This design comes from an exercise in tuning for small area, a short achievable clock period and few clock cycles per item on the open sky130 flow, not from production work.
RTL that was checked went through simulation tests only; none was proved equivalent to the original.
Not every run is shown, and edits may drop behaviour that the tests do not exercise.
For runs 2, 3, 5, 6, 14 and 15, only the layout was checked, not whether the RTL still works.

`flow/design.v`:
```
`timescale 1ns / 1ps
module float_sq_mul (clk, rst, start, float_in_sq, float_in_mul, float_out, ready);
input wire start;
input wire clk;
input wire rst;
input wire [31:0] float_in_sq;
input wire [31:0] float_in_mul;
output reg [31:0] float_out;
output reg ready;
wire signed [7:0] E_sq, E_mul;
wire signed [7:0] E_sq2;
reg signed [7:0] E;
wire [22:0] M_in_sq, M_in_mul, M_sq_trunc, M_mul_trunc;
reg [22:0] M_sq_done, M;
reg [47:0] M_mul, M_sq, M_sq_of;
reg [2:0] state;
localparam IDLE_SQ = 3'b000,
           OVERLOWSQ = 3'b001,
           ROUNDSQ = 3'b010,
           MUL = 3'b011,
           OVERFLOWMUL = 3'b100,
           ROUNDMUL = 3'b101,
           FINISH = 3'b110;
assign E_sq = float_in_sq[30:23] - 127;
assign E_mul = float_in_mul[30:23] - 127;
assign E_sq2 = E_sq << 1;
assign M_in_sq = float_in_sq[22:0];
assign M_in_mul = float_in_mul[22:0];
assign M_sq_trunc = M_sq[22:0];
assign M_mul_trunc = M_mul[22:0];
always @(posedge clk)
    if(rst == 1'b1) begin
        float_out <= 32'b0;
        E <= 8'b0;
        M_sq_done <= 23'b0;
        M <= 23'b0;
        M_mul <= 48'b0;
        M_sq <= 48'b0;
        M_sq_of <= 48'b0;
        ready <= 1'b0;
        state <= IDLE_SQ;
    end else begin
        case(state)
            IDLE_SQ: begin
                ready <= 1'b0;
                if (start == 1'b1) begin
                    M_sq <= ({1'b1, M_in_sq} * {1'b1, M_in_sq});
                    state <= OVERLOWSQ;
                end else
                    state <= IDLE_SQ;
            end
            OVERLOWSQ: begin
                if (M_sq[47] == 1'b1) begin
                    M_sq_of <= (M_sq >> 1);
                    E <= E_sq2 + E_mul + 1;
                end else begin
                    M_sq_of <= M_sq;
                    E <= E_sq2 + E_mul;
                end
                state <= ROUNDSQ;
            end
            ROUNDSQ: begin
                if(M_sq_trunc[22] == 1'b1)
                    M_sq_done <= M_sq_of[45:23] + 1;
                else
                    M_sq_done <= M_sq_of[45:23];
                state <= MUL;
            end
            MUL: begin
                M_mul <= ({1'b1, M_sq_done} * {1'b1, M_in_mul});
                state <= OVERFLOWMUL;
            end
            OVERFLOWMUL: begin
                if (M_mul[47] == 1'b1) begin
                    M_mul <= (M_mul >> 1);
                    E <= E + 1;
                end else begin
                    M_mul <= M_mul;
                    E <= E;
                end
                state <= ROUNDMUL;
            end
            ROUNDMUL: begin
                if(M_mul_trunc[22] == 1'b1)
                    M <= M_mul[45:23] + 1;
                else
                    M <= M_mul[45:23];
                state <= FINISH;
            end
            FINISH: begin
                float_out[30:0] <= {(E + 127), M};
                float_out[31] <= 0;
                ready <= 1'b1;
                state <= IDLE_SQ;
            end
        endcase
    end
endmodule
`timescale 1ns / 1ps
module float_sub_1d5 (clk, rst, start, float_in, float_out, ready);
input wire start;
input wire clk;
input wire rst;
input wire [31:0] float_in;
output reg [31:0] float_out;
output reg ready;
wire [1:0] E_in;
wire [7:0] E;
reg [23 +3:0] M_in, M_sub, M_ov;
reg [23:0] M_rd;
wire E_ov;
reg [2:0] state;
wire [22:0] M;
localparam IDLE = 3'b000,
           SUBTRACTION = 3'b001,
           OVERFLOW = 3'b010,
           ROUNDING = 3'b011,
           FINISH = 3'b100;
assign E_in = float_in[24:23];
assign M = float_in[22:0];
assign E_ov = (M_sub[23+3] == 1'b0) ? 1'b0 : 1'b1;
assign E = {7'b011_1111, E_ov};
always @(posedge clk)
    if(rst == 1'b1) begin
        float_out <= 32'b0;
        M_in <= 27'b0;
        M_sub <= 27'b0;
        M_ov <= 27'b0;
        M_rd <= 24'b0;
        ready <= 1'b0;
        state <= IDLE;
    end else begin
        case(state)
            IDLE: begin
                ready <= 0;
                if (start == 1'b1) begin
                    if (E_in == 2'b10)
                        M_in <= (({1'b1, M, 3'b000}) >> 1);
                    else if (E_in == 2'b01)
                        M_in <= (({1'b1, M, 3'b000}) >> 2);
                    else
                        M_in <= {1'b1, M, 3'b000};
                    state <= SUBTRACTION;
                end else begin
                    state <= IDLE;
                end
            end
            SUBTRACTION: begin
                M_sub <= ({1'b1, 23'h40_0000, 3'b000}) - M_in;
                state <= OVERFLOW;
            end
            OVERFLOW: begin
                if (M_sub[23+3] == 1'b0)
                    M_ov <= M_sub << 1;
                else
                    M_ov <= M_sub;
                state <= ROUNDING;
            end
            ROUNDING: begin
                if (M_ov[3-1] == 1'b1)
                    M_rd <= M_ov[23+3:3] + 1;
                else
                    M_rd <= M_ov[23+3:3];
                state <= FINISH;
            end
            FINISH: begin
                float_out[30:0] <= {E, M_rd[22:0]};
                float_out[31] <= 0;
                ready <= 1'b1;
                state <= IDLE;
            end
        endcase
    end
endmodule
`timescale 1ns / 1ps
module float_mul (clk, rst, start, float_in_1, float_in_2, float_out, ready);
input wire start;
input wire clk;
input wire rst;
input wire [31:0] float_in_1;
input wire [31:0] float_in_2;
output reg [31:0] float_out;
output reg ready;
wire signed [7:0] E1, E2;
reg signed [7:0] E;
wire [22:0] M1, M2, M_trunc;
reg [22:0] M;
reg [47:0] M_mul;
reg [1:0] state;
localparam IDLE_MUL = 2'b00,
           OVERFLOW = 2'b01,
           ROUNDING = 2'b10,
           FINISH = 2'b11;
assign E1 = float_in_1[30:23] - 127;
assign E2 = float_in_2[30:23] - 127;
assign M1 = float_in_1[22:0];
assign M2 = float_in_2[22:0];
assign M_trunc = M_mul[22:0];
always @ (posedge clk)
    if(rst == 1'b1) begin
        float_out <= 32'b0;
        ready <= 1'b0;
        state <= IDLE_MUL;
        E <= 8'b0;
        M <= 23'b0;
        M_mul <= 48'b0;
    end else begin
        case(state)
            IDLE_MUL: begin
                E <= E1 + E2;
                ready <= 1'b0;
                if (start == 1'b1) begin
                    M_mul <= ({1'b1, M1} * {1'b1, M2});
                    state <= OVERFLOW;
                end else begin
                    state <= IDLE_MUL;
                end
            end
            OVERFLOW: begin
                if (M_mul[47] == 1) begin
                    M_mul <= M_mul >> 1;
                    E <= E + 1;
                end else begin
                    M_mul <= M_mul;
                    E <= E;
                end
                state <= ROUNDING;
            end
            ROUNDING: begin
                if(M_trunc[22] == 1) begin
                    M <= M_mul[45:23] + 1;
                end else begin
                    M <= M_mul[45:23];
                end
                state <= FINISH;
            end
            FINISH: begin
                float_out[30:0] <= {(E + 127), M};
                float_out[31] <= 0;
                ready <= 1'b1;
                state <= IDLE_MUL;
            end
        endcase
    end
endmodule
`timescale 1ns / 1ps
module invsqrt (clk, rst, start, float_in, float_out, ready);
input wire start;
input wire clk;
input wire rst;
input wire [31:0] float_in;
output wire [31:0] float_out;
output reg ready;
wire [31:0] x2, y, mul_yyx2, sub_1d5_yyx2, fp;
wire [22:0] M_in;
wire [7:0] E_in_x2;
wire rdy_1, rdy_2, rdy_3;
wire [31:0] float_out_invsq;
wire error;
assign M_in = float_in[22:0];
assign E_in_x2 = float_in[30:23] - 1;
assign x2 = {1'b0, E_in_x2, M_in};
assign y = 32'h5f3759df - (float_in >> 1);
assign error = ((float_in == 32'b0) || (float_in[30:23] == 8'hFF) || (float_in[31] == 1'b1)) ? 1'b1 : 1'b0;
assign float_out = (error == 1'b0) ? float_out_invsq : 32'h7FFFFFFF;
float_sq_mul  multiply_yyx2     (clk, rst, start, y,        x2, mul_yyx2,                  rdy_1);
float_sub_1d5 subtract_1d5_yyx2 (clk, rst, rdy_1, mul_yyx2, sub_1d5_yyx2,                  rdy_2);
float_mul     multiply_y_sub    (clk, rst, rdy_2, y,        sub_1d5_yyx2, float_out_invsq, rdy_3);
always @(posedge clk)
    if(rst == 1'b1) begin
        ready <= 0;
    end else begin
        if (start == 1'b1) begin
            ready <= 0;
        end else if (rdy_3 == 1'b1) begin
            ready <= 1;
        end else begin
            ready <= ready;
        end
    end
endmodule
```
`flow/run.sh`:
```
#!/bin/bash
# synth_recipe.tcl (not shown) runs the flow's synth.tcl, then flattens the netlist and writes it again
# the make line also repeats each setting of config.mk as NAME=value (left out here)
make -C /OpenROAD-flow-scripts/flow DESIGN_CONFIG=/design/flow/config.mk WORK_HOME=/design/flow/orfs CLKGATE_MAP_FILE= SYNTH_SCRIPT=/design/flow/synth_recipe.tcl finish
```
`flow/config.mk`:
```
export PLATFORM = sky130hd
export DESIGN_NAME = invsqrt
export DESIGN_NICKNAME = invsqrt
export VERILOG_FILES = /design/flow/design.v
export SDC_FILE = /design/flow/constraint.sdc
export NUM_CORES = 4
export LEC_CHECK = 0
export CAP_MARGIN = 20
export CORE_MARGIN = 2
export CORE_UTILIZATION = 40
export SLEW_MARGIN = 20
```
`flow/constraint.sdc`:
```
create_clock -name core_clock -period 11.0 [get_ports {clk}]
set_input_delay 2.2000 -clock core_clock [delete_from_list [all_inputs] [get_ports {clk}]]
set_output_delay 2.2000 -clock core_clock [all_outputs]
set_load 0.01 [all_outputs]
```
==> impl_metrics.json, run 1 <==
{
  "outcome": "timing/DRC/antenna clean",
  "clkbuf_count": 61,
  "critical_path_arrival_ns": 11.09,
  "synthCells": 7726,
  "cts-htree-levels": 2,
  "clock_latency_ns": 0.62,
  "yosys.area.top_type_share_pct": 41.0,
  "hold_buffers": 0,
  "max_stage_delay_ns": 0.55,
  "tns_ns": 0,
  "multi_input_area_share_pct": 70.7,
  "nFillCells": 16500,
  "path_clk_slew_ns": 0.06,
  "synth.top_cells.by_count": "1,597 x inv_1, 1,386 x fa_1, 1,154 x nand2_1",
  "seq_area_frac_synth_pct": 11.0,
  "largest_class": "multi-input combinational cells",
  "fmax_mhz": 93.9,
  "rsz0062_at_grt": "false",
  "worst-path-stages": 38,
  "hold_end": "subtract_1d5_yyx2.float_out[20]",
  "seqCellArea_um2": 7450,
  "fin_crit_sh_pct": 96.8,
  "top_usage_layer": "met2",
  "yosysTopAreaCell": "fa_1",
  "min_from": "subtract_1d5_yyx2.M_rd[20]",
  "gp_congestion": 0.931,
  "numClockSinks": 372,
  "synth_xor_area_share_pct": 2.66,
  "netlist_top_cells_area": "fa_1 41%, dfxtp_1 11%, ha_1 9.8%",
  "die_height_um": 415,
  "drive_gt1_share_pct": 7.93,
  "synth_top_family_by_area": "adder cells"
}
Testbench counts for the RTL of run 1, summed over its fixed seeds: cycles 57,600, items 3,200.
-- run 1: layout by cell type, fill, tap and decap left out, types with 8 or more instances in the layout --
cell                n
dfxtp_1           371
buf_12             15
a311oi_1           28
nor2b_1            56
nand4_1            32
a221oi_1           18
or2_2              43
nor4_1             12
o211ai_1           12
inv_1            1597
nand3b_1            9
a21o_1             58
mux2i_1           105
xor2_1            106
nand2_1          1154
ha_1              527
or3_1              20
clkbuf_1           12
or4_1              12
o31ai_1             8
clkbuf_16          44
nor2_1            476
and2_1            312
a211oi_1          155
a21oi_1           241
o21bai_1           11
xnor2_1            84
nor3_1             37
xnor2_2             8
o21ai_0           139
buf_4             449
nand2b_1           64
fa_1             1386
clkdlybuf4s50_1    59
a31oi_1            12
and3_1             35
nand3_1            66
-- run 1: state kept, by name, summed over array words and instances, names as in the netlist, 24 cells and up --
register / count
multiply_y_sub.float_out: 31
multiply_y_sub.M_mul: 26
multiply_yyx2.M_mul: 26
subtract_1d5_yyx2.M_sub: 26
subtract_1d5_yyx2.M_ov: 24
subtract_1d5_yyx2.float_out: 25
subtract_1d5_yyx2.M_in: 26
multiply_yyx2.float_out: 25
multiply_yyx2.M_sq: 26
==> run_1/clock_map.png <==
Drawn at 1.5 px/µm.
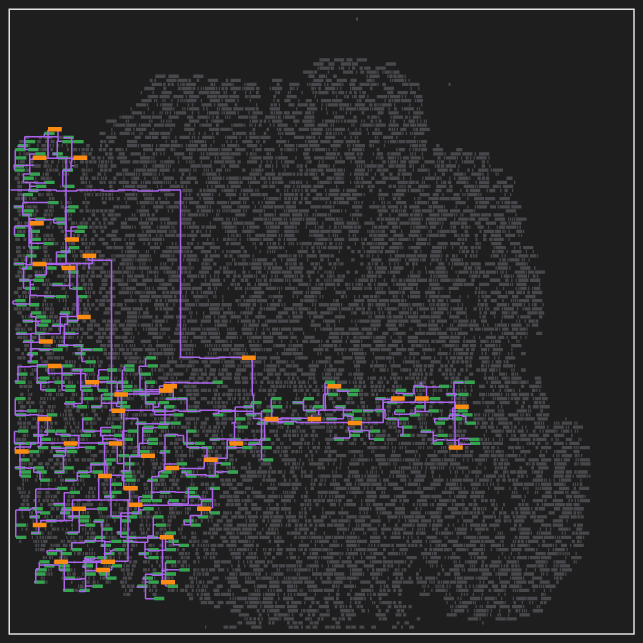
legend:
  purple:
    item: clock wires
    length: 5,260 µm
  orange:
    item: cells driving clock nets
    count: 44
  green:
    item: flip-flops
    count: 372
routed clock nets: 45

==> run_1/zoom.png <==
Region (91, 299) to (116, 324) µm. Cells in grey, sequential cells in the stronger grey; small squares are vias.
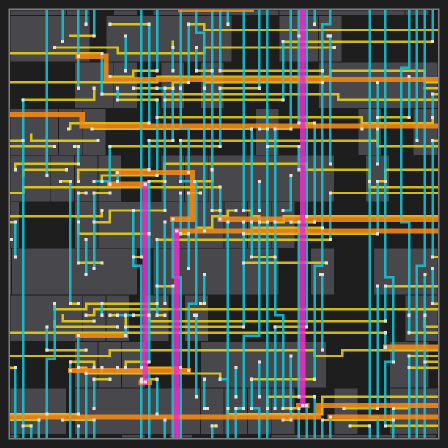
legend:
  yellow:
    layer: met1
  cyan:
    layer: met2
  orange:
    layer: met3
  magenta:
    layer: met4
cells with their middle in the window: 47
most frequent: nand2_1 (22), fa_1 (11), inv_1 (9)
sequential cells in the window: 0

==> run_1/final_placement.png <==
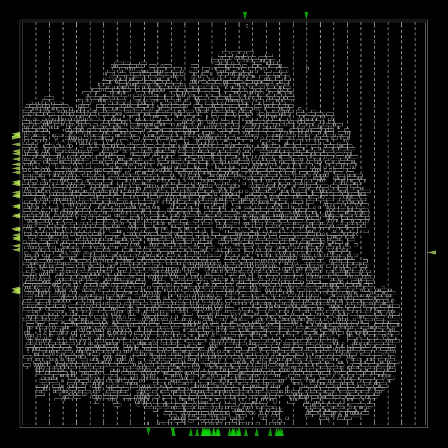
FFs & Latches: 372
sequential cell area share: 9.94%
fin util: 44.4%
row cnt: 151
Tapcells: 2,218

==> run_1/density.png <==
Drawn at 1 px/µm. The die is cut into 21 by 21 equal tiles; dark purple is low, yellow is high, 0 to 100% covered.
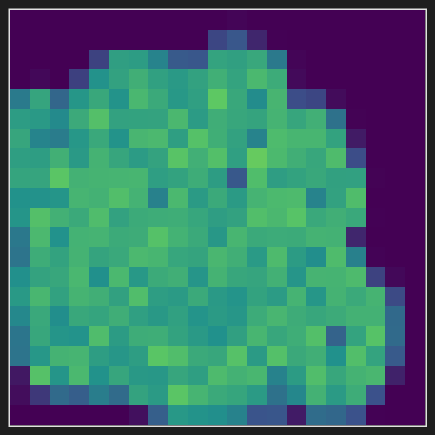
fullest tile: 76%
nearly empty tiles: 24%
emptiest ninth of the die: top right
tiles over 75% full: 0.20%
mean over tiles: 42%

==> run 2: changes to the inputs <==
==> flow/design.v (replaced) <==
`timescale 1ns / 1ps
module invsqrt (clk, rst, start, float_in, float_out, ready);
input wire start;
input wire clk;
input wire rst;
input wire [31:0] float_in;
output wire [31:0] float_out;
output wire ready;
localparam IDLE = 2'd0,
           S1   = 2'd1,
           S2   = 2'd2,
           DONE = 2'd3;
reg  [1:0]  state;
reg  [47:22] P;
reg         n1;        
reg         e_ov;      
wire [31:0] y  = 32'h5f3759df - (float_in >> 1);
wire [7:0]  ye = y[30:23];
wire [7:0]  xe = float_in[30:23];
wire [22:0] sq_done = (P[47] ? P[46:24] : P[45:23]) + {22'd0, P[22]};
wire [22:0] m_rnd   = (P[47] ? P[46:24] : P[45:23]) + {22'd0, (P[47] ? P[23] : P[22])};
wire [7:0]  te = {ye - 8'd127, 1'b0} + (xe - 8'd128) + {7'd0, n1} + {7'd0, P[47]} + 8'd127;
wire [26:0] m_t = {1'b1, m_rnd, 3'b000};
wire [26:0] m_in = (te[1:0] == 2'b10) ? (m_t >> 1) :
                   (te[1:0] == 2'b01) ? (m_t >> 2) : m_t;
wire [26:0] m_sub = 27'h6000000 - m_in;
wire [26:0] m_ov  = m_sub[26] ? m_sub : (m_sub << 1);
wire [22:0] rd    = m_ov[25:3] + {22'd0, m_ov[2]};
wire [23:0] opa = (state == S1) ? {1'b1, sq_done} : {1'b1, y[22:0]};
wire [23:0] opb = (state == S1) ? {1'b1, float_in[22:0]} :
                  (state == S2) ? {1'b1, rd} : {1'b1, y[22:0]};
wire [47:0] prod = opa * opb;
always @(posedge clk) begin
    if (rst) begin
        state <= IDLE;
    end else if (start) begin
        state <= S1;
    end else begin
        case (state)
            S1:      state <= S2;
            S2:      state <= DONE;
            default: state <= state;
        endcase
    end
end
always @(posedge clk) begin
    if (start || state == S1 || state == S2)
        P <= prod[47:22];
    if (state == S1)
        n1 <= P[47];
    if (state == S2)
        e_ov <= m_sub[26];
end
assign ready = (state == DONE);
wire [7:0] oe = ye + {7'd0, e_ov} - 8'd1 + {7'd0, P[47]};
wire error = (float_in == 32'b0) || (float_in[30:23] == 8'hFF) || float_in[31];
assign float_out = error ? 32'h7FFFFFFF : {1'b0, oe, m_rnd};
endmodule
==> run_2/density.png <==
Drawn at 1.5 px/µm. The die is cut into 25 by 25 equal tiles; dark purple is low, yellow is high, 0 to 100% covered.
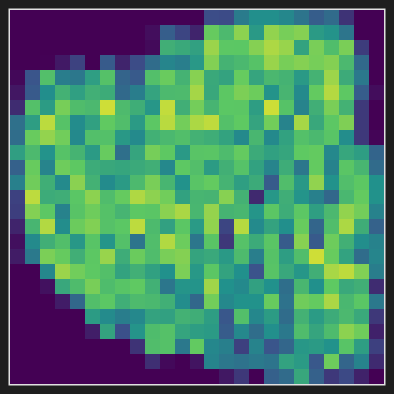
tiles over 75% full: 18%
emptiest ninth of the die: bottom left
mean over tiles: 49%
fullest tile: 93%

==> run_2/final_placement.png <==
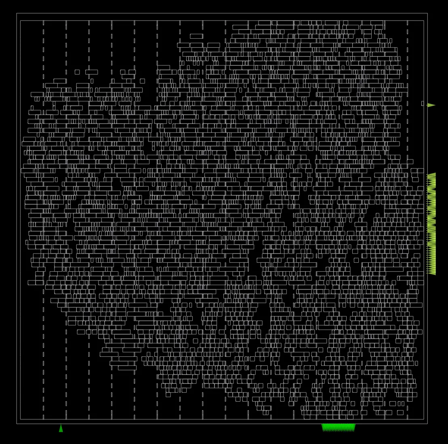
fin util: 52.9%
Tapcells: 773
core box area: 59,200 µm²

==> impl_metrics.json, run 2 <==
{
  "seqCellArea_um2": 881,
  "setup_ws_ns": -3.23,
  "max_stage_delay_ns": 0.56,
  "synth_top_family_by_area": "adder cells",
  "synth.top_cells.by_count": "573 x inv_1, 482 x fa_1, 455 x nand2_1",
  "gp_congestion": 0.958,
  "rsz0062_at_grt": "true",
  "fmax_mhz": 70.3,
  "hold_end": "state[0]",
  "hold_buffers": 0,
  "setup_viol": 26,
  "clkbuf_count": 5,
  "path_clk_slew_ns": 0.07,
  "netlist_top_cells_area": "fa_1 40%, ha_1 10%, inv_1 8.9%",
  "seq_cells": 30,
  "final_cell_mix": "584 x buf_4, 564 x inv_1, 467 x fa_1",
  "so.violations": "negative setup slack",
  "first_pass_iters": 5,
  "drive_gt1_share_pct": 25.1,
  "synth_compound_area_share_pct": 9.49,
  "slew_violations": 0,
  "yosys.area.top_type_share_pct": 40.1,
  "tns_ns": -75.38,
  "top_register": "P",
  "yosysTopAreaCell": "fa_1",
  "outcome": "failed layout checks",
  "synth_xor_area_share_pct": 4.47,
  "rows": 89,
  "nFillCells": 5479,
  "largest_reg_flops": 26,
  "largest_class": "multi-input combinational cells",
  "multi_input_area_share_pct": 68.4,
  "seq_area_frac_synth_pct": 3.66,
  "final_common_cell": "buf_4",
  "clock_latency_ns": 0.30,
  "seq_share_pct": 2.81,
  "synthCells": 2904,
  "min_from": "state[0]",
  "die_height_um": 249,
  "areaGrowthSynthToFinish_pct": 30.3
}
-- run 2: changes by cell type after synthesis, moves of 155 or more --
cell      previous run  this run
inv_1             1597       573
fa_1              1386       482
nand2_1           1154       455
dfxtp_1            372         2
ha_1               528       193
clkbuf_1           373        86
and2_1             312        62
nor2_1             477       242
a21oi_1            242        87
-- run 2: per-layer routing --
layer | GRT usage [%] | up-vias | routed length [µm] | share of wire (%)
met3 | 4.40 | 183 | 6190 | 7.4
met4 | 9.14 | 0 | 3550 | 4.2
met2 | 46.1 | 914 | 39500 | 47
met1 | 36.2 | 11300 | 35000 | 42
met5 | 0 | - | 0 | 0
li1 | - | 10200 | - | -
-- run 2: what timing repair did --
action | CTS | global route
setup endpoints to repair | 26 | 26
setup buffers | 36 | 27
pin swaps | 65 | 60
resized for setup | 94 | 101
## Run 3: large edit since run 2, in outline
flow/design.v: 58 -> 1041 lines; modules unchanged: 0
  sub_1d5: new, 17 lines
  booth_mul: new, 953 lines
  invsqrt: edited, 57 -> 68 lines
==> module invsqrt as of run 3 <==
module invsqrt (clk, rst, start, float_in, float_out, ready);
input wire start;
input wire clk;
input wire rst;
input wire [31:0] float_in;
output wire [31:0] float_out;
output wire ready;
localparam IDLE = 2'd0,
           S1   = 2'd1,
           S2   = 2'd2,
           DONE = 2'd3;
reg  [1:0]   state;
reg  [47:22] R;
reg  [1:0]   K;       
reg          wrap1;   
reg          wrap3;   
reg          e_ov;    
wire [31:0] y  = 32'h5f3759df - (float_in >> 1);
wire [7:0]  ye = y[30:23];
wire [7:0]  xe = float_in[30:23];
wire [22:0] xm = float_in[22:0];
wire in_s1 = (state == S1);
wire in_s2 = (state == S2);
wire [22:0] hi1 = R[47] ? R[46:24] : R[45:23];
wire        r1  = R[22];
wire [23:0] sub_lo, sub_hi;    
wire        ov_lo, ov_hi;      
sub_1d5 sub_n0 (.K(K), .n(1'b0),   .hi(R[45:23]), .r(R[22]), .m_ov(sub_lo), .e_ov(ov_lo));
sub_1d5 sub_n1 (.K(K), .n(~wrap1), .hi(R[46:24]), .r(R[23]), .m_ov(sub_hi), .e_ov(ov_hi));
wire [22:0] a3   = R[47] ? sub_hi[23:1] : sub_lo[23:1];
wire        r3   = R[47] ? sub_hi[0] : sub_lo[0];
wire        ov2  = R[47] ? ov_hi : ov_lo;
wire [23:0] opa = in_s1 ? {1'b1, xm} : {1'b1, y[22:0]};
wire [23:0] opb = in_s1 ? {1'b1, hi1} : in_s2 ? {1'b1, a3} : {1'b1, y[22:0]};
wire        cin = in_s1 ? r1 : in_s2 ? r3 : 1'b0;
wire [47:0] P;
booth_mul mul (.a(opa), .b(opb), .cin(cin), .p(P));
wire        n3  = R[47] & ~wrap3;
wire [22:0] m3  = R[47] ? R[46:24] + {22'd0, R[23]} : R[45:23] + {22'd0, R[22]};
wire [7:0]  oe  = ye + {7'd0, e_ov} - 8'd1 + {7'd0, n3};
wire error = (float_in == 32'b0) || (float_in[30:23] == 8'hFF) || float_in[31];
assign float_out = error ? 32'h7FFFFFFF : {1'b0, oe, m3};
assign ready = (state == DONE);
always @(posedge clk) begin
    if (rst)
        state <= IDLE;
    else if (start)
        state <= S1;
    else if (in_s1)
        state <= S2;
    else if (in_s2)
        state <= DONE;
end
always @(posedge clk) begin
    if (start || in_s1 || in_s2)
        R <= P[47:22];
    if (start)
        K <= {ye[0], 1'b0} + xe[1:0] + 2'd1;
    if (in_s1) begin
        K <= K + {1'b0, R[47]};
        wrap1 <= r1 & (&hi1);
    end
    if (in_s2) begin
        e_ov <= ov2;
        wrap3 <= r3 & (&a3);
    end
end
endmodule
==> module sub_1d5 as of run 3 <==
module sub_1d5 (K, n, hi, r, m_ov, e_ov);
input  wire [1:0]  K;
input  wire        n;
input  wire [22:0] hi;
input  wire        r;
output wire [23:0] m_ov;    
output wire        e_ov;
wire [1:0]  te = K + {1'b0, n};
wire [1:0]  s  = (te == 2'b10) ? 2'd1 : (te == 2'b01) ? 2'd2 : 2'd0;
wire [25:0] ds   = (s == 2'd1) ? 26'h1800000 : (s == 2'd2) ? 26'h3000000 : 26'h0C00000;
wire        wrap = r & (&hi);
wire [25:0] w    = wrap ? (ds - 26'h0800000) : (ds + {3'b110, ~hi} + {25'd0, ~r});
wire [26:0] m_sub = (s == 2'd1) ? {w[24:0], 2'b00} : (s == 2'd2) ? {w, 1'b0} : {w[23:0], 3'b000};
wire [26:0] mo    = m_sub[26] ? m_sub : (m_sub << 1);
assign m_ov = mo[25:2];
assign e_ov = m_sub[26];
endmodule
--- a/flow/config.mk
+++ b/flow/config.mk
@@ -6,4 +6,5 @@
 export NUM_CORES = 4
 export LEC_CHECK = 0
+export ABC_AREA = 1
 export CAP_MARGIN = 20
 export CORE_MARGIN = 2
==> run_3/density.png <==
Drawn at 1.5 px/µm. The die is cut into 24 by 24 equal tiles; dark purple is low, yellow is high, 0 to 100% covered.
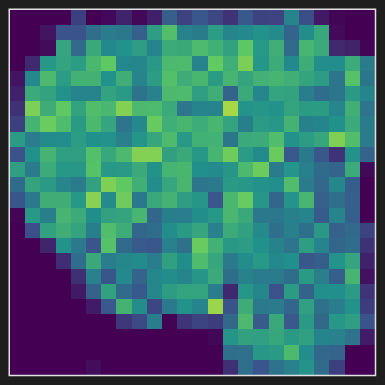
fullest tile: 87%
emptiest ninth of the die: bottom left
nearly empty tiles: 16%
mean over tiles: 40%
tiles over 75% full: 3.6%

==> run_3/clock_map.png <==
Drawn at 2 px/µm.
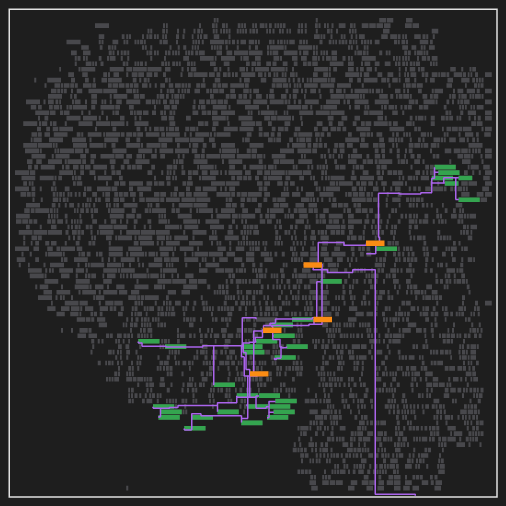
legend:
  purple:
    item: clock wires
    length: 840 µm
  green:
    item: flip-flops
    count: 33
  orange:
    item: cells driving clock nets
    count: 5
routed clock nets: 6

==> impl_metrics.json, run 3 <==
{
  "final_common_cell": "nand2_1",
  "synth_xor_area_share_pct": 11.2,
  "seqCellArea_um2": 971,
  "yosysTopAreaCell": "fa_1",
  "gp_congestion": 0.990,
  "final_cell_mix": "771 x nand2_1, 565 x inv_1, 281 x xor2_1",
  "netlist_top_cells_area": "fa_1 21%, nand2_1 13%, xor2_1 11%",
  "clkbuf_count": 5,
  "numClockSinks": 33,
  "seq_share_pct": 3.94,
  "areaGrowthSynthToFinish_pct": 7.66,
  "critical_path_arrival_ns": 10.45,
  "yosys.area.top_type_share_pct": 20.9,
  "synth.top_cells.by_count": "771 x nand2_1, 565 x inv_1, 281 x xor2_1",
  "multi_input_area_share_pct": 76.7,
  "synth_compound_area_share_pct": 17.9,
  "synthCells": 3536,
  "rsz0062_at_grt": "false",
  "highest_layer": "met4",
  "path_clk_slew_ns": 0.07,
  "largest_class": "multi-input combinational cells",
  "fmax_mhz": 96.1,
  "met1Wirelength_mm": 39.0,
  "outcome": "timing/DRC/antenna clean",
  "setup_viol": 0,
  "hold_buffers": 0,
  "worst-path-stages": 37,
  "routed-wl-met3_mm": 8.14,
  "fin_crit_sh_pct": 94.6,
  "rows": 87,
  "seq_cells": 33,
  "synth_top_family_by_area": "adder cells",
  "slew_violations": 0
}
## run 3: cell types whose count changed in the layout (fill, tap and decap cells not counted), moves of 25 or more
cell and delta:
o21ai_0 +125, a21o_1 -25, buf_4 -481, nand3_1 +175
nor2_1 +56, xor2_1 +248, ha_1 -49, and2_1 -58
a21oi_1 +56, o22ai_1 +212, xnor2_1 -69, nand2_1 +330
fa_1 -228, o21ai_1 +39
## run 3: final timing paths
kind,from,endpoint,slack (ns)
worst max register to register,K[0],R[37],0.78
worst min-delay path,state[1],state[1],0.53
worst min register to register,state[1],state[1],0.53
worst max-delay path,float_in[6],R[37],0.59
## run 3: metal layers
metal  vias up  global-route usage, %
met5         -                      0
met4         0                   13.2
met3       234                   3.77
met2      1337                   51.2
met1     11900                   42.5
li1      11400                      -
## run 3: tightest hold or removal path, stage by stage (launching register included)
cell	delay, ns
dfxtp_1	0.33
inv_1	0.09
a211oi_1	0.07
==> run 4: changes to the inputs <==
--- a/flow/design.v
+++ b/flow/design.v
@@ -1,21 +1,3 @@
 `timescale 1ns / 1ps
-module sub_1d5 (K, n, hi, r, m_ov, e_ov);
-input  wire [1:0]  K;
-input  wire        n;
-input  wire [22:0] hi;
-input  wire        r;
-output wire [23:0] m_ov;    
-output wire        e_ov;
-wire [1:0]  te = K + {1'b0, n};
-wire [1:0]  s  = (te == 2'b10) ? 2'd1 : (te == 2'b01) ? 2'd2 : 2'd0;
-wire [25:0] ds   = (s == 2'd1) ? 26'h1800000 : (s == 2'd2) ? 26'h3000000 : 26'h0C00000;
-wire        wrap = r & (&hi);
-wire [25:0] w    = wrap ? (ds - 26'h0800000) : (ds + {3'b110, ~hi} + {25'd0, ~r});
-wire [26:0] m_sub = (s == 2'd1) ? {w[24:0], 2'b00} : (s == 2'd2) ? {w, 1'b0} : {w[23:0], 3'b000};
-wire [26:0] mo    = m_sub[26] ? m_sub : (m_sub << 1);
-assign m_ov = mo[25:2];
-assign e_ov = m_sub[26];
-endmodule
-`timescale 1ns / 1ps
 module booth_mul (a, b, cin, p);
 input  wire [23:0] a;
@@ -997,11 +979,16 @@
 wire [22:0] hi1 = R[47] ? R[46:24] : R[45:23];
 wire        r1  = R[22];
-wire [23:0] sub_lo, sub_hi;    
-wire        ov_lo, ov_hi;      
-sub_1d5 sub_n0 (.K(K), .n(1'b0),   .hi(R[45:23]), .r(R[22]), .m_ov(sub_lo), .e_ov(ov_lo));
-sub_1d5 sub_n1 (.K(K), .n(~wrap1), .hi(R[46:24]), .r(R[23]), .m_ov(sub_hi), .e_ov(ov_hi));
-wire [22:0] a3   = R[47] ? sub_hi[23:1] : sub_lo[23:1];
-wire        r3   = R[47] ? sub_hi[0] : sub_lo[0];
-wire        ov2  = R[47] ? ov_hi : ov_lo;
+wire        n2   = R[47] & ~wrap1;
+wire [22:0] hi2  = R[47] ? R[46:24] : R[45:23];
+wire        r2   = R[47] ? R[23] : R[22];
+wire [1:0]  te   = K + {1'b0, n2};
+wire [1:0]  s    = (te == 2'b10) ? 2'd1 : (te == 2'b01) ? 2'd2 : 2'd0;
+wire [25:0] ds   = (s == 2'd1) ? 26'h1800000 : (s == 2'd2) ? 26'h3000000 : 26'h0C00000;
+wire        wrap2 = r2 & (&hi2);
+wire [25:0] w    = wrap2 ? (ds - 26'h0800000) : (ds + {3'b110, ~hi2} + {25'd0, ~r2});
+wire [26:0] m_sub = (s == 2'd1) ? {w[24:0], 2'b00} : (s == 2'd2) ? {w, 1'b0} : {w[23:0], 3'b000};
+wire [26:0] m_ov  = m_sub[26] ? m_sub : (m_sub << 1);
+wire [22:0] a3   = m_ov[25:3];
+wire        r3   = m_ov[2];
 wire [23:0] opa = in_s1 ? {1'b1, xm} : {1'b1, y[22:0]};
 wire [23:0] opb = in_s1 ? {1'b1, hi1} : in_s2 ? {1'b1, a3} : {1'b1, y[22:0]};
@@ -1035,5 +1022,5 @@
     end
     if (in_s2) begin
-        e_ov <= ov2;
+        e_ov <= m_sub[26];
         wrap3 <= r3 & (&a3);
     end
--- a/flow/config.mk
+++ b/flow/config.mk
@@ -6,5 +6,4 @@
 export NUM_CORES = 4
 export LEC_CHECK = 0
-export ABC_AREA = 1
 export CAP_MARGIN = 20
 export CORE_MARGIN = 2
==> run_4/clock_map.png <==
Drawn at 2 px/µm.
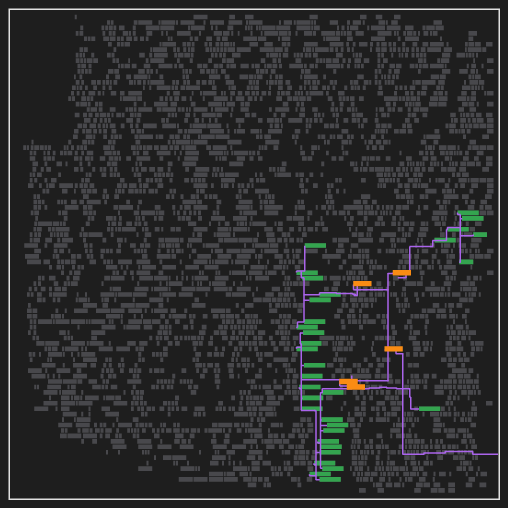
legend:
  purple:
    item: clock wires
    length: 643 µm
  green:
    item: flip-flops
    count: 33
  orange:
    item: cells driving clock nets
    count: 5
routed clock nets: 6

==> run_4/final_placement.png <==
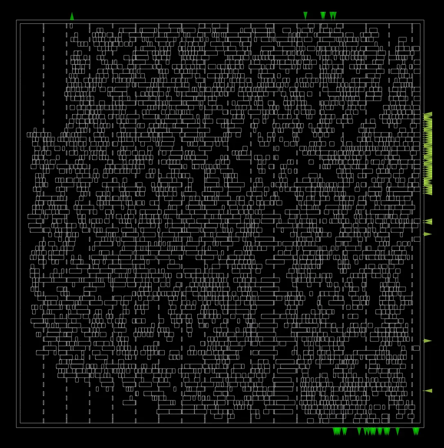
Fillers: 5,935
Tapcells: 765
Post-Layout Cell Count: 4,014
sequential cell area share: 3.74%

==> impl_metrics.json, run 4 <==
{
  "crit_end": "R[44]",
  "fmax_mhz": 94.4,
  "tns_ns": 0,
  "seq_area_frac_synth_pct": 4.21,
  "numClockSinks": 33,
  "max_stage_delay_ns": 0.54,
  "top_regs": "R: 26 flops, K: 2 flops, state: 2 flops",
  "met1_usage_pct": 48.9,
  "met3_usage_pct": 7.33,
  "worst-path-stages": 42,
  "highest_layer": "met4",
  "final_cell_mix": "424 x a21oi_1, 366 x o21ai_0, 322 x inv_1",
  "die_height_um": 244,
  "drive_gt1_share_pct": 12.0,
  "top_usage_layer": "met2",
  "final_common_cell": "a21oi_1",
  "netlist_top_cells_area": "fa_1 21%, a21oi_1 9.3%, o21ai_0 8.0%",
  "synth_compound_area_share_pct": 36.4,
  "slew_violations": 0,
  "synth_xor_area_share_pct": 4.48,
  "routed-wl-met2_mm": 47.6,
  "yosysTopAreaCell": "fa_1",
  "coreArea_um2": 57400,
  "gp_congestion": 0.973,
  "largest_reg_flops": 26,
  "use_met2_pct": 54.7,
  "outcome": "timing/DRC/antenna clean",
  "setup_ws_ns": 0.407,
  "first_pass_iters": 8,
  "clock_latency_ns": 0.29
}
Testbench counts for the RTL of run 4, summed over its fixed seeds: cycles 12,800, items 3,200.
==> run 4: worst reg2reg max path: cells and delay by family (launching register included) <==
family / cells / cell delay (ns)
DFF: 1 / 0.36
AOI/OAI and AO/OA: 12 / 2.78
and+or+nand+nor: 9 / 1.88
buffers and inverters: 9 / 1.25
xor gates and xnor gates: 2 / 0.34
adders and majority gates: 10 / 3.75
==> run 4: how the worst min path moves through the flow <==
| stage | start | slack [ns] | end |
|---|---|---|---|
| final | state[1] | 0.53 | state[1] |
| after global routing | state[1] | 0.54 | state[1] |
| after CTS | state[1] | 0.52 | state[1] |
| after detailed placement | state[1] | 0.51 | state[1] |
| after global placement | state[1] | 0.49 | state[1] |
| after floorplan | state[1] | 0.47 | state[1] |
==> run 4: area by class of cell <==
type                            count  area, µm²  share of cell area, %
Clock buffer                        5        125                  0.482
Multi-Input combinational cell   2542      19800                   76.3
Clock inverter                      3       46.3                  0.178
Sequential cell                    33        971                   3.74
Inverter                          331       1240                   4.79
Tap cell                          765        957                   3.69
Timing Repair Buffer              335       2810                   10.8
==> run 4: timing repair <==
action / CTS / global route
setup buffers: 0 / 3
setup endpoints to repair: 0 / 16
resized for setup: 0 / 47
--- run 5: outline of the changes from run 4 ---
flow/design.v: 1028 -> 1045 lines; modules unchanged: 0
  booth_mul: edited, 953 -> 949 lines
  mul_fa: new, 6 lines
  mul_ha: new, 6 lines
  invsqrt: edited, 73 -> 82 lines
==> module invsqrt as of run 5 <==
module invsqrt (clk, rst, start, float_in, float_out, ready);
input wire start;
input wire clk;
input wire rst;
input wire [31:0] float_in;
output wire [31:0] float_out;
output wire ready;
localparam IDLE = 2'd0,
           S1   = 2'd1,
           S2   = 2'd2,
           DONE = 2'd3;
reg  [1:0]   state;
reg  [47:22] R;
reg  [1:0]   K;       
reg          wrap1;   
reg          wrap3;   
reg          e_ov;    
wire [31:0] y  = 32'h5f3759df - (float_in >> 1);
wire [7:0]  ye = y[30:23];
wire [7:0]  xe = float_in[30:23];
wire [22:0] xm = float_in[22:0];
wire in_s1 = (state == S1);
wire in_s2 = (state == S2);
wire [22:0] hi1 = R[47] ? R[46:24] : R[45:23];
wire        r1  = R[22];
function [24:0] sub_1d5;
    input [1:0]  te;
    input [22:0] hi;
    input        r;
    reg   [1:0]  s;
    reg   [25:0] ds, w;
    reg   [26:0] m_sub, mo;
    begin
        s = (te == 2'b10) ? 2'd1 : (te == 2'b01) ? 2'd2 : 2'd0;
        ds = (s == 2'd1) ? 26'h1800000 : (s == 2'd2) ? 26'h3000000 : 26'h0C00000;
        w = (r & (&hi)) ? (ds - 26'h0800000) : (ds + {3'b110, ~hi} + {25'd0, ~r});
        m_sub = (s == 2'd1) ? {w[24:0], 2'b00} : (s == 2'd2) ? {w, 1'b0} : {w[23:0], 3'b000};
        mo = m_sub[26] ? m_sub : (m_sub << 1);
        sub_1d5 = {m_sub[26], mo[25:2]};
    end
endfunction
wire [24:0] sub_lo = sub_1d5(K, R[45:23], R[22]);
wire [24:0] sub_hi = sub_1d5(K + {1'b0, ~wrap1}, R[46:24], R[23]);
wire [22:0] a3   = R[47] ? sub_hi[23:1] : sub_lo[23:1];
wire        r3   = R[47] ? sub_hi[0] : sub_lo[0];
wire        ov2  = R[47] ? sub_hi[24] : sub_lo[24];
wire [23:0] opa = in_s1 ? {1'b1, xm} : {1'b1, y[22:0]};
wire [23:0] opb = in_s1 ? {1'b1, hi1} : in_s2 ? {1'b1, a3} : {1'b1, y[22:0]};
wire        cin = in_s1 ? r1 : in_s2 ? r3 : 1'b0;
wire [47:0] P;
booth_mul mul (.a(opa), .b(opb), .cin(cin), .p(P));
wire        n3  = R[47] & ~wrap3;
wire [22:0] m3  = R[47] ? R[46:24] + {22'd0, R[23]} : R[45:23] + {22'd0, R[22]};
wire [7:0]  oe  = ye + {7'd0, e_ov} - 8'd1 + {7'd0, n3};
wire error = (float_in == 32'b0) || (float_in[30:23] == 8'hFF) || float_in[31];
assign float_out = error ? 32'h7FFFFFFF : {1'b0, oe, m3};
assign ready = (state == DONE);
always @(posedge clk) begin
    if (rst)
        state <= IDLE;
    else if (start)
        state <= S1;
    else if (in_s1)
        state <= S2;
    else if (in_s2)
        state <= DONE;
end
always @(posedge clk) begin
    if (start || in_s1 || in_s2)
        R <= P[47:22];
    if (start)
        K <= {ye[0], 1'b0} + xe[1:0] + 2'd1;
    if (in_s1) begin
        K <= K + {1'b0, R[47]};
        wrap1 <= r1 & (&hi1);
    end
    if (in_s2) begin
        e_ov <= ov2;
        wrap3 <= r3 & (&a3);
    end
end
endmodule
==> module mul_ha as of run 5 <==
module mul_ha (a, b, s, co);
input wire a, b;
output wire s, co;
assign s = a ^ b;
assign co = a & b;
endmodule
==> module mul_fa as of run 5 <==
module mul_fa (a, b, c, s, co);
input wire a, b, c;
output wire s, co;
assign s = a ^ b ^ c;
assign co = (a & b) | (a & c) | (b & c);
endmodule
--- a/flow/config.mk
+++ b/flow/config.mk
@@ -6,6 +6,9 @@
 export NUM_CORES = 4
 export LEC_CHECK = 0
+export ABC_AREA = 1
 export CAP_MARGIN = 20
 export CORE_MARGIN = 2
 export CORE_UTILIZATION = 40
 export SLEW_MARGIN = 20
+export SYNTH_HIERARCHICAL = 1
+export SYNTH_MINIMUM_KEEP_SIZE = 0
==> run_5/zoom.png <==
Region (48, 168) to (73, 193) µm. Cells in grey, sequential cells in the stronger grey; small squares are vias.
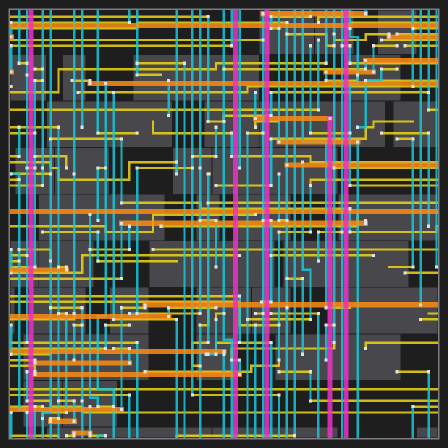
legend:
  orange:
    layer: met3
  magenta:
    layer: met4
  yellow:
    layer: met1
  cyan:
    layer: met2
sequential cells in the window: 0
cells with their middle in the window: 32
most frequent: fa_1 (11), o22ai_1 (10), xor2_1 (9)

==> run_5/density.png <==
Drawn at 1.5 px/µm. The die is cut into 24 by 24 equal tiles; dark purple is low, yellow is high, 0 to 100% covered.
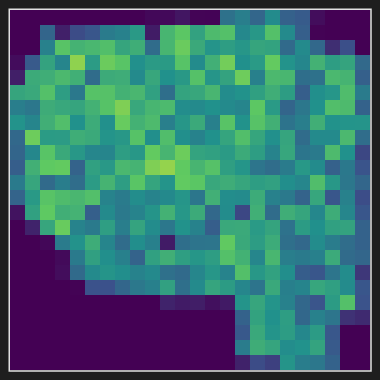
nearly empty tiles: 20%
mean over tiles: 40%
emptiest ninth of the die: bottom left

==> impl_metrics.json, run 5 <==
{
  "cts_resized": 0,
  "met1_usage_pct": 40.6,
  "first_pass_iters": 6,
  "top_usage_layer": "met2",
  "numClockSinks": 33,
  "gp_congestion": 0.986,
  "path_clk_slew_ns": 0.06,
  "min_from": "state[1]",
  "max_stage_delay_ns": 0.63,
  "seqCellArea_um2": 971,
  "worst-path-stages": 30,
  "regToRegSetupSlack_ns": 1.11,
  "clock_latency_ns": 0.30,
  "final_cell_mix": "678 x nand2_1, 342 x xor2_1, 299 x inv_1",
  "final_common_cell": "nand2_1",
  "tns_ns": 0,
  "r2r_end": "R[47]",
  "rsz0062_at_grt": "false",
  "outcome": "timing/DRC/antenna clean",
  "post_cts_buffers": 0,
  "drive_gt1_share_pct": 6.13,
  "areaGrowthSynthToFinish_pct": 6.71,
  "critical_path_arrival_ns": 10.19,
  "coreArea_um2": 55100,
  "top_regs": "R: 26 flops, K: 2 flops, state: 2 flops",
  "rows": 86,
  "hold_end": "state[1]",
  "setup_ws_ns": 0.835,
  "fmax_mhz": 98.4
}
## run 5: through the flow
stage | cells | util [%]
2_1_floorplan | 3217 | -
3_3_place_gp | 3889 | 42.9
3_5_place_dp | 3889 | 42.9
4_1_cts | 3897 | 43.2
5_1_grt | 3897 | 43.2
6_report | 3897 | 43.2
## run 5: layout make-up
class	count	share of cell area [%]
multi-input combinational	2668	81.7
inverter	315	4.98
timing repair buffer	125	4.63
sequential	33	4.08
tap	748	3.93
clock buffer	5	0.525
clock inverter	3	0.194
## run 5: how the worst max path moves through the flow
stage / end / slack, ns
final: R[36] / 0.84
after global routing: R[33] / 0.30
after CTS: R[36] / 1.01
after detailed placement: R[36] / 0.68
after global placement: R[36] / 0.69
after floorplan: R[47] / 2.29
## run 5: per-layer routing
metal | vias to the layer above | wire length [µm]
met5 | - | 0
met4 | 0 | 5070
met3 | 215 | 7730
met2 | 1190 | 39600
met1 | 10800 | 36300
li1 | 10500 | -
==> run 6: changes to the inputs <==
--- a/flow/design.v
+++ b/flow/design.v
@@ -974,5 +974,5 @@
            DONE = 2'd3;
 reg  [1:0]   state;
-reg  [47:22] R;
+reg  [24:0]  R;       
 reg  [1:0]   K;       
 reg          wrap1;   
@@ -985,6 +985,7 @@
 wire in_s1 = (state == S1);
 wire in_s2 = (state == S2);
-wire [22:0] hi1 = R[47] ? R[46:24] : R[45:23];
-wire        r1  = R[22];
+wire        Rn  = R[24];
+wire [22:0] Rhi = R[23:1];
+wire        Rr  = R[0];
 function [24:0] sub_1d5;
     input [1:0]  te;
@@ -1003,16 +1004,15 @@
     end
 endfunction
-wire [24:0] sub_lo = sub_1d5(K, R[45:23], R[22]);
-wire [24:0] sub_hi = sub_1d5(K + {1'b0, ~wrap1}, R[46:24], R[23]);
-wire [22:0] a3   = R[47] ? sub_hi[23:1] : sub_lo[23:1];
-wire        r3   = R[47] ? sub_hi[0] : sub_lo[0];
-wire        ov2  = R[47] ? sub_hi[24] : sub_lo[24];
+wire [24:0] sub = sub_1d5(K + {1'b0, Rn & ~wrap1}, Rhi, Rr);
+wire [22:0] a3   = sub[23:1];
+wire        r3   = sub[0];
+wire        ov2  = sub[24];
 wire [23:0] opa = in_s1 ? {1'b1, xm} : {1'b1, y[22:0]};
-wire [23:0] opb = in_s1 ? {1'b1, hi1} : in_s2 ? {1'b1, a3} : {1'b1, y[22:0]};
-wire        cin = in_s1 ? r1 : in_s2 ? r3 : 1'b0;
+wire [23:0] opb = in_s1 ? {1'b1, Rhi} : in_s2 ? {1'b1, a3} : {1'b1, y[22:0]};
+wire        cin = in_s1 ? Rr : in_s2 ? r3 : 1'b0;
 wire [47:0] P;
 booth_mul mul (.a(opa), .b(opb), .cin(cin), .p(P));
-wire        n3  = R[47] & ~wrap3;
-wire [22:0] m3  = R[47] ? R[46:24] + {22'd0, R[23]} : R[45:23] + {22'd0, R[22]};
+wire        n3  = Rn & ~wrap3;
+wire [22:0] m3  = Rhi + {22'd0, Rr};
 wire [7:0]  oe  = ye + {7'd0, e_ov} - 8'd1 + {7'd0, n3};
 wire error = (float_in == 32'b0) || (float_in[30:23] == 8'hFF) || float_in[31];
@@ -1031,10 +1031,10 @@
 always @(posedge clk) begin
     if (start || in_s1 || in_s2)
-        R <= P[47:22];
+        R <= {P[47], P[47] ? P[46:24] : P[45:23], (P[47] & ~start) ? P[23] : P[22]};
     if (start)
         K <= {ye[0], 1'b0} + xe[1:0] + 2'd1;
     if (in_s1) begin
-        K <= K + {1'b0, R[47]};
-        wrap1 <= r1 & (&hi1);
+        K <= K + {1'b0, Rn};
+        wrap1 <= Rr & (&Rhi);
     end
     if (in_s2) begin
--- a/flow/config.mk
+++ b/flow/config.mk
@@ -10,4 +10,5 @@
 export CORE_MARGIN = 2
 export CORE_UTILIZATION = 40
+export SETUP_SLACK_MARGIN = 2
 export SLEW_MARGIN = 20
 export SYNTH_HIERARCHICAL = 1
==> run_6/density.png <==
Drawn at 1.5 px/µm. The die is cut into 23 by 23 equal tiles; dark purple is low, yellow is high, 0 to 100% covered.
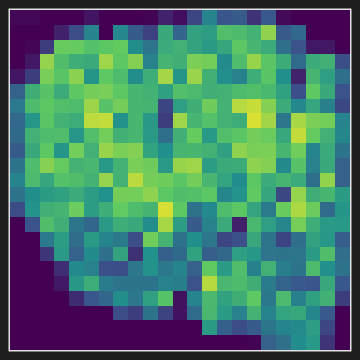
tiles over 75% full: 14%
nearly empty tiles: 15%
mean over tiles: 47%
fullest tile: 94%

==> run_6/zoom.png <==
Region (44, 158) to (69, 183) µm. Cells in grey, sequential cells in the stronger grey; small squares are vias.
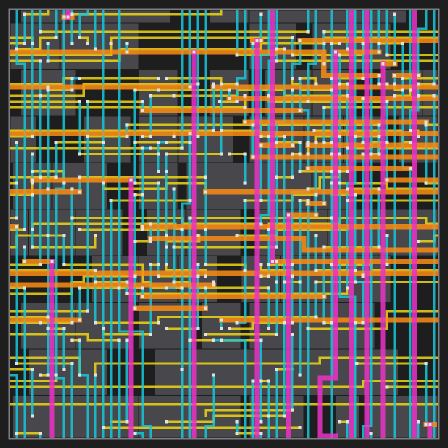
legend:
  yellow:
    layer: met1
  magenta:
    layer: met4
  cyan:
    layer: met2
  orange:
    layer: met3
cells with their middle in the window: 47
most frequent: o22ai_1 (15), xor2_1 (12), buf_4 (6)
sequential cells in the window: 0

==> impl_metrics.json, run 6 <==
{
  "rows": 81,
  "synthCells": 2721,
  "fin_crit_sh_pct": 81.1,
  "place_inst": 3368,
  "outcome": "timing/DRC/antenna clean",
  "met3_usage_pct": 5.46,
  "first_pass_iters": 6,
  "setup_viol": 0,
  "die_height_um": 227,
  "coreArea_um2": 49000,
  "start_util_pct": 40.5,
  "top_usage_layer": "met2",
  "top_register": "R",
  "final_cell_mix": "461 x nand2_1, 305 x xor2_1, 243 x o22ai_1",
  "finish.utilization_pct": 50.6,
  "rsz0062_at_grt": "true",
  "use_met2_pct": 50.8,
  "met1_usage_pct": 41.4,
  "numClockSinks": 32,
  "largest_reg_flops": 25,
  "highest_layer": "met4",
  "routed-wl-met3_mm": 7.99,
  "slew_violations": 0,
  "max_stage_delay_ns": 0.58,
  "met1Wirelength_mm": 33.3,
  "path_clk_slew_ns": 0.06,
  "areaGrowthSynthToFinish_pct": 24.7,
  "drive_gt1_share_pct": 23.0,
  "critical_path_arrival_ns": 8.95,
  "clock_latency_ns": 0.29,
  "post_cts_buffers": 63,
  "tns_ns": 0,
  "cts-htree-levels": 2,
  "gp_congestion": 0.998
}
## run 6: metrics by stage
step / area (µm²) / worst slack (ns)
6_report: 24700 / 2.08
3_3_place_gp: 21400 / 0.607
5_1_grt: 24700 / 1.83
2_1_floorplan: 20000 / 2.00
3_5_place_dp: 21400 / 0.535
4_1_cts: 23000 / 2.00
## run 6: worst paths after layout
| path | slack [ns] | end | cells past startpoint | start |
|---|---|---|---|---|
| worst max-delay path | 2.08 | R[0] | 36 | float_in[8] |
| worst min-delay path | 0.53 | state[1] | 2 | state[1] |
| worst max register to register | 2.19 | R[0] | 48 | R[24] |
| worst min register to register | 0.53 | state[1] | 2 | state[1] |
## run 6: area by class of cell
| cell class | count | area, µm² | area share, % |
|---|---|---|---|
| Multi-Input combinational cell | 2263 | 19100 | 77.3 |
| Timing Repair Buffer | 261 | 2590 | 10.5 |
| Inverter | 275 | 1080 | 4.35 |
| Sequential cell | 32 | 941 | 3.80 |
| Tap cell | 664 | 831 | 3.36 |
| Clock buffer | 5 | 125 | 0.506 |
| Clock inverter | 3 | 42.5 | 0.172 |
| Timing Repair inverter | 2 | 15.0 | 0.0607 |
==> run 7: changes to the inputs <==
--- a/flow/design.v
+++ b/flow/design.v
@@ -993,10 +993,12 @@
     input        r;
     reg   [1:0]  s;
-    reg   [25:0] ds, w;
+    reg   [25:0] negu, w;
+    reg   [3:0]  ds;
     reg   [26:0] m_sub, mo;
     begin
         s = (te == 2'b10) ? 2'd1 : (te == 2'b01) ? 2'd2 : 2'd0;
-        ds = (s == 2'd1) ? 26'h1800000 : (s == 2'd2) ? 26'h3000000 : 26'h0C00000;
-        w = (r & (&hi)) ? (ds - 26'h0800000) : (ds + {3'b110, ~hi} + {25'd0, ~r});
+        negu = (r & (&hi)) ? 26'h3800000 : ({3'b110, ~hi} + {25'd0, ~r});
+        ds = (s == 2'd1) ? 4'h6 : (s == 2'd2) ? 4'hC : 4'h3;
+        w = {negu[25:22] + ds, negu[21:0]};
         m_sub = (s == 2'd1) ? {w[24:0], 2'b00} : (s == 2'd2) ? {w, 1'b0} : {w[23:0], 3'b000};
         mo = m_sub[26] ? m_sub : (m_sub << 1);
--- a/flow/config.mk
+++ b/flow/config.mk
@@ -9,5 +9,5 @@
 export CAP_MARGIN = 20
 export CORE_MARGIN = 2
-export CORE_UTILIZATION = 40
+export CORE_UTILIZATION = 70
 export SETUP_SLACK_MARGIN = 2
 export SLEW_MARGIN = 20
==> impl_metrics.json, run 7 <==
{
  "port_buffers": 66,
  "root_buffer": "clkbuf_16",
  "pre_cts_slack_ns": 0.444,
  "placed_area_um2": 21100,
  "die_height_um": 172,
  "outcome": "aborted with a tool error",
  "stop_stage": "global routing (5_1_grt)",
  "hpwl_mm": 59.6,
  "synthCells": 2682,
  "yosys_warnings": 7,
  "dieWidth_um": 172,
  "tool.error": "[ERROR GRT-0232] Routing congestion too high. Check the congestion heatmap in the GUI.",
  "numCtsBuffers": 5,
  "grt-worst-endpoint": "R[17]$_DFFE_PP_/D",
  "grt-ovfl-total": 314,
  "worst_endpoint_kind": "register input",
  "cts-htree-levels": 2,
  "synth_area_um2": 19800,
  "track_usage_pct": 90.1,
  "gp_congestion": 1.15,
  "grt_max_degree": 49,
  "rows": 61,
  "syn_area_per_cell_um2": 7.37,
  "hold_buffers": 0,
  "clockBufferDepth": 2,
  "start_util_pct": 71.1,
  "place_inst": 3049,
  "io_pins": 68
}
Testbench counts for the RTL of run 7, summed over its fixed seeds: cycles 12,800, items 3,200.
==> run 7: worst min-delay path by stage <==
| stage | to | start | slack [ns] |
|---|---|---|---|
| 2_1_floorplan | state[1] | state[1] | 0.47 |
| 3_3_place_gp | state[1] | state[1] | 0.49 |
| 3_5_place_dp | state[1] | state[1] | 0.52 |
| 4_1_cts | state[1] | state[1] | 0.53 |
==> run 7: layer usage <==
metal / global-route usage, % / overflow
met2: 99.8 / 144
met4: 91.1 / 108
met1: 87.6 / 23
met5: 73.0 / 10
met3: 82.7 / 29
==> run 7: timing repair <==
item                                    in CTS
hold endpoints to repair                     0
pin swaps                                   68
resized for setup                          321
endpoints found under the setup margin      25
cloned                                       8
setup buffers                              120
==> run 8: changes to the inputs <==
--- a/flow/design.v
+++ b/flow/design.v
@@ -947,5 +947,263 @@
 wire [47:0] ps = {c590, s589, c582, s581, c570, s569, c554, s553, c534, s533, c510, c496, c482, s481, c450, c432, c414, c394, c374, s371, c330, s329, c286, c264, c242, c220, c200, c180, c162, c144, c128, c112, c98, c84, s81, c60, c50, s47, s37, c24, s21, s15, s9, s5, c2, neg1, pp0_1, neg0};
 wire [47:0] pc = {s591, c586, s585, c576, s575, c562, s561, c544, s543, c522, s521, s509, s495, c466, s465, s449, s431, s413, s393, s373, s351, c308, s307, s285, s263, s241, s219, s199, s179, s161, s143, s127, s111, s97, s83, s71, s59, s49, s39, s31, s23, s17, s11, s7, s3, s1, 1'b0, pp0_0};
-assign p = ps + pc;
+wire [47:0] g0 = ps & pc;
+wire [47:0] p0 = ps ^ pc;
+wire G1_1 = g0[1] | (p0[1] & g0[0]);
+wire P1_1 = p0[1] & p0[0];
+wire G1_3 = g0[3] | (p0[3] & g0[2]);
+wire P1_3 = p0[3] & p0[2];
+wire G1_5 = g0[5] | (p0[5] & g0[4]);
+wire P1_5 = p0[5] & p0[4];
+wire G1_7 = g0[7] | (p0[7] & g0[6]);
+wire P1_7 = p0[7] & p0[6];
+wire G1_9 = g0[9] | (p0[9] & g0[8]);
+wire P1_9 = p0[9] & p0[8];
+wire G1_11 = g0[11] | (p0[11] & g0[10]);
+wire P1_11 = p0[11] & p0[10];
+wire G1_13 = g0[13] | (p0[13] & g0[12]);
+wire P1_13 = p0[13] & p0[12];
+wire G1_15 = g0[15] | (p0[15] & g0[14]);
+wire P1_15 = p0[15] & p0[14];
+wire G1_17 = g0[17] | (p0[17] & g0[16]);
+wire P1_17 = p0[17] & p0[16];
+wire G1_19 = g0[19] | (p0[19] & g0[18]);
+wire P1_19 = p0[19] & p0[18];
+wire G1_21 = g0[21] | (p0[21] & g0[20]);
+wire P1_21 = p0[21] & p0[20];
+wire G1_23 = g0[23] | (p0[23] & g0[22]);
+wire P1_23 = p0[23] & p0[22];
+wire G1_25 = g0[25] | (p0[25] & g0[24]);
+wire P1_25 = p0[25] & p0[24];
+wire G1_27 = g0[27] | (p0[27] & g0[26]);
+wire P1_27 = p0[27] & p0[26];
+wire G1_29 = g0[29] | (p0[29] & g0[28]);
+wire P1_29 = p0[29] & p0[28];
+wire G1_31 = g0[31] | (p0[31] & g0[30]);
+wire P1_31 = p0[31] & p0[30];
+wire G1_33 = g0[33] | (p0[33] & g0[32]);
+wire P1_33 = p0[33] & p0[32];
+wire G1_35 = g0[35] | (p0[35] & g0[34]);
+wire P1_35 = p0[35] & p0[34];
+wire G1_37 = g0[37] | (p0[37] & g0[36]);
+wire P1_37 = p0[37] & p0[36];
+wire G1_39 = g0[39] | (p0[39] & g0[38]);
+wire P1_39 = p0[39] & p0[38];
+wire G1_41 = g0[41] | (p0[41] & g0[40]);
+wire P1_41 = p0[41] & p0[40];
+wire G1_43 = g0[43] | (p0[43] & g0[42]);
+wire P1_43 = p0[43] & p0[42];
+wire G1_45 = g0[45] | (p0[45] & g0[44]);
+wire P1_45 = p0[45] & p0[44];
+wire G1_47 = g0[47] | (p0[47] & g0[46]);
+wire P1_47 = p0[47] & p0[46];
+wire G2_2 = g0[2] | (p0[2] & G1_1);
+wire P2_2 = p0[2] & P1_1;
+wire G2_3 = G1_3 | (P1_3 & G1_1);
+wire P2_3 = P1_3 & P1_1;
+wire G2_6 = g0[6] | (p0[6] & G1_5);
+wire P2_6 = p0[6] & P1_5;
+wire G2_7 = G1_7 | (P1_7 & G1_5);
+wire P2_7 = P1_7 & P1_5;
+wire G2_10 = g0[10] | (p0[10] & G1_9);
+wire P2_10 = p0[10] & P1_9;
+wire G2_11 = G1_11 | (P1_11 & G1_9);
+wire P2_11 = P1_11 & P1_9;
+wire G2_14 = g0[14] | (p0[14] & G1_13);
+wire P2_14 = p0[14] & P1_13;
+wire G2_15 = G1_15 | (P1_15 & G1_13);
+wire P2_15 = P1_15 & P1_13;
+wire G2_18 = g0[18] | (p0[18] & G1_17);
+wire P2_18 = p0[18] & P1_17;
+wire G2_19 = G1_19 | (P1_19 & G1_17);
+wire P2_19 = P1_19 & P1_17;
+wire G2_22 = g0[22] | (p0[22] & G1_21);
+wire P2_22 = p0[22] & P1_21;
+wire G2_23 = G1_23 | (P1_23 & G1_21);
+wire P2_23 = P1_23 & P1_21;
+wire G2_26 = g0[26] | (p0[26] & G1_25);
+wire P2_26 = p0[26] & P1_25;
+wire G2_27 = G1_27 | (P1_27 & G1_25);
+wire P2_27 = P1_27 & P1_25;
+wire G2_30 = g0[30] | (p0[30] & G1_29);
+wire P2_30 = p0[30] & P1_29;
+wire G2_31 = G1_31 | (P1_31 & G1_29);
+wire P2_31 = P1_31 & P1_29;
+wire G2_34 = g0[34] | (p0[34] & G1_33);
+wire P2_34 = p0[34] & P1_33;
+wire G2_35 = G1_35 | (P1_35 & G1_33);
+wire P2_35 = P1_35 & P1_33;
+wire G2_38 = g0[38] | (p0[38] & G1_37);
+wire P2_38 = p0[38] & P1_37;
+wire G2_39 = G1_39 | (P1_39 & G1_37);
+wire P2_39 = P1_39 & P1_37;
+wire G2_42 = g0[42] | (p0[42] & G1_41);
+wire P2_42 = p0[42] & P1_41;
+wire G2_43 = G1_43 | (P1_43 & G1_41);
+wire P2_43 = P1_43 & P1_41;
+wire G2_46 = g0[46] | (p0[46] & G1_45);
+wire P2_46 = p0[46] & P1_45;
+wire G2_47 = G1_47 | (P1_47 & G1_45);
+wire P2_47 = P1_47 & P1_45;
+wire G3_4 = g0[4] | (p0[4] & G2_3);
+wire P3_4 = p0[4] & P2_3;
+wire G3_5 = G1_5 | (P1_5 & G2_3);
+wire P3_5 = P1_5 & P2_3;
+wire G3_6 = G2_6 | (P2_6 & G2_3);
+wire P3_6 = P2_6 & P2_3;
+wire G3_7 = G2_7 | (P2_7 & G2_3);
+wire P3_7 = P2_7 & P2_3;
+wire G3_12 = g0[12] | (p0[12] & G2_11);
+wire P3_12 = p0[12] & P2_11;
+wire G3_13 = G1_13 | (P1_13 & G2_11);
+wire P3_13 = P1_13 & P2_11;
+wire G3_14 = G2_14 | (P2_14 & G2_11);
+wire P3_14 = P2_14 & P2_11;
+wire G3_15 = G2_15 | (P2_15 & G2_11);
+wire P3_15 = P2_15 & P2_11;
+wire G3_20 = g0[20] | (p0[20] & G2_19);
+wire P3_20 = p0[20] & P2_19;
+wire G3_21 = G1_21 | (P1_21 & G2_19);
+wire P3_21 = P1_21 & P2_19;
+wire G3_22 = G2_22 | (P2_22 & G2_19);
+wire P3_22 = P2_22 & P2_19;
+wire G3_23 = G2_23 | (P2_23 & G2_19);
+wire P3_23 = P2_23 & P2_19;
+wire G3_28 = g0[28] | (p0[28] & G2_27);
+wire P3_28 = p0[28] & P2_27;
+wire G3_29 = G1_29 | (P1_29 & G2_27);
+wire P3_29 = P1_29 & P2_27;
+wire G3_30 = G2_30 | (P2_30 & G2_27);
+wire P3_30 = P2_30 & P2_27;
+wire G3_31 = G2_31 | (P2_31 & G2_27);
+wire P3_31 = P2_31 & P2_27;
+wire G3_36 = g0[36] | (p0[36] & G2_35);
+wire P3_36 = p0[36] & P2_35;
+wire G3_37 = G1_37 | (P1_37 & G2_35);
+wire P3_37 = P1_37 & P2_35;
+wire G3_38 = G2_38 | (P2_38 & G2_35);
+wire P3_38 = P2_38 & P2_35;
+wire G3_39 = G2_39 | (P2_39 & G2_35);
+wire P3_39 = P2_39 & P2_35;
+wire G3_44 = g0[44] | (p0[44] & G2_43);
+wire P3_44 = p0[44] & P2_43;
+wire G3_45 = G1_45 | (P1_45 & G2_43);
+wire P3_45 = P1_45 & P2_43;
+wire G3_46 = G2_46 | (P2_46 & G2_43);
+wire P3_46 = P2_46 & P2_43;
+wire G3_47 = G2_47 | (P2_47 & G2_43);
+wire P3_47 = P2_47 & P2_43;
+wire G4_8 = g0[8] | (p0[8] & G3_7);
+wire P4_8 = p0[8] & P3_7;
+wire G4_9 = G1_9 | (P1_9 & G3_7);
+wire P4_9 = P1_9 & P3_7;
+wire G4_10 = G2_10 | (P2_10 & G3_7);
+wire P4_10 = P2_10 & P3_7;
+wire G4_11 = G2_11 | (P2_11 & G3_7);
+wire P4_11 = P2_11 & P3_7;
+wire G4_12 = G3_12 | (P3_12 & G3_7);
+wire P4_12 = P3_12 & P3_7;
+wire G4_13 = G3_13 | (P3_13 & G3_7);
+wire P4_13 = P3_13 & P3_7;
+wire G4_14 = G3_14 | (P3_14 & G3_7);
+wire P4_14 = P3_14 & P3_7;
+wire G4_15 = G3_15 | (P3_15 & G3_7);
+wire P4_15 = P3_15 & P3_7;
+wire G4_24 = g0[24] | (p0[24] & G3_23);
+wire P4_24 = p0[24] & P3_23;
+wire G4_25 = G1_25 | (P1_25 & G3_23);
+wire P4_25 = P1_25 & P3_23;
+wire G4_26 = G2_26 | (P2_26 & G3_23);
+wire P4_26 = P2_26 & P3_23;
+wire G4_27 = G2_27 | (P2_27 & G3_23);
+wire P4_27 = P2_27 & P3_23;
+wire G4_28 = G3_28 | (P3_28 & G3_23);
+wire P4_28 = P3_28 & P3_23;
+wire G4_29 = G3_29 | (P3_29 & G3_23);
+wire P4_29 = P3_29 & P3_23;
+wire G4_30 = G3_30 | (P3_30 & G3_23);
+wire P4_30 = P3_30 & P3_23;
+wire G4_31 = G3_31 | (P3_31 & G3_23);
+wire P4_31 = P3_31 & P3_23;
+wire G4_40 = g0[40] | (p0[40] & G3_39);
+wire P4_40 = p0[40] & P3_39;
+wire G4_41 = G1_41 | (P1_41 & G3_39);
+wire P4_41 = P1_41 & P3_39;
+wire G4_42 = G2_42 | (P2_42 & G3_39);
+wire P4_42 = P2_42 & P3_39;
+wire G4_43 = G2_43 | (P2_43 & G3_39);
+wire P4_43 = P2_43 & P3_39;
+wire G4_44 = G3_44 | (P3_44 & G3_39);
+wire P4_44 = P3_44 & P3_39;
+wire G4_45 = G3_45 | (P3_45 & G3_39);
+wire P4_45 = P3_45 & P3_39;
+wire G4_46 = G3_46 | (P3_46 & G3_39);
+wire P4_46 = P3_46 & P3_39;
+wire G4_47 = G3_47 | (P3_47 & G3_39);
+wire P4_47 = P3_47 & P3_39;
+wire G5_16 = g0[16] | (p0[16] & G4_15);
+wire P5_16 = p0[16] & P4_15;
+wire G5_17 = G1_17 | (P1_17 & G4_15);
+wire P5_17 = P1_17 & P4_15;
+wire G5_18 = G2_18 | (P2_18 & G4_15);
+wire P5_18 = P2_18 & P4_15;
+wire G5_19 = G2_19 | (P2_19 & G4_15);
+wire P5_19 = P2_19 & P4_15;
+wire G5_20 = G3_20 | (P3_20 & G4_15);
+wire P5_20 = P3_20 & P4_15;
+wire G5_21 = G3_21 | (P3_21 & G4_15);
+wire P5_21 = P3_21 & P4_15;
+wire G5_22 = G3_22 | (P3_22 & G4_15);
+wire P5_22 = P3_22 & P4_15;
+wire G5_23 = G3_23 | (P3_23 & G4_15);
+wire P5_23 = P3_23 & P4_15;
+wire G5_24 = G4_24 | (P4_24 & G4_15);
+wire P5_24 = P4_24 & P4_15;
+wire G5_25 = G4_25 | (P4_25 & G4_15);
+wire P5_25 = P4_25 & P4_15;
+wire G5_26 = G4_26 | (P4_26 & G4_15);
+wire P5_26 = P4_26 & P4_15;
+wire G5_27 = G4_27 | (P4_27 & G4_15);
+wire P5_27 = P4_27 & P4_15;
+wire G5_28 = G4_28 | (P4_28 & G4_15);
+wire P5_28 = P4_28 & P4_15;
+wire G5_29 = G4_29 | (P4_29 & G4_15);
+wire P5_29 = P4_29 & P4_15;
+wire G5_30 = G4_30 | (P4_30 & G4_15);
+wire P5_30 = P4_30 & P4_15;
+wire G5_31 = G4_31 | (P4_31 & G4_15);
+wire P5_31 = P4_31 & P4_15;
+wire G6_32 = g0[32] | (p0[32] & G5_31);
+wire P6_32 = p0[32] & P5_31;
+wire G6_33 = G1_33 | (P1_33 & G5_31);
+wire P6_33 = P1_33 & P5_31;
+wire G6_34 = G2_34 | (P2_34 & G5_31);
+wire P6_34 = P2_34 & P5_31;
+wire G6_35 = G2_35 | (P2_35 & G5_31);
+wire P6_35 = P2_35 & P5_31;
+wire G6_36 = G3_36 | (P3_36 & G5_31);
+wire P6_36 = P3_36 & P5_31;
+wire G6_37 = G3_37 | (P3_37 & G5_31);
+wire P6_37 = P3_37 & P5_31;
+wire G6_38 = G3_38 | (P3_38 & G5_31);
+wire P6_38 = P3_38 & P5_31;
+wire G6_39 = G3_39 | (P3_39 & G5_31);
+wire P6_39 = P3_39 & P5_31;
+wire G6_40 = G4_40 | (P4_40 & G5_31);
+wire P6_40 = P4_40 & P5_31;
+wire G6_41 = G4_41 | (P4_41 & G5_31);
+wire P6_41 = P4_41 & P5_31;
+wire G6_42 = G4_42 | (P4_42 & G5_31);
+wire P6_42 = P4_42 & P5_31;
+wire G6_43 = G4_43 | (P4_43 & G5_31);
+wire P6_43 = P4_43 & P5_31;
+wire G6_44 = G4_44 | (P4_44 & G5_31);
+wire P6_44 = P4_44 & P5_31;
+wire G6_45 = G4_45 | (P4_45 & G5_31);
+wire P6_45 = P4_45 & P5_31;
+wire G6_46 = G4_46 | (P4_46 & G5_31);
+wire P6_46 = P4_46 & P5_31;
+wire G6_47 = G4_47 | (P4_47 & G5_31);
+wire P6_47 = P4_47 & P5_31;
+assign p = p0 ^ {G6_46, G6_45, G6_44, G6_43, G6_42, G6_41, G6_40, G6_39, G6_38, G6_37, G6_36, G6_35, G6_34, G6_33, G6_32, G5_31, G5_30, G5_29, G5_28, G5_27, G5_26, G5_25, G5_24, G5_23, G5_22, G5_21, G5_20, G5_19, G5_18, G5_17, G5_16, G4_15, G4_14, G4_13, G4_12, G4_11, G4_10, G4_9, G4_8, G3_7, G3_6, G3_5, G3_4, G2_3, G2_2, G1_1, g0[0], 1'b0};
 endmodule
 module mul_fa (a, b, c, s, co);
--- a/flow/config.mk
+++ b/flow/config.mk
@@ -9,7 +9,8 @@
 export CAP_MARGIN = 20
 export CORE_MARGIN = 2
-export CORE_UTILIZATION = 70
-export SETUP_SLACK_MARGIN = 2
+export CORE_UTILIZATION = 55
+export SETUP_SLACK_MARGIN = 3
 export SLEW_MARGIN = 20
 export SYNTH_HIERARCHICAL = 1
 export SYNTH_MINIMUM_KEEP_SIZE = 0
+export TNS_END_PERCENT = 0
==> run_8/zoom.png <==
Region (35, 129) to (60, 154) µm. Cells in grey, sequential cells in the stronger grey; small squares are vias.
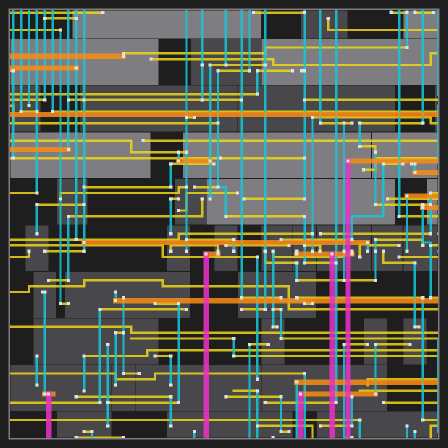
legend:
  magenta:
    layer: met4
  orange:
    layer: met3
  yellow:
    layer: met1
  cyan:
    layer: met2
netlist names of flops here include: R (6)
most frequent: fa_1 (7), edfxtp_1 (6)
cells with their middle in the window: 36
sequential cells in the window: 6

==> run_8/registers.png <==
Drawn at 3 px/µm. Other sequential cells in the stronger grey, the rest of the logic in the fainter grey.
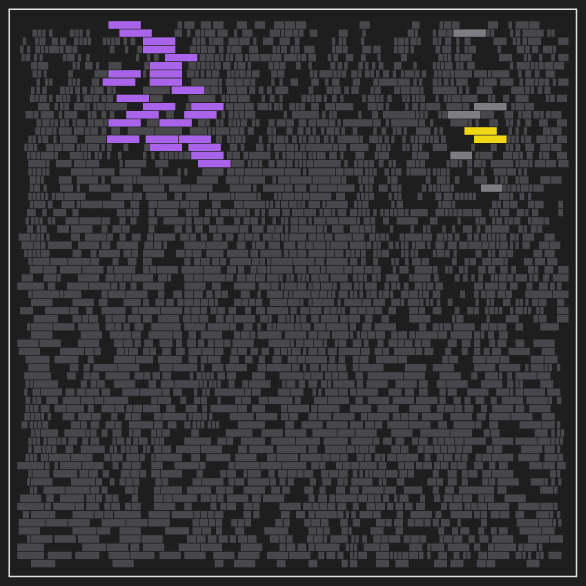
legend:
  purple:
    signal: R
    sequential_cells: 25
    where: top left
  yellow:
    signal: K
    sequential_cells: 2

==> impl_metrics.json, run 8 <==
{
  "outcome": "timing/DRC/antenna clean",
  "rows": 67,
  "hold_buffers": 0,
  "setup_ws_ns": 1.95,
  "routed-wl-met3_mm": 9.85,
  "multi_input_area_um2": 17700,
  "synthCells": 2431,
  "tns_ns": 0,
  "pre_cts_slack_ns": 0.731,
  "nFillCells": 2681,
  "holdPathStages": 2,
  "slew_violations": 0,
  "drive_gt1_share_pct": 26.0,
  "routed-wl-met2_mm": 31.5,
  "r2r_end": "R[8]",
  "place_inst": 2859,
  "largest_reg_flops": 25,
  "clockBufferDepth": 2,
  "met1_usage_pct": 56.2,
  "root_buffer": "clkbuf_16",
  "syn_area_per_cell_um2": 7.71,
  "rr_worst_depth": 40,
  "hold_end": "state[1]",
  "min_from": "state[1]",
  "track_usage_pct": 41.5,
  "r2r_start": "R[14]",
  "placed_area_um2": 20200,
  "clock_latency_ns": 0.29,
  "path_clk_slew_ns": 0.06,
  "coreArea_um2": 33500,
  "start_util_pct": 55.9,
  "fin_cells": 3078,
  "dieWidth_um": 189,
  "grt_max_degree": 58,
  "first_pass_iters": 12,
  "gp_congestion": 0.986,
  "critical_path_arrival_ns": 9.09,
  "final_common_cell": "nand2_1",
  "final_cell_mix": "403 x nand2_1, 316 x xor2_1, 259 x o22ai_1",
  "die_height_um": 189,
  "areaGrowthSynthToFinish_pct": 25.9,
  "stdcell_area_um2": 23600,
  "numClockSinks": 32,
  "use_met2_pct": 62.0,
  "hpwl_mm": 51.5,
  "cts_resized": 337,
  "regToRegSetupSlack_ns": 1.95
}
Testbench counts for the RTL of run 8, summed over its fixed seeds: cycles 12,800, items 3,200.
==> run 8: worst max-delay path, delay by kind of cell, from the launching register on <==
family / cells / cell delay, ns
DFF: 1 / 0.45
AOI/OAI and AO/OA: 7 / 1.11
buffers and inverters: 6 / 0.84
xor gates and xnor gates: 1 / 0.26
and+or+nand+nor: 18 / 2.63
adders and majority gates: 8 / 3.50
==> run 8: worst max path at each step <==
stage / start / to / slack, ns / cells after the start
after floorplan: float_in[6] / R[0] / 2.37 / 42
after global placement: float_in[6] / R[10] / 0.82 / 36
after detailed placement: float_in[6] / R[11] / 0.73 / 36
after CTS: float_in[7] / R[10] / 2.29 / 38
after global routing: R[14] / R[8] / 1.62 / 40
final: R[14] / R[8] / 1.95 / 40
==> run 8: final cells by class <==
cell class	count	share of cell area, %
Sequential cell	32	3.99
Clock buffer	5	0.530
Timing Repair Buffer	334	13.7
Timing Repair inverter	9	0.233
Inverter	229	4.07
Tap cell	448	2.38
Clock inverter	3	0.180
Multi-Input combinational cell	2018	75.0
==> run 9: changes to the inputs <==
--- a/flow/config.mk
+++ b/flow/config.mk
@@ -9,6 +9,6 @@
 export CAP_MARGIN = 20
 export CORE_MARGIN = 2
-export CORE_UTILIZATION = 55
-export SETUP_SLACK_MARGIN = 3
+export CORE_UTILIZATION = 62
+export SETUP_SLACK_MARGIN = 2
 export SLEW_MARGIN = 20
 export SYNTH_HIERARCHICAL = 1
==> run_9/registers.png <==
Drawn at 3 px/µm. Other sequential cells in the stronger grey, the rest of the logic in the fainter grey.
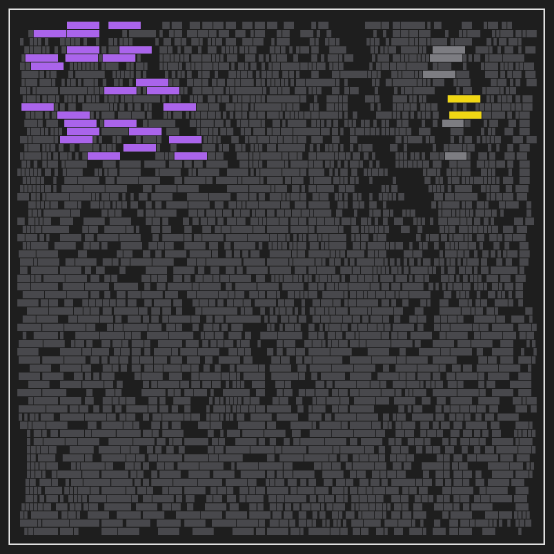
legend:
  purple:
    signal: R
    sequential_cells: 25
    where: top left
  yellow:
    signal: K
    sequential_cells: 2
not coloured: 5

==> run_9/zoom.png <==
Region (32, 121) to (57, 146) µm. Cells in grey, sequential cells in the stronger grey; small squares are vias.
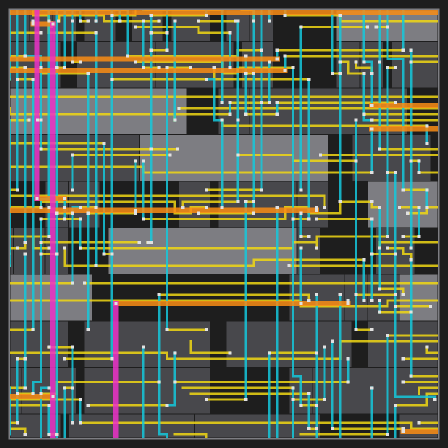
legend:
  cyan:
    layer: met2
  orange:
    layer: met3
  magenta:
    layer: met4
  yellow:
    layer: met1
most frequent: ha_1 (7), nand2_1 (6), fa_1 (6)
cells with their middle in the window: 46
netlist names of flops here include: R (4)
sequential cells in the window: 4

==> impl_metrics.json, run 9 <==
{
  "top_register": "R",
  "hpwl_mm": 49.4,
  "clockBufferDepth": 2,
  "hold_buffers": 0,
  "start_util_pct": 63.1,
  "setup_ws_ns": 1.91,
  "place_inst": 2785,
  "fmax_mhz": 110,
  "nFillCells": 2092,
  "syn_area_per_cell_um2": 7.71,
  "grt-ovfl-total": 0,
  "cts_resized": 252,
  "yosys_warnings": 7,
  "first_pass_iters": 8,
  "track_usage_pct": 44.3,
  "drive_gt1_share_pct": 25.1,
  "finish.utilization_pct": 78.0,
  "max_stage_delay_ns": 0.57,
  "clock_latency_ns": 0.29,
  "cts-htree-levels": 2,
  "rsz0062_at_grt": "true",
  "numCtsBuffers": 5,
  "outcome": "timing/DRC/antenna clean",
  "setup_viol": 0,
  "synth_area_um2": 18700,
  "critical_path_arrival_ns": 9.13,
  "areaGrowthSynthToFinish_pct": 23.7,
  "die_height_um": 178,
  "seqCellArea_um2": 941,
  "fin_crit_sh_pct": 82.6
}
[run 9: per-layer routing]
layer	vias up	GRT usage (%)	routed length, µm
met5	-	0	14
met4	2	21.2	4980
met3	387	14.9	10600
met2	1656	65.7	31400
met1	9389	58.2	26200
li1	8428	-	-
[run 9: final timing paths]
path | start | to | slack, ns | depth (start not counted)
max | R[11] | R[10] | 1.91 | 38
min | state[1] | state[1] | 0.54 | 2
max reg2reg | R[11] | R[10] | 1.91 | 38
min reg2reg | state[1] | state[1] | 0.54 | 2
[run 9: cell type report]
type / count / area share [%]
inverters: 229 / 4.11
repair inverters: 5 / 0.130
repair buffers: 302 / 12.6
well taps: 390 / 2.11
clock inverters: 2 / 0.151
diodes: 1 / 0.0108
clock buffers: 6 / 0.556
flip-flops and latches: 32 / 4.06
multi-input cells: 2014 / 76.3
[run 9: critical path, delay by kind of cell, from the launching register on]
kind            cells  cell delay (ns)
xor+xnor            1             0.29
fa+ha+maj           9             3.82
buf+inv             8             0.90
flops               1             0.57
simple gates       14             1.84
compound gates      6             1.40
==> run 10: changes to the inputs <==
--- a/flow/design.v
+++ b/flow/design.v
@@ -1251,4 +1251,5 @@
     input        r;
     reg   [1:0]  s;
+    reg          ov;
     reg   [25:0] negu, w;
     reg   [3:0]  ds;
@@ -1260,6 +1261,8 @@
         w = {negu[25:22] + ds, negu[21:0]};
         m_sub = (s == 2'd1) ? {w[24:0], 2'b00} : (s == 2'd2) ? {w, 1'b0} : {w[23:0], 3'b000};
-        mo = m_sub[26] ? m_sub : (m_sub << 1);
-        sub_1d5 = {m_sub[26], mo[25:2]};
+        ov = (s == 2'd0) ? (hi[22] & ((|hi[21:0]) | r) & ~(r & (&hi))) :
+             (s == 2'd1) ? ((~(|hi) & ~r) | (r & (&hi))) : 1'b1;
+        mo = ov ? m_sub : (m_sub << 1);
+        sub_1d5 = {ov, mo[25:2]};
     end
 endfunction
==> run_10/registers.png <==
Drawn at 3 px/µm. Other sequential cells in the stronger grey, the rest of the logic in the fainter grey.
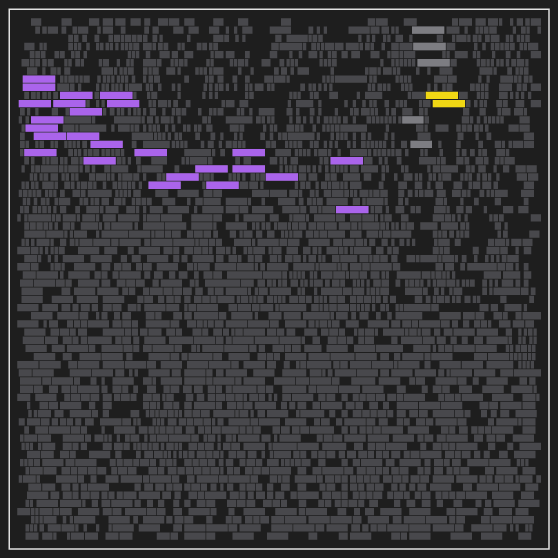
legend:
  purple:
    signal: R
    sequential_cells: 25
    where: top left
  yellow:
    signal: K
    sequential_cells: 2
not coloured: 5

==> run_10/density.png <==
Drawn at 2 px/µm. The die is cut into 18 by 18 equal tiles; dark purple is low, yellow is high, 0 to 100% covered.
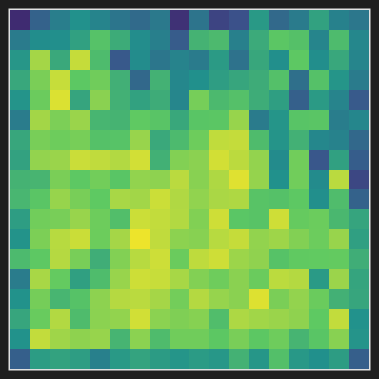
densest ninth of the die: middle
mean over tiles: 68%
fullest tile: 98%

==> impl_metrics.json, run 10 <==
{
  "outcome": "timing/DRC/antenna clean",
  "hold_end": "state[1]",
  "fmax_mhz": 112,
  "min_from": "state[1]",
  "grt_max_degree": 35,
  "met1Wirelength_mm": 28.0,
  "cts_resized": 150,
  "worst-path-stages": 34,
  "hpwl_mm": 54.0,
  "startpoint": "float_in[8]",
  "critical_path_arrival_ns": 8.98,
  "max_stage_delay_ns": 0.54,
  "stdcell_area_um2": 22400,
  "coreArea_um2": 30400,
  "slew_violations": 0,
  "top_regs": "R: 25 flops, K: 2 flops, state: 2 flops",
  "r2r_end": "R[9]",
  "final_common_cell": "nand2_1",
  "hold_buffers": 0,
  "track_usage_pct": 44.2,
  "port_buffers": 66,
  "grt-ovfl-total": 0,
  "fin_crit_sh_pct": 81.4,
  "dieWidth_um": 179,
  "tns_ns": 0,
  "holdPathStages": 2,
  "rr_worst_depth": 39,
  "routed-wl-met2_mm": 30.3,
  "numCtsBuffers": 5,
  "highest_layer": "met5",
  "yosys_warnings": 7,
  "rsz0062_at_grt": "true",
  "synth_area_um2": 19100,
  "place_inst": 2921,
  "met3_usage_pct": 14.9,
  "cts-htree-levels": 2,
  "syn_area_per_cell_um2": 7.49,
  "r2r_start": "R[0]",
  "met1_usage_pct": 60.7,
  "setup_viol": 0,
  "crit_family": "adder cells",
  "synthCells": 2548,
  "pre_cts_slack_ns": 0.625,
  "post_cts_buffers": 61
}
Testbench counts for the RTL of run 10, summed over its fixed seeds: cycles 12,800, items 3,200.
==> run 10: cell types whose count changed in the layout (fill, tap and decap cells not counted), moves of 35 or more <==
cell and change:
nand2_1 +87, inv_1 +35, buf_4 -45, fa_2 -42
nor2_1 +48, fa_1 +41
==> run 10: final cells by class <==
| class | instances | area [µm²] |
|---|---|---|
| Timing Repair inverter | 6 | 40.0 |
| Inverter | 248 | 1020 |
| Clock inverter | 3 | 42.5 |
| Multi-Input combinational cell | 2116 | 17500 |
| Timing Repair Buffer | 239 | 2230 |
| Antenna cell | 4 | 10.0 |
| Fill cell | 2412 | 8050 |
| Clock buffer | 5 | 125 |
| Tap cell | 396 | 495 |
| Sequential cell | 32 | 941 |
==> run 11: changes to the inputs <==
--- a/flow/design.v
+++ b/flow/design.v
@@ -1232,5 +1232,5 @@
            DONE = 2'd3;
 reg  [1:0]   state;
-reg  [24:0]  R;       
+reg  [47:22] R;       
 reg  [1:0]   K;       
 reg          wrap1;   
@@ -1243,7 +1243,8 @@
 wire in_s1 = (state == S1);
 wire in_s2 = (state == S2);
-wire        Rn  = R[24];
-wire [22:0] Rhi = R[23:1];
-wire        Rr  = R[0];
+wire        Rn    = R[47];
+wire [22:0] Rhi   = Rn ? R[46:24] : R[45:23];
+wire        Rr    = Rn ? R[23] : R[22];
+wire        Rr_sq = R[22];
 function [24:0] sub_1d5;
     input [1:0]  te;
@@ -1273,5 +1274,5 @@
 wire [23:0] opa = in_s1 ? {1'b1, xm} : {1'b1, y[22:0]};
 wire [23:0] opb = in_s1 ? {1'b1, Rhi} : in_s2 ? {1'b1, a3} : {1'b1, y[22:0]};
-wire        cin = in_s1 ? Rr : in_s2 ? r3 : 1'b0;
+wire        cin = in_s1 ? Rr_sq : in_s2 ? r3 : 1'b0;
 wire [47:0] P;
 booth_mul mul (.a(opa), .b(opb), .cin(cin), .p(P));
@@ -1294,10 +1295,10 @@
 always @(posedge clk) begin
     if (start || in_s1 || in_s2)
-        R <= {P[47], P[47] ? P[46:24] : P[45:23], (P[47] & ~start) ? P[23] : P[22]};
+        R <= P[47:22];
     if (start)
         K <= {ye[0], 1'b0} + xe[1:0] + 2'd1;
     if (in_s1) begin
         K <= K + {1'b0, Rn};
-        wrap1 <= Rr & (&Rhi);
+        wrap1 <= Rr_sq & (&Rhi);
     end
     if (in_s2) begin
==> run_11/density.png <==
Drawn at 2 px/µm. The die is cut into 18 by 18 equal tiles; dark purple is low, yellow is high, 0 to 100% covered.
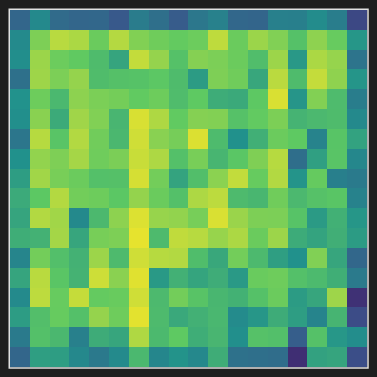
fullest tile: 96%
densest ninth of the die: middle
tiles over 75% full: 43%
mean over tiles: 68%
emptiest ninth of the die: bottom right

==> run_11/clock_map.png <==
Drawn at 3 px/µm.
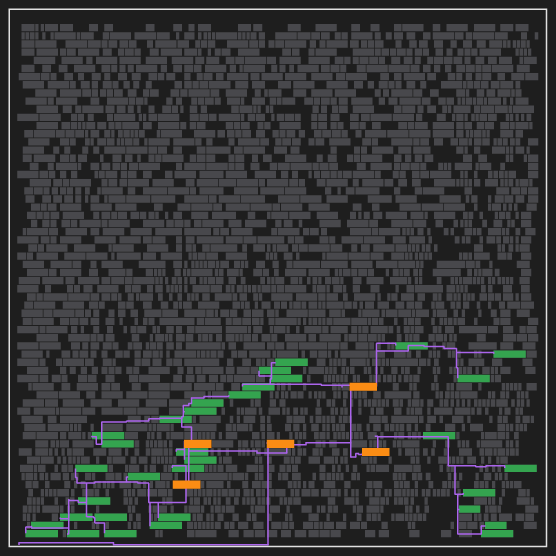
legend:
  orange:
    item: cells driving clock nets
    count: 5
  purple:
    item: clock wires
    length: 704 µm
  green:
    item: flip-flops
    count: 33
routed clock nets: 6

==> impl_metrics.json, run 11 <==
{
  "crit_family": "adder cells",
  "worst-path-stages": 32,
  "signal_buffers": 225,
  "coreArea_um2": 29800,
  "r2r_end": "R[33]",
  "min_from": "state[1]",
  "multi_input_area_share_pct": 78.3,
  "slew_violations": 0,
  "track_usage_pct": 45.8,
  "setup_viol": 0,
  "synth_area_um2": 18900,
  "clock_latency_ns": 0.29,
  "syn_area_per_cell_um2": 7.67,
  "final_common_cell": "nand2_1",
  "holdPathStages": 2,
  "numClockSinks": 33,
  "multi_input_area_um2": 17300,
  "clockBufferDepth": 2,
  "inv_count": 240,
  "fin_crit_sh_pct": 80.9,
  "hpwl_mm": 53.9,
  "clk_share_pct": 0.776,
  "cp_num_buf_inv": 6,
  "start_util_pct": 63.4,
  "areaGrowthSynthToFinish_pct": 16.9,
  "outcome": "timing/DRC/antenna clean"
}
Testbench counts for the RTL of run 11, summed over its fixed seeds: cycles 12,800, items 3,200.
## run 11: cell types whose count changed in the layout (fill, tap and decap cells not counted), sizes merged, moves of 7 or more
cell / delta
clkdlybuf4s50: +7
a21oi: -26
nand2: +25
o21ai: -39
buf: -17
xor2: -10
o211ai: -10
nor2: -31
inv: -8
clkbuf: -9
o221ai: +15
## run 11: timing repair
| action | CTS | global route |
|---|---|---|
| setup buffers | 35 | 59 |
| pin swaps | 27 | 59 |
| setup endpoints to repair | 29 | 28 |
| cloned | 3 | 5 |
| resized for setup | 114 | 170 |
## run 11: metal layers
layer / global-route usage (%) / wire length (µm) / vias up
li1: - / - / 8301
met1: 61.0 / 27200 / 9313
met2: 66.4 / 30900 / 1648
met3: 16.1 / 11800 / 348
met4: 21.9 / 4690 / 0
met5: 0 / 0 / -
## run 11: through the flow
stage	hold slack, ns	std cells	area, µm²	worst slack (ns)
2_1_floorplan	0.470	2481	19000	2.03
3_3_place_gp	0.490	2832	19900	0.683
3_5_place_dp	0.515	2832	19900	0.445
4_1_cts	0.523	2878	20900	1.96
5_1_grt	0.569	2942	22100	1.83
6_report	0.534	2942	22100	2.11
==> run 12: changes to the inputs <==
==> flow/flow/run.sh (new file) <==
#!/bin/bash
# The standard layout, with the port buffers made of plain buffers
# (sky130_fd_sc_hd__buf_2) instead of the default delay-cell buffers.
set -euo pipefail
export BUFFER_PORTS_ARGS="-buffer_cell sky130_fd_sc_hd__buf_2"
bash standard.sh > standard_flow.log 2>&1
==> flow/standard.sh (new file) <==
#!/bin/bash
# synth_recipe.tcl (not shown) runs the flow's synth.tcl, then flattens the netlist and writes it again
# the make line also repeats each setting of config.mk as NAME=value (left out here)
make -C /OpenROAD-flow-scripts/flow DESIGN_CONFIG=/design/flow/config.mk WORK_HOME=/design/flow/orfs CLKGATE_MAP_FILE= SYNTH_SCRIPT=/design/flow/synth_recipe.tcl "${@:-finish}"
removed: flow/run.sh
==> run_12/density.png <==
Drawn at 2 px/µm. The die is cut into 18 by 18 equal tiles; dark purple is low, yellow is high, 0 to 100% covered.
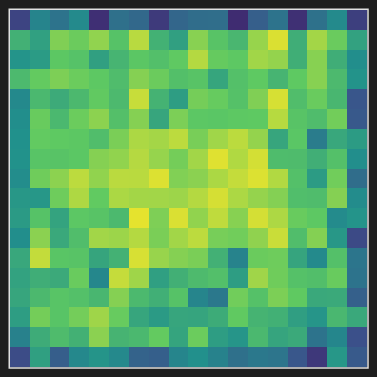
mean over tiles: 67%
fullest tile: 96%
densest ninth of the die: middle
tiles over 75% full: 40%

==> run_12/registers.png <==
Drawn at 3 px/µm. Other sequential cells in the stronger grey, the rest of the logic in the fainter grey.
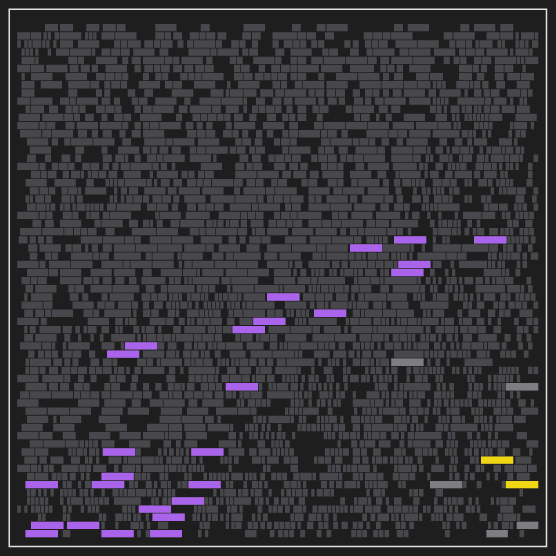
legend:
  yellow:
    signal: K
    sequential_cells: 2
  purple:
    signal: R
    sequential_cells: 26
not coloured: 5

==> impl_metrics.json, run 12 <==
{
  "rr_worst_depth": 28,
  "multi_input_area_um2": 17300,
  "tns_ns": 0,
  "seqCellArea_um2": 971,
  "rows": 63,
  "worst-path-stages": 35,
  "final_common_cell": "nand2_1",
  "io_pins": 68,
  "top_register": "R",
  "top_regs": "R: 26 flops, K: 2 flops, state: 2 flops",
  "hold_end": "state[1]",
  "outcome": "timing/DRC/antenna clean",
  "synth_area_um2": 18900,
  "cp_num_buf_inv": 6,
  "stdcell_area_um2": 21800,
  "setup_viol": 0,
  "r2r_start": "state[1]",
  "largest_reg_flops": 26,
  "drive_gt1_share_pct": 21.0,
  "syn_area_per_cell_um2": 7.67,
  "areaGrowthSynthToFinish_pct": 15.5,
  "synthCells": 2466,
  "numClockSinks": 33,
  "rsz0062_at_grt": "false",
  "crit_family": "adder cells",
  "slew_violations": 0,
  "numCtsBuffers": 5,
  "clockBufferDepth": 2,
  "path_clk_slew_ns": 0.06,
  "final_cell_mix": "480 x nand2_1, 310 x xor2_1, 269 x o22ai_1"
}
[run 12: metal layers]
layer / GRT usage [%] / wire (µm) / up-vias
met4: 19.3 / 4240 / 0
met3: 15.5 / 12100 / 362
li1: - / - / 8316
met1: 60.8 / 26800 / 9304
met5: 0 / 0 / -
met2: 64.7 / 30600 / 1717
[run 12: metrics by stage]
step                      hold slack (ns)  cells  worst slack [ns]  util, %
after floorplan                     0.470   2481              2.03        -
after global placement              0.490   2832             0.992     65.7
after detailed placement            0.504   2832             0.897     65.7
after CTS                           0.512   2875              1.97     67.9
after global routing                0.567   2957              1.88     73.3
final                               0.512   2957              2.10     73.3
[run 12: layout make-up]
type / count / area share [%]
Clock buffer: 5 / 0.573
Timing Repair inverter: 4 / 0.132
Tap cell: 390 / 2.24
Inverter: 238 / 4.37
Clock inverter: 3 / 0.212
Sequential cell: 33 / 4.45
Multi-Input combinational cell: 2046 / 79.4
Timing Repair Buffer: 238 / 8.64
==> run 13: changes to the inputs <==
--- a/flow/config.mk
+++ b/flow/config.mk
@@ -10,5 +10,5 @@
 export CORE_MARGIN = 2
 export CORE_UTILIZATION = 62
-export SETUP_SLACK_MARGIN = 2
+export SETUP_SLACK_MARGIN = 2.5
 export SLEW_MARGIN = 20
 export SYNTH_HIERARCHICAL = 1
==> run_13/zoom.png <==
Region (32, 121) to (57, 146) µm. Cells in grey, sequential cells in the stronger grey; small squares are vias.
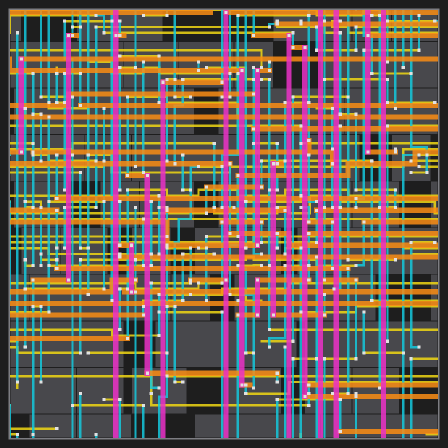
legend:
  magenta:
    layer: met4
  orange:
    layer: met3
  cyan:
    layer: met2
  yellow:
    layer: met1
sequential cells in the window: 0
cells with their middle in the window: 46

==> run_13/registers.png <==
Drawn at 3 px/µm. Other sequential cells in the stronger grey, the rest of the logic in the fainter grey.
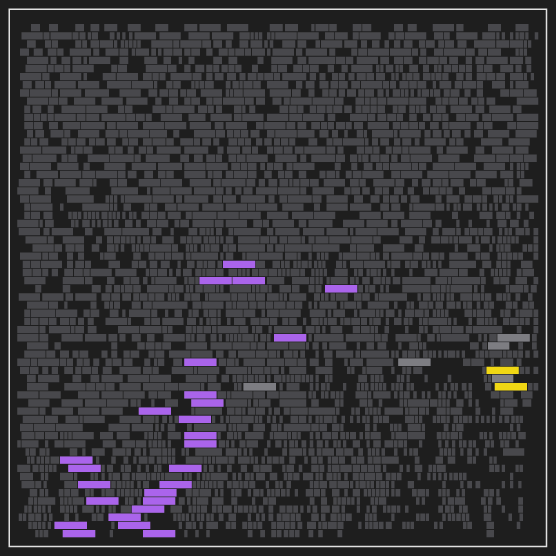
legend:
  yellow:
    signal: K
    sequential_cells: 2
  purple:
    signal: R
    sequential_cells: 26
not coloured: 5

==> impl_metrics.json, run 13 <==
{
  "cp_num_buf_inv": 5,
  "critical_path_arrival_ns": 8.76,
  "setup_ws_ns": 2.30,
  "top_register": "R",
  "whs_ns": 0.519,
  "pre_cts_slack_ns": 1.25,
  "placed_area_um2": 19700,
  "outcome": "timing/DRC/antenna clean",
  "final_cell_mix": "478 x nand2_1, 309 x xor2_1, 264 x o22ai_1",
  "slew_violations": 0,
  "grt_max_degree": 49,
  "tns_ns": 0,
  "clock_latency_ns": 0.29,
  "syn_area_per_cell_um2": 7.67,
  "crit_family": "adder cells",
  "numCtsBuffers": 5,
  "track_usage_pct": 45.3,
  "fin_cells": 2988,
  "max_stage_delay_ns": 0.97,
  "fin_crit_sh_pct": 79.1,
  "use_met2_pct": 64.4,
  "crit_end": "R[32]",
  "synth_area_um2": 18900,
  "worst-path-stages": 23,
  "holdPathStages": 2,
  "hpwl_mm": 52.8,
  "met3_usage_pct": 17.4,
  "top_regs": "R: 26 flops, K: 2 flops, state: 2 flops",
  "r2r_end": "R[32]",
  "port_buffers": 66,
  "clockBufferDepth": 2,
  "yosys_warnings": 7,
  "gp_congestion": 0.986,
  "coreArea_um2": 29800,
  "grt-ovfl-total": 0,
  "nFillCells": 2338,
  "rows": 63,
  "start_util_pct": 63.4,
  "first_pass_iters": 10,
  "top_usage_layer": "met2",
  "fmax_mhz": 115,
  "startpoint": "float_in[4]",
  "rr_worst_depth": 38,
  "rsz0062_at_grt": "true",
  "io_pins": 68,
  "synthCells": 2466,
  "min_from": "state[1]",
  "drive_gt1_share_pct": 22.9,
  "setup_viol": 0,
  "final_common_cell": "nand2_1",
  "place_inst": 2828,
  "stdcell_area_um2": 22200,
  "met1_usage_pct": 60.5,
  "r2r_start": "R[47]"
}
[run 13: repair_timing]
item                                    4_1_cts  5_1_grt
endpoints found under the setup margin       26       26
gates cloned                                  7        7
pin swaps                                    22       77
buffers inserted                             65       71
gates resized for setup                      98      180
[run 13: per-layer routing]
| layer | routed length [µm] | up-vias |
|---|---|---|
| li1 | - | 8394 |
| met2 | 30100 | 1621 |
| met4 | 5160 | 4 |
| met3 | 11600 | 431 |
| met1 | 26700 | 9332 |
| met5 | 107 | - |
[run 13: final cells by class]
class | instances | area, µm² | share of cell area [%]
clock buffer | 5 | 125 | 0.563
inverter | 238 | 1000 | 4.50
sequential | 33 | 971 | 4.37
timing repair inverter | 9 | 52.6 | 0.237
tap | 390 | 488 | 2.20
clock inverter | 3 | 46.3 | 0.208
timing repair buffer | 262 | 2030 | 9.16
multi-input combinational | 2048 | 17500 | 78.8
==> run 14: changes to the inputs <==
--- a/flow/design.v
+++ b/flow/design.v
@@ -1205,5 +1205,52 @@
 wire G6_47 = G4_47 | (P4_47 & G5_31);
 wire P6_47 = P4_47 & P5_31;
-assign p = p0 ^ {G6_46, G6_45, G6_44, G6_43, G6_42, G6_41, G6_40, G6_39, G6_38, G6_37, G6_36, G6_35, G6_34, G6_33, G6_32, G5_31, G5_30, G5_29, G5_28, G5_27, G5_26, G5_25, G5_24, G5_23, G5_22, G5_21, G5_20, G5_19, G5_18, G5_17, G5_16, G4_15, G4_14, G4_13, G4_12, G4_11, G4_10, G4_9, G4_8, G3_7, G3_6, G3_5, G3_4, G2_3, G2_2, G1_1, g0[0], 1'b0};
+mul_xor ux0 (.a(p0[0]), .b(1'b0), .y(p[0]));
+mul_xor ux1 (.a(p0[1]), .b(g0[0]), .y(p[1]));
+mul_xor ux2 (.a(p0[2]), .b(G1_1), .y(p[2]));
+mul_xor ux3 (.a(p0[3]), .b(G2_2), .y(p[3]));
+mul_xor ux4 (.a(p0[4]), .b(G2_3), .y(p[4]));
+mul_xor ux5 (.a(p0[5]), .b(G3_4), .y(p[5]));
+mul_xor ux6 (.a(p0[6]), .b(G3_5), .y(p[6]));
+mul_xor ux7 (.a(p0[7]), .b(G3_6), .y(p[7]));
+mul_xor ux8 (.a(p0[8]), .b(G3_7), .y(p[8]));
+mul_xor ux9 (.a(p0[9]), .b(G4_8), .y(p[9]));
+mul_xor ux10 (.a(p0[10]), .b(G4_9), .y(p[10]));
+mul_xor ux11 (.a(p0[11]), .b(G4_10), .y(p[11]));
+mul_xor ux12 (.a(p0[12]), .b(G4_11), .y(p[12]));
+mul_xor ux13 (.a(p0[13]), .b(G4_12), .y(p[13]));
+mul_xor ux14 (.a(p0[14]), .b(G4_13), .y(p[14]));
+mul_xor ux15 (.a(p0[15]), .b(G4_14), .y(p[15]));
+mul_xor ux16 (.a(p0[16]), .b(G4_15), .y(p[16]));
+mul_xor ux17 (.a(p0[17]), .b(G5_16), .y(p[17]));
+mul_xor ux18 (.a(p0[18]), .b(G5_17), .y(p[18]));
+mul_xor ux19 (.a(p0[19]), .b(G5_18), .y(p[19]));
+mul_xor ux20 (.a(p0[20]), .b(G5_19), .y(p[20]));
+mul_xor ux21 (.a(p0[21]), .b(G5_20), .y(p[21]));
+mul_xor ux22 (.a(p0[22]), .b(G5_21), .y(p[22]));
+mul_xor ux23 (.a(p0[23]), .b(G5_22), .y(p[23]));
+mul_xor ux24 (.a(p0[24]), .b(G5_23), .y(p[24]));
+mul_xor ux25 (.a(p0[25]), .b(G5_24), .y(p[25]));
+mul_xor ux26 (.a(p0[26]), .b(G5_25), .y(p[26]));
+mul_xor ux27 (.a(p0[27]), .b(G5_26), .y(p[27]));
+mul_xor ux28 (.a(p0[28]), .b(G5_27), .y(p[28]));
+mul_xor ux29 (.a(p0[29]), .b(G5_28), .y(p[29]));
+mul_xor ux30 (.a(p0[30]), .b(G5_29), .y(p[30]));
+mul_xor ux31 (.a(p0[31]), .b(G5_30), .y(p[31]));
+mul_xor ux32 (.a(p0[32]), .b(G5_31), .y(p[32]));
+mul_xor ux33 (.a(p0[33]), .b(G6_32), .y(p[33]));
+mul_xor ux34 (.a(p0[34]), .b(G6_33), .y(p[34]));
+mul_xor ux35 (.a(p0[35]), .b(G6_34), .y(p[35]));
+mul_xor ux36 (.a(p0[36]), .b(G6_35), .y(p[36]));
+mul_xor ux37 (.a(p0[37]), .b(G6_36), .y(p[37]));
+mul_xor ux38 (.a(p0[38]), .b(G6_37), .y(p[38]));
+mul_xor ux39 (.a(p0[39]), .b(G6_38), .y(p[39]));
+mul_xor ux40 (.a(p0[40]), .b(G6_39), .y(p[40]));
+mul_xor ux41 (.a(p0[41]), .b(G6_40), .y(p[41]));
+mul_xor ux42 (.a(p0[42]), .b(G6_41), .y(p[42]));
+mul_xor ux43 (.a(p0[43]), .b(G6_42), .y(p[43]));
+mul_xor ux44 (.a(p0[44]), .b(G6_43), .y(p[44]));
+mul_xor ux45 (.a(p0[45]), .b(G6_44), .y(p[45]));
+mul_xor ux46 (.a(p0[46]), .b(G6_45), .y(p[46]));
+mul_xor ux47 (.a(p0[47]), .b(G6_46), .y(p[47]));
 endmodule
 module mul_fa (a, b, c, s, co);
@@ -1213,4 +1260,9 @@
 assign co = (a & b) | (a & c) | (b & c);
 endmodule
+module mul_xor (a, b, y);
+input wire a, b;
+output wire y;
+assign y = a ^ b;
+endmodule
 module mul_ha (a, b, s, co);
 input wire a, b;
--- a/flow/config.mk
+++ b/flow/config.mk
@@ -10,5 +10,5 @@
 export CORE_MARGIN = 2
 export CORE_UTILIZATION = 62
-export SETUP_SLACK_MARGIN = 2.5
+export SETUP_SLACK_MARGIN = 2
 export SLEW_MARGIN = 20
 export SYNTH_HIERARCHICAL = 1
==> run_14/zoom.png <==
Region (32, 121) to (57, 146) µm. Cells in grey, sequential cells in the stronger grey; small squares are vias.
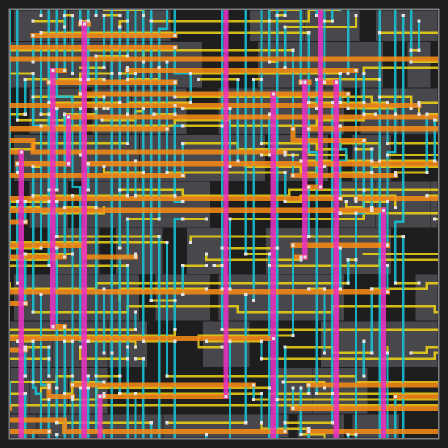
legend:
  yellow:
    layer: met1
  magenta:
    layer: met4
  orange:
    layer: met3
  cyan:
    layer: met2
cells with their middle in the window: 44
most frequent: xor2_1 (14), fa_1 (12), o22ai_1 (11)
sequential cells in the window: 0

==> run_14/registers.png <==
Drawn at 3 px/µm. Other sequential cells in the stronger grey, the rest of the logic in the fainter grey.
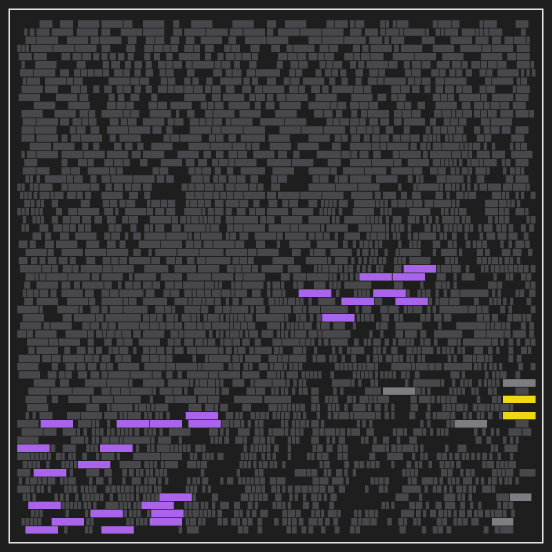
legend:
  yellow:
    signal: K
    sequential_cells: 2
  purple:
    signal: R
    sequential_cells: 26

==> impl_metrics.json, run 14 <==
{
  "grt_max_degree": 29,
  "crit_end": "R[47]",
  "clk_share_pct": 0.649,
  "seq_share_pct": 4.58,
  "drv_cap": 1,
  "hold_buffers": 0,
  "routed-wl-met3_mm": 11.1,
  "met3_usage_pct": 15.0,
  "rsz0062_at_grt": "true",
  "post_cts_buffers": 50,
  "drive_gt1_share_pct": 18.1,
  "critical_path_arrival_ns": 9.25,
  "top_usage_layer": "met2",
  "rr_worst_depth": 43,
  "largest_class": "multi-input combinational cells",
  "setup_ws_ns": 1.80,
  "so.violations": "max-capacitance violations, max-slew violations",
  "final_common_cell": "nand2_1",
  "pre_cts_slack_ns": 0.699,
  "outcome": "failed layout checks",
  "inv_count": 286,
  "startpoint": "float_in[6]",
  "final_cell_mix": "531 x nand2_1, 308 x xor2_1, 272 x o22ai_1",
  "r2r_end": "R[47]",
  "numClockSinks": 33,
  "fin_cells": 2980,
  "antenna_cells": 0,
  "hpwl_mm": 51.5,
  "areaGrowthSynthToFinish_pct": 13.8,
  "io_pins": 68,
  "grt-ovfl-total": 0,
  "whs_ns": 0.531,
  "setup_viol": 0,
  "slew_violations": 4,
  "holdPathStages": 2,
  "path_clk_slew_ns": 0.06,
  "root_buffer": "clkbuf_16",
  "clock_latency_ns": 0.30,
  "track_usage_pct": 44.8,
  "numCtsBuffers": 5,
  "cts_resized": 90,
  "synthCells": 2492,
  "seq_cells": 33,
  "cts-htree-levels": 2,
  "tns_ns": 0,
  "fin_crit_sh_pct": 83.6,
  "stdcell_area_um2": 21200,
  "hold_end": "state[1]",
  "rows": 63,
  "clkbuf_count": 5,
  "highest_layer": "met5"
}
-- run 14: cell types whose count changed in the layout (fill, tap and decap cells not counted), sizes merged, moves of 5 or more --
cell / delta
a21oi: -13
buf: -32
clkinvlp: +6
inv: +36
nand2: +25
nand3: -19
nor2: +5
o21ai: +5
xor2: -6
-- run 14: worst max-delay path: stages --
cell	delay, ns
buf_2	0.12
ha_2	0.20
xor2_1	0.19
o21ai_0	0.79
inv_1	0.79
o22ai_1	0.34
xor2_1	0.22
fa_1	0.45
fa_1	0.41
fa_1	0.49
fa_1	0.58
fa_1	0.49
ha_1	0.31
ha_1	0.31
inv_1	0.10
nor2_1	0.05
nor2_1	0.14
nand2_1	0.07
nand2_1	0.07
nand2_2	0.14
a21oi_2	0.19
buf_6	0.19
nand2_8	0.10
nand2_1	0.09
nand2_1	0.07
nand2_1	0.07
nand2_1	0.05
==> run 15: changes to the inputs <==
--- a/flow/design.v
+++ b/flow/design.v
@@ -1,3 +1,137 @@
 `timescale 1ns / 1ps
+module y_guess (xs, ym, borrow);
+input  wire [22:0] xs;    
+output wire [22:0] ym;
+output wire        borrow;
+wire g1_1 = ~xs[0] | (xs[0] & 1'b1);
+wire p1_1 = xs[0] & 1'b0;
+wire g1_3 = ~xs[2] | (xs[2] & ~xs[1]);
+wire p1_3 = xs[2] & xs[1];
+wire g1_5 = ~xs[4] | (xs[4] & ~xs[3]);
+wire p1_5 = xs[4] & xs[3];
+wire g1_7 = ~xs[6] | (xs[6] & 1'b0);
+wire p1_7 = xs[6] & ~xs[5];
+wire g1_9 = ~xs[8] | (xs[8] & ~xs[7]);
+wire p1_9 = xs[8] & xs[7];
+wire g1_11 = 1'b0 | (~xs[10] & 1'b0);
+wire p1_11 = ~xs[10] & ~xs[9];
+wire g1_13 = ~xs[12] | (xs[12] & ~xs[11]);
+wire p1_13 = xs[12] & xs[11];
+wire g1_15 = ~xs[14] | (xs[14] & 1'b0);
+wire p1_15 = xs[14] & ~xs[13];
+wire g1_17 = ~xs[16] | (xs[16] & 1'b0);
+wire p1_17 = xs[16] & ~xs[15];
+wire g1_19 = ~xs[18] | (xs[18] & ~xs[17]);
+wire p1_19 = xs[18] & xs[17];
+wire g1_21 = ~xs[20] | (xs[20] & 1'b0);
+wire p1_21 = xs[20] & ~xs[19];
+wire g1_23 = 1'b0 | (~xs[22] & ~xs[21]);
+wire p1_23 = ~xs[22] & xs[21];
+wire g2_2 = ~xs[1] | (xs[1] & g1_1);
+wire p2_2 = xs[1] & p1_1;
+wire g2_3 = g1_3 | (p1_3 & g1_1);
+wire p2_3 = p1_3 & p1_1;
+wire g2_6 = 1'b0 | (~xs[5] & g1_5);
+wire p2_6 = ~xs[5] & p1_5;
+wire g2_7 = g1_7 | (p1_7 & g1_5);
+wire p2_7 = p1_7 & p1_5;
+wire g2_10 = 1'b0 | (~xs[9] & g1_9);
+wire p2_10 = ~xs[9] & p1_9;
+wire g2_11 = g1_11 | (p1_11 & g1_9);
+wire p2_11 = p1_11 & p1_9;
+wire g2_14 = 1'b0 | (~xs[13] & g1_13);
+wire p2_14 = ~xs[13] & p1_13;
+wire g2_15 = g1_15 | (p1_15 & g1_13);
+wire p2_15 = p1_15 & p1_13;
+wire g2_18 = ~xs[17] | (xs[17] & g1_17);
+wire p2_18 = xs[17] & p1_17;
+wire g2_19 = g1_19 | (p1_19 & g1_17);
+wire p2_19 = p1_19 & p1_17;
+wire g2_22 = ~xs[21] | (xs[21] & g1_21);
+wire p2_22 = xs[21] & p1_21;
+wire g2_23 = g1_23 | (p1_23 & g1_21);
+wire p2_23 = p1_23 & p1_21;
+wire g3_4 = ~xs[3] | (xs[3] & g2_3);
+wire p3_4 = xs[3] & p2_3;
+wire g3_5 = g1_5 | (p1_5 & g2_3);
+wire p3_5 = p1_5 & p2_3;
+wire g3_6 = g2_6 | (p2_6 & g2_3);
+wire p3_6 = p2_6 & p2_3;
+wire g3_7 = g2_7 | (p2_7 & g2_3);
+wire p3_7 = p2_7 & p2_3;
+wire g3_12 = ~xs[11] | (xs[11] & g2_11);
+wire p3_12 = xs[11] & p2_11;
+wire g3_13 = g1_13 | (p1_13 & g2_11);
+wire p3_13 = p1_13 & p2_11;
+wire g3_14 = g2_14 | (p2_14 & g2_11);
+wire p3_14 = p2_14 & p2_11;
+wire g3_15 = g2_15 | (p2_15 & g2_11);
+wire p3_15 = p2_15 & p2_11;
+wire g3_20 = 1'b0 | (~xs[19] & g2_19);
+wire p3_20 = ~xs[19] & p2_19;
+wire g3_21 = g1_21 | (p1_21 & g2_19);
+wire p3_21 = p1_21 & p2_19;
+wire g3_22 = g2_22 | (p2_22 & g2_19);
+wire p3_22 = p2_22 & p2_19;
+wire g3_23 = g2_23 | (p2_23 & g2_19);
+wire p3_23 = p2_23 & p2_19;
+wire g4_8 = ~xs[7] | (xs[7] & g3_7);
+wire p4_8 = xs[7] & p3_7;
+wire g4_9 = g1_9 | (p1_9 & g3_7);
+wire p4_9 = p1_9 & p3_7;
+wire g4_10 = g2_10 | (p2_10 & g3_7);
+wire p4_10 = p2_10 & p3_7;
+wire g4_11 = g2_11 | (p2_11 & g3_7);
+wire p4_11 = p2_11 & p3_7;
+wire g4_12 = g3_12 | (p3_12 & g3_7);
+wire p4_12 = p3_12 & p3_7;
+wire g4_13 = g3_13 | (p3_13 & g3_7);
+wire p4_13 = p3_13 & p3_7;
+wire g4_14 = g3_14 | (p3_14 & g3_7);
+wire p4_14 = p3_14 & p3_7;
+wire g4_15 = g3_15 | (p3_15 & g3_7);
+wire p4_15 = p3_15 & p3_7;
+wire g5_16 = 1'b0 | (~xs[15] & g4_15);
+wire p5_16 = ~xs[15] & p4_15;
+wire g5_17 = g1_17 | (p1_17 & g4_15);
+wire p5_17 = p1_17 & p4_15;
+wire g5_18 = g2_18 | (p2_18 & g4_15);
+wire p5_18 = p2_18 & p4_15;
+wire g5_19 = g2_19 | (p2_19 & g4_15);
+wire p5_19 = p2_19 & p4_15;
+wire g5_20 = g3_20 | (p3_20 & g4_15);
+wire p5_20 = p3_20 & p4_15;
+wire g5_21 = g3_21 | (p3_21 & g4_15);
+wire p5_21 = p3_21 & p4_15;
+wire g5_22 = g3_22 | (p3_22 & g4_15);
+wire p5_22 = p3_22 & p4_15;
+wire g5_23 = g3_23 | (p3_23 & g4_15);
+wire p5_23 = p3_23 & p4_15;
+assign ym[0] = xs[0] ^ 1'b1;
+assign ym[1] = xs[1] ^ g1_1;
+assign ym[2] = xs[2] ^ g2_2;
+assign ym[3] = xs[3] ^ g2_3;
+assign ym[4] = xs[4] ^ g3_4;
+assign ym[5] = ~xs[5] ^ g3_5;
+assign ym[6] = xs[6] ^ g3_6;
+assign ym[7] = xs[7] ^ g3_7;
+assign ym[8] = xs[8] ^ g4_8;
+assign ym[9] = ~xs[9] ^ g4_9;
+assign ym[10] = ~xs[10] ^ g4_10;
+assign ym[11] = xs[11] ^ g4_11;
+assign ym[12] = xs[12] ^ g4_12;
+assign ym[13] = ~xs[13] ^ g4_13;
+assign ym[14] = xs[14] ^ g4_14;
+assign ym[15] = ~xs[15] ^ g4_15;
+assign ym[16] = xs[16] ^ g5_16;
+assign ym[17] = xs[17] ^ g5_17;
+assign ym[18] = xs[18] ^ g5_18;
+assign ym[19] = ~xs[19] ^ g5_19;
+assign ym[20] = xs[20] ^ g5_20;
+assign ym[21] = xs[21] ^ g5_21;
+assign ym[22] = ~xs[22] ^ g5_22;
+assign borrow = ~g5_23;
+endmodule
+`timescale 1ns / 1ps
 module booth_mul (a, b, cin, p);
 input  wire [23:0] a;
@@ -1205,52 +1339,5 @@
 wire G6_47 = G4_47 | (P4_47 & G5_31);
 wire P6_47 = P4_47 & P5_31;
-mul_xor ux0 (.a(p0[0]), .b(1'b0), .y(p[0]));
-mul_xor ux1 (.a(p0[1]), .b(g0[0]), .y(p[1]));
-mul_xor ux2 (.a(p0[2]), .b(G1_1), .y(p[2]));
-mul_xor ux3 (.a(p0[3]), .b(G2_2), .y(p[3]));
-mul_xor ux4 (.a(p0[4]), .b(G2_3), .y(p[4]));
-mul_xor ux5 (.a(p0[5]), .b(G3_4), .y(p[5]));
-mul_xor ux6 (.a(p0[6]), .b(G3_5), .y(p[6]));
-mul_xor ux7 (.a(p0[7]), .b(G3_6), .y(p[7]));
-mul_xor ux8 (.a(p0[8]), .b(G3_7), .y(p[8]));
-mul_xor ux9 (.a(p0[9]), .b(G4_8), .y(p[9]));
-mul_xor ux10 (.a(p0[10]), .b(G4_9), .y(p[10]));
-mul_xor ux11 (.a(p0[11]), .b(G4_10), .y(p[11]));
-mul_xor ux12 (.a(p0[12]), .b(G4_11), .y(p[12]));
-mul_xor ux13 (.a(p0[13]), .b(G4_12), .y(p[13]));
-mul_xor ux14 (.a(p0[14]), .b(G4_13), .y(p[14]));
-mul_xor ux15 (.a(p0[15]), .b(G4_14), .y(p[15]));
-mul_xor ux16 (.a(p0[16]), .b(G4_15), .y(p[16]));
-mul_xor ux17 (.a(p0[17]), .b(G5_16), .y(p[17]));
-mul_xor ux18 (.a(p0[18]), .b(G5_17), .y(p[18]));
-mul_xor ux19 (.a(p0[19]), .b(G5_18), .y(p[19]));
-mul_xor ux20 (.a(p0[20]), .b(G5_19), .y(p[20]));
-mul_xor ux21 (.a(p0[21]), .b(G5_20), .y(p[21]));
-mul_xor ux22 (.a(p0[22]), .b(G5_21), .y(p[22]));
-mul_xor ux23 (.a(p0[23]), .b(G5_22), .y(p[23]));
-mul_xor ux24 (.a(p0[24]), .b(G5_23), .y(p[24]));
-mul_xor ux25 (.a(p0[25]), .b(G5_24), .y(p[25]));
-mul_xor ux26 (.a(p0[26]), .b(G5_25), .y(p[26]));
-mul_xor ux27 (.a(p0[27]), .b(G5_26), .y(p[27]));
-mul_xor ux28 (.a(p0[28]), .b(G5_27), .y(p[28]));
-mul_xor ux29 (.a(p0[29]), .b(G5_28), .y(p[29]));
-mul_xor ux30 (.a(p0[30]), .b(G5_29), .y(p[30]));
-mul_xor ux31 (.a(p0[31]), .b(G5_30), .y(p[31]));
-mul_xor ux32 (.a(p0[32]), .b(G5_31), .y(p[32]));
-mul_xor ux33 (.a(p0[33]), .b(G6_32), .y(p[33]));
-mul_xor ux34 (.a(p0[34]), .b(G6_33), .y(p[34]));
-mul_xor ux35 (.a(p0[35]), .b(G6_34), .y(p[35]));
-mul_xor ux36 (.a(p0[36]), .b(G6_35), .y(p[36]));
-mul_xor ux37 (.a(p0[37]), .b(G6_36), .y(p[37]));
-mul_xor ux38 (.a(p0[38]), .b(G6_37), .y(p[38]));
-mul_xor ux39 (.a(p0[39]), .b(G6_38), .y(p[39]));
-mul_xor ux40 (.a(p0[40]), .b(G6_39), .y(p[40]));
-mul_xor ux41 (.a(p0[41]), .b(G6_40), .y(p[41]));
-mul_xor ux42 (.a(p0[42]), .b(G6_41), .y(p[42]));
-mul_xor ux43 (.a(p0[43]), .b(G6_42), .y(p[43]));
-mul_xor ux44 (.a(p0[44]), .b(G6_43), .y(p[44]));
-mul_xor ux45 (.a(p0[45]), .b(G6_44), .y(p[45]));
-mul_xor ux46 (.a(p0[46]), .b(G6_45), .y(p[46]));
-mul_xor ux47 (.a(p0[47]), .b(G6_46), .y(p[47]));
+assign p = p0 ^ {G6_46, G6_45, G6_44, G6_43, G6_42, G6_41, G6_40, G6_39, G6_38, G6_37, G6_36, G6_35, G6_34, G6_33, G6_32, G5_31, G5_30, G5_29, G5_28, G5_27, G5_26, G5_25, G5_24, G5_23, G5_22, G5_21, G5_20, G5_19, G5_18, G5_17, G5_16, G4_15, G4_14, G4_13, G4_12, G4_11, G4_10, G4_9, G4_8, G3_7, G3_6, G3_5, G3_4, G2_3, G2_2, G1_1, g0[0], 1'b0};
 endmodule
 module mul_fa (a, b, c, s, co);
@@ -1260,9 +1347,4 @@
 assign co = (a & b) | (a & c) | (b & c);
 endmodule
-module mul_xor (a, b, y);
-input wire a, b;
-output wire y;
-assign y = a ^ b;
-endmodule
 module mul_ha (a, b, s, co);
 input wire a, b;
@@ -1289,6 +1371,9 @@
 reg          wrap3;   
 reg          e_ov;    
-wire [31:0] y  = 32'h5f3759df - (float_in >> 1);
-wire [7:0]  ye = y[30:23];
+wire [22:0] ym;
+wire        y_borrow;
+y_guess ysub (.xs(float_in[23:1]), .ym(ym), .borrow(y_borrow));
+wire [7:0]  ye = 8'hBE - float_in[31:24] - {7'd0, y_borrow};
+wire [31:0] y  = {1'b0, ye, ym};
 wire [7:0]  xe = float_in[30:23];
 wire [22:0] xm = float_in[22:0];
--- a/flow/config.mk
+++ b/flow/config.mk
@@ -10,5 +10,5 @@
 export CORE_MARGIN = 2
 export CORE_UTILIZATION = 62
-export SETUP_SLACK_MARGIN = 2
+export SETUP_SLACK_MARGIN = 2.5
 export SLEW_MARGIN = 20
 export SYNTH_HIERARCHICAL = 1
==> run_15/density.png <==
Drawn at 2 px/µm. The die is cut into 18 by 18 equal tiles; dark purple is low, yellow is high, 0 to 100% covered.
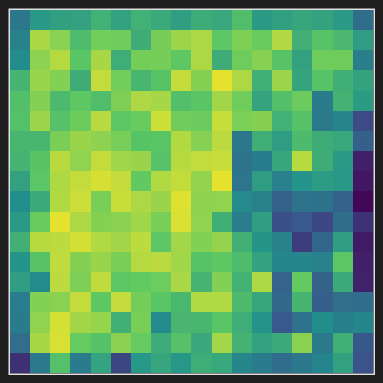
mean over tiles: 66%
nearly empty tiles: 0.30%
fullest tile: 96%
tiles over 75% full: 41%

==> run_15/clock_map.png <==
Drawn at 3 px/µm.
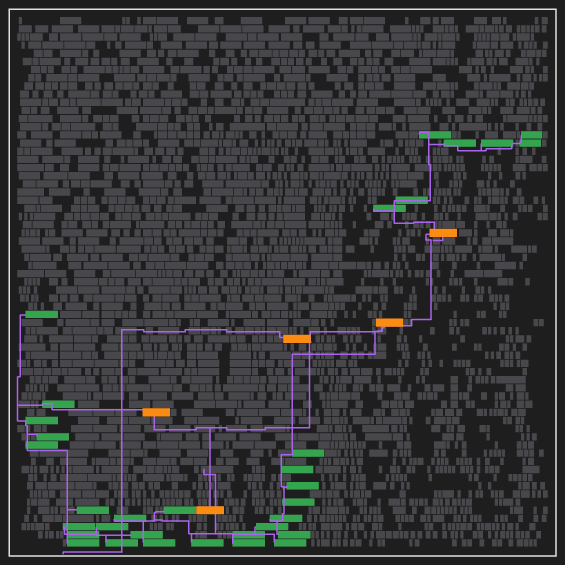
legend:
  purple:
    item: clock wires
    length: 894 µm
  green:
    item: flip-flops
    count: 33
  orange:
    item: cells driving clock nets
    count: 5
routed clock nets: 6

==> impl_metrics.json, run 15 <==
{
  "hold_buffers": 0,
  "grt-ovfl-total": 0,
  "post_cts_buffers": 83,
  "clockBufferDepth": 2,
  "io_pins": 68,
  "areaGrowthSynthToFinish_pct": 14.2,
  "top_usage_layer": "met2",
  "track_usage_pct": 46.3,
  "root_buffer": "clkbuf_16",
  "clock_latency_ns": 0.32,
  "syn_area_per_cell_um2": 7.54,
  "dieWidth_um": 182,
  "met3_usage_pct": 15.4,
  "tns_ns": 0,
  "drive_gt1_share_pct": 20.3,
  "outcome": "timing/DRC/antenna clean",
  "r2r_start": "R[47]",
  "min_from": "state[1]",
  "path_clk_slew_ns": 0.07,
  "rr_worst_depth": 44,
  "setup_ws_ns": 2.28,
  "top_register": "R",
  "regToRegSetupSlack_ns": 2.28,
  "pre_cts_slack_ns": 0.722,
  "first_pass_iters": 8,
  "fin_cells": 3083,
  "routed-wl-met2_mm": 32.1,
  "routed-wl-met3_mm": 10.6,
  "top_regs": "R: 26 flops, K: 2 flops, state: 2 flops",
  "numClockSinks": 33,
  "place_inst": 2960,
  "coreArea_um2": 31300,
  "final_common_cell": "nand2_1",
  "rows": 65,
  "highest_layer": "met4",
  "port_buffers": 66,
  "drv_cap": 0,
  "final_cell_mix": "533 x nand2_1, 303 x xor2_1, 267 x o22ai_1",
  "cp_slowest_cell": "fa_1",
  "holdPathStages": 2,
  "use_met2_pct": 69.6,
  "nFillCells": 2458,
  "yosys_warnings": 7,
  "gp_congestion": 1.01,
  "die_height_um": 182
}
run 15: worst max path at each step:
| stage | start | slack (ns) | to | cells past startpoint |
|---|---|---|---|---|
| after detailed placement | R[47] | 0.72 | R[33] | 42 |
| after CTS | R[23] | 2.45 | R[32] | 44 |
| after floorplan | R[47] | 2.48 | R[32] | 46 |
| final | R[47] | 2.28 | R[32] | 44 |
| after global routing | R[47] | 1.96 | R[32] | 46 |
| after global placement | R[47] | 0.88 | R[33] | 40 |
run 15: area by class of cell:
class	count	area [µm²]	share of cell area, %
clock inverters	3	46.3	0.207
flip-flops and latches	33	971	4.34
multi-input cells	2153	17800	79.5
repair inverters	9	57.6	0.257
clock buffers	5	125	0.559
repair buffers	221	1830	8.18
inverters	257	1060	4.75
well taps	402	503	2.25
run 15: worst max-delay path: cells and delay by family (launching register included):
| kind | cells | cell delay (ns) |
|---|---|---|
| compound gates | 6 | 0.77 |
| xor+xnor | 1 | 0.20 |
| fa+ha+maj | 10 | 3.96 |
| buf+inv | 11 | 1.40 |
| flops | 1 | 0.44 |
| simple gates | 16 | 1.70 |

## separate check: timing with driven ports
The results above use ideal ports. As a check the final layouts listed here were re-extracted and re-timed, cells and wires unchanged. Step 1, drivers: a clkbuf_16 drives clk and a buf_2 each remaining input, both assumed. Step 2 moves the port delays by t, midway between the first and last clock arrival at a register: inputs arrive t later, outputs are due t later. That takes back most of the time a late clock gives input paths. Slacks: ideal ports / drivers / drivers and shift; pairs: ideal ports / drivers.
run | shift t [ns] | setup slack, ns | clock arrival spread, ns | worst register clock-pin slew, ns
run 1 | 0.652 | 0.347 / 0.396 / -0.256 | 0.072 / 0.072 | 0.06 / 0.06
run 2 | 0.348 | -3.231 / -3.227 / -3.574 | 0.011 / 0.011 | 0.07 / 0.07
run 3 | 0.351 | 0.592 / 0.612 / 0.261 | 0.016 / 0.016 | 0.07 / 0.07
run 4 | 0.331 | 0.407 / 0.407 / 0.152 | 0.003 / 0.003 | 0.06 / 0.06
run 5 | 0.351 | 0.835 / 0.867 / 0.516 | 0.013 / 0.014 | 0.07 / 0.07
run 6 | 0.325 | 2.078 / 2.074 / 1.749 | 0.006 / 0.006 | 0.06 / 0.06
run 8 | 0.328 | 1.946 / 1.946 / 1.798 | 0.007 / 0.006 | 0.06 / 0.06
run 9 | 0.330 | 1.911 / 1.911 / 1.707 | 0.009 / 0.009 | 0.06 / 0.06
run 10 | 0.330 | 2.049 / 2.065 / 1.735 | 0.004 / 0.004 | 0.06 / 0.06
run 11 | 0.329 | 2.106 / 2.115 / 1.791 | 0.009 / 0.009 | 0.07 / 0.07
run 12 | 0.354 | 2.105 / 2.119 / 1.765 | 0.010 / 0.011 | 0.07 / 0.07
run 13 | 0.332 | 2.301 / 2.314 / 1.983 | 0.004 / 0.005 | 0.06 / 0.06
run 14 | 0.333 | 1.801 / 1.802 / 1.469 | 0.008 / 0.008 | 0.06 / 0.06
run 15 | 0.363 | 2.285 / 2.285 / 1.921 | 0.011 / 0.011 | 0.07 / 0.07
With both steps, setup timing fails in run 1, where it was met with ideal ports. For run 1, which loses most, drivers alone change the setup slack by +0.049 ns; drivers and shift together by -0.603 ns.
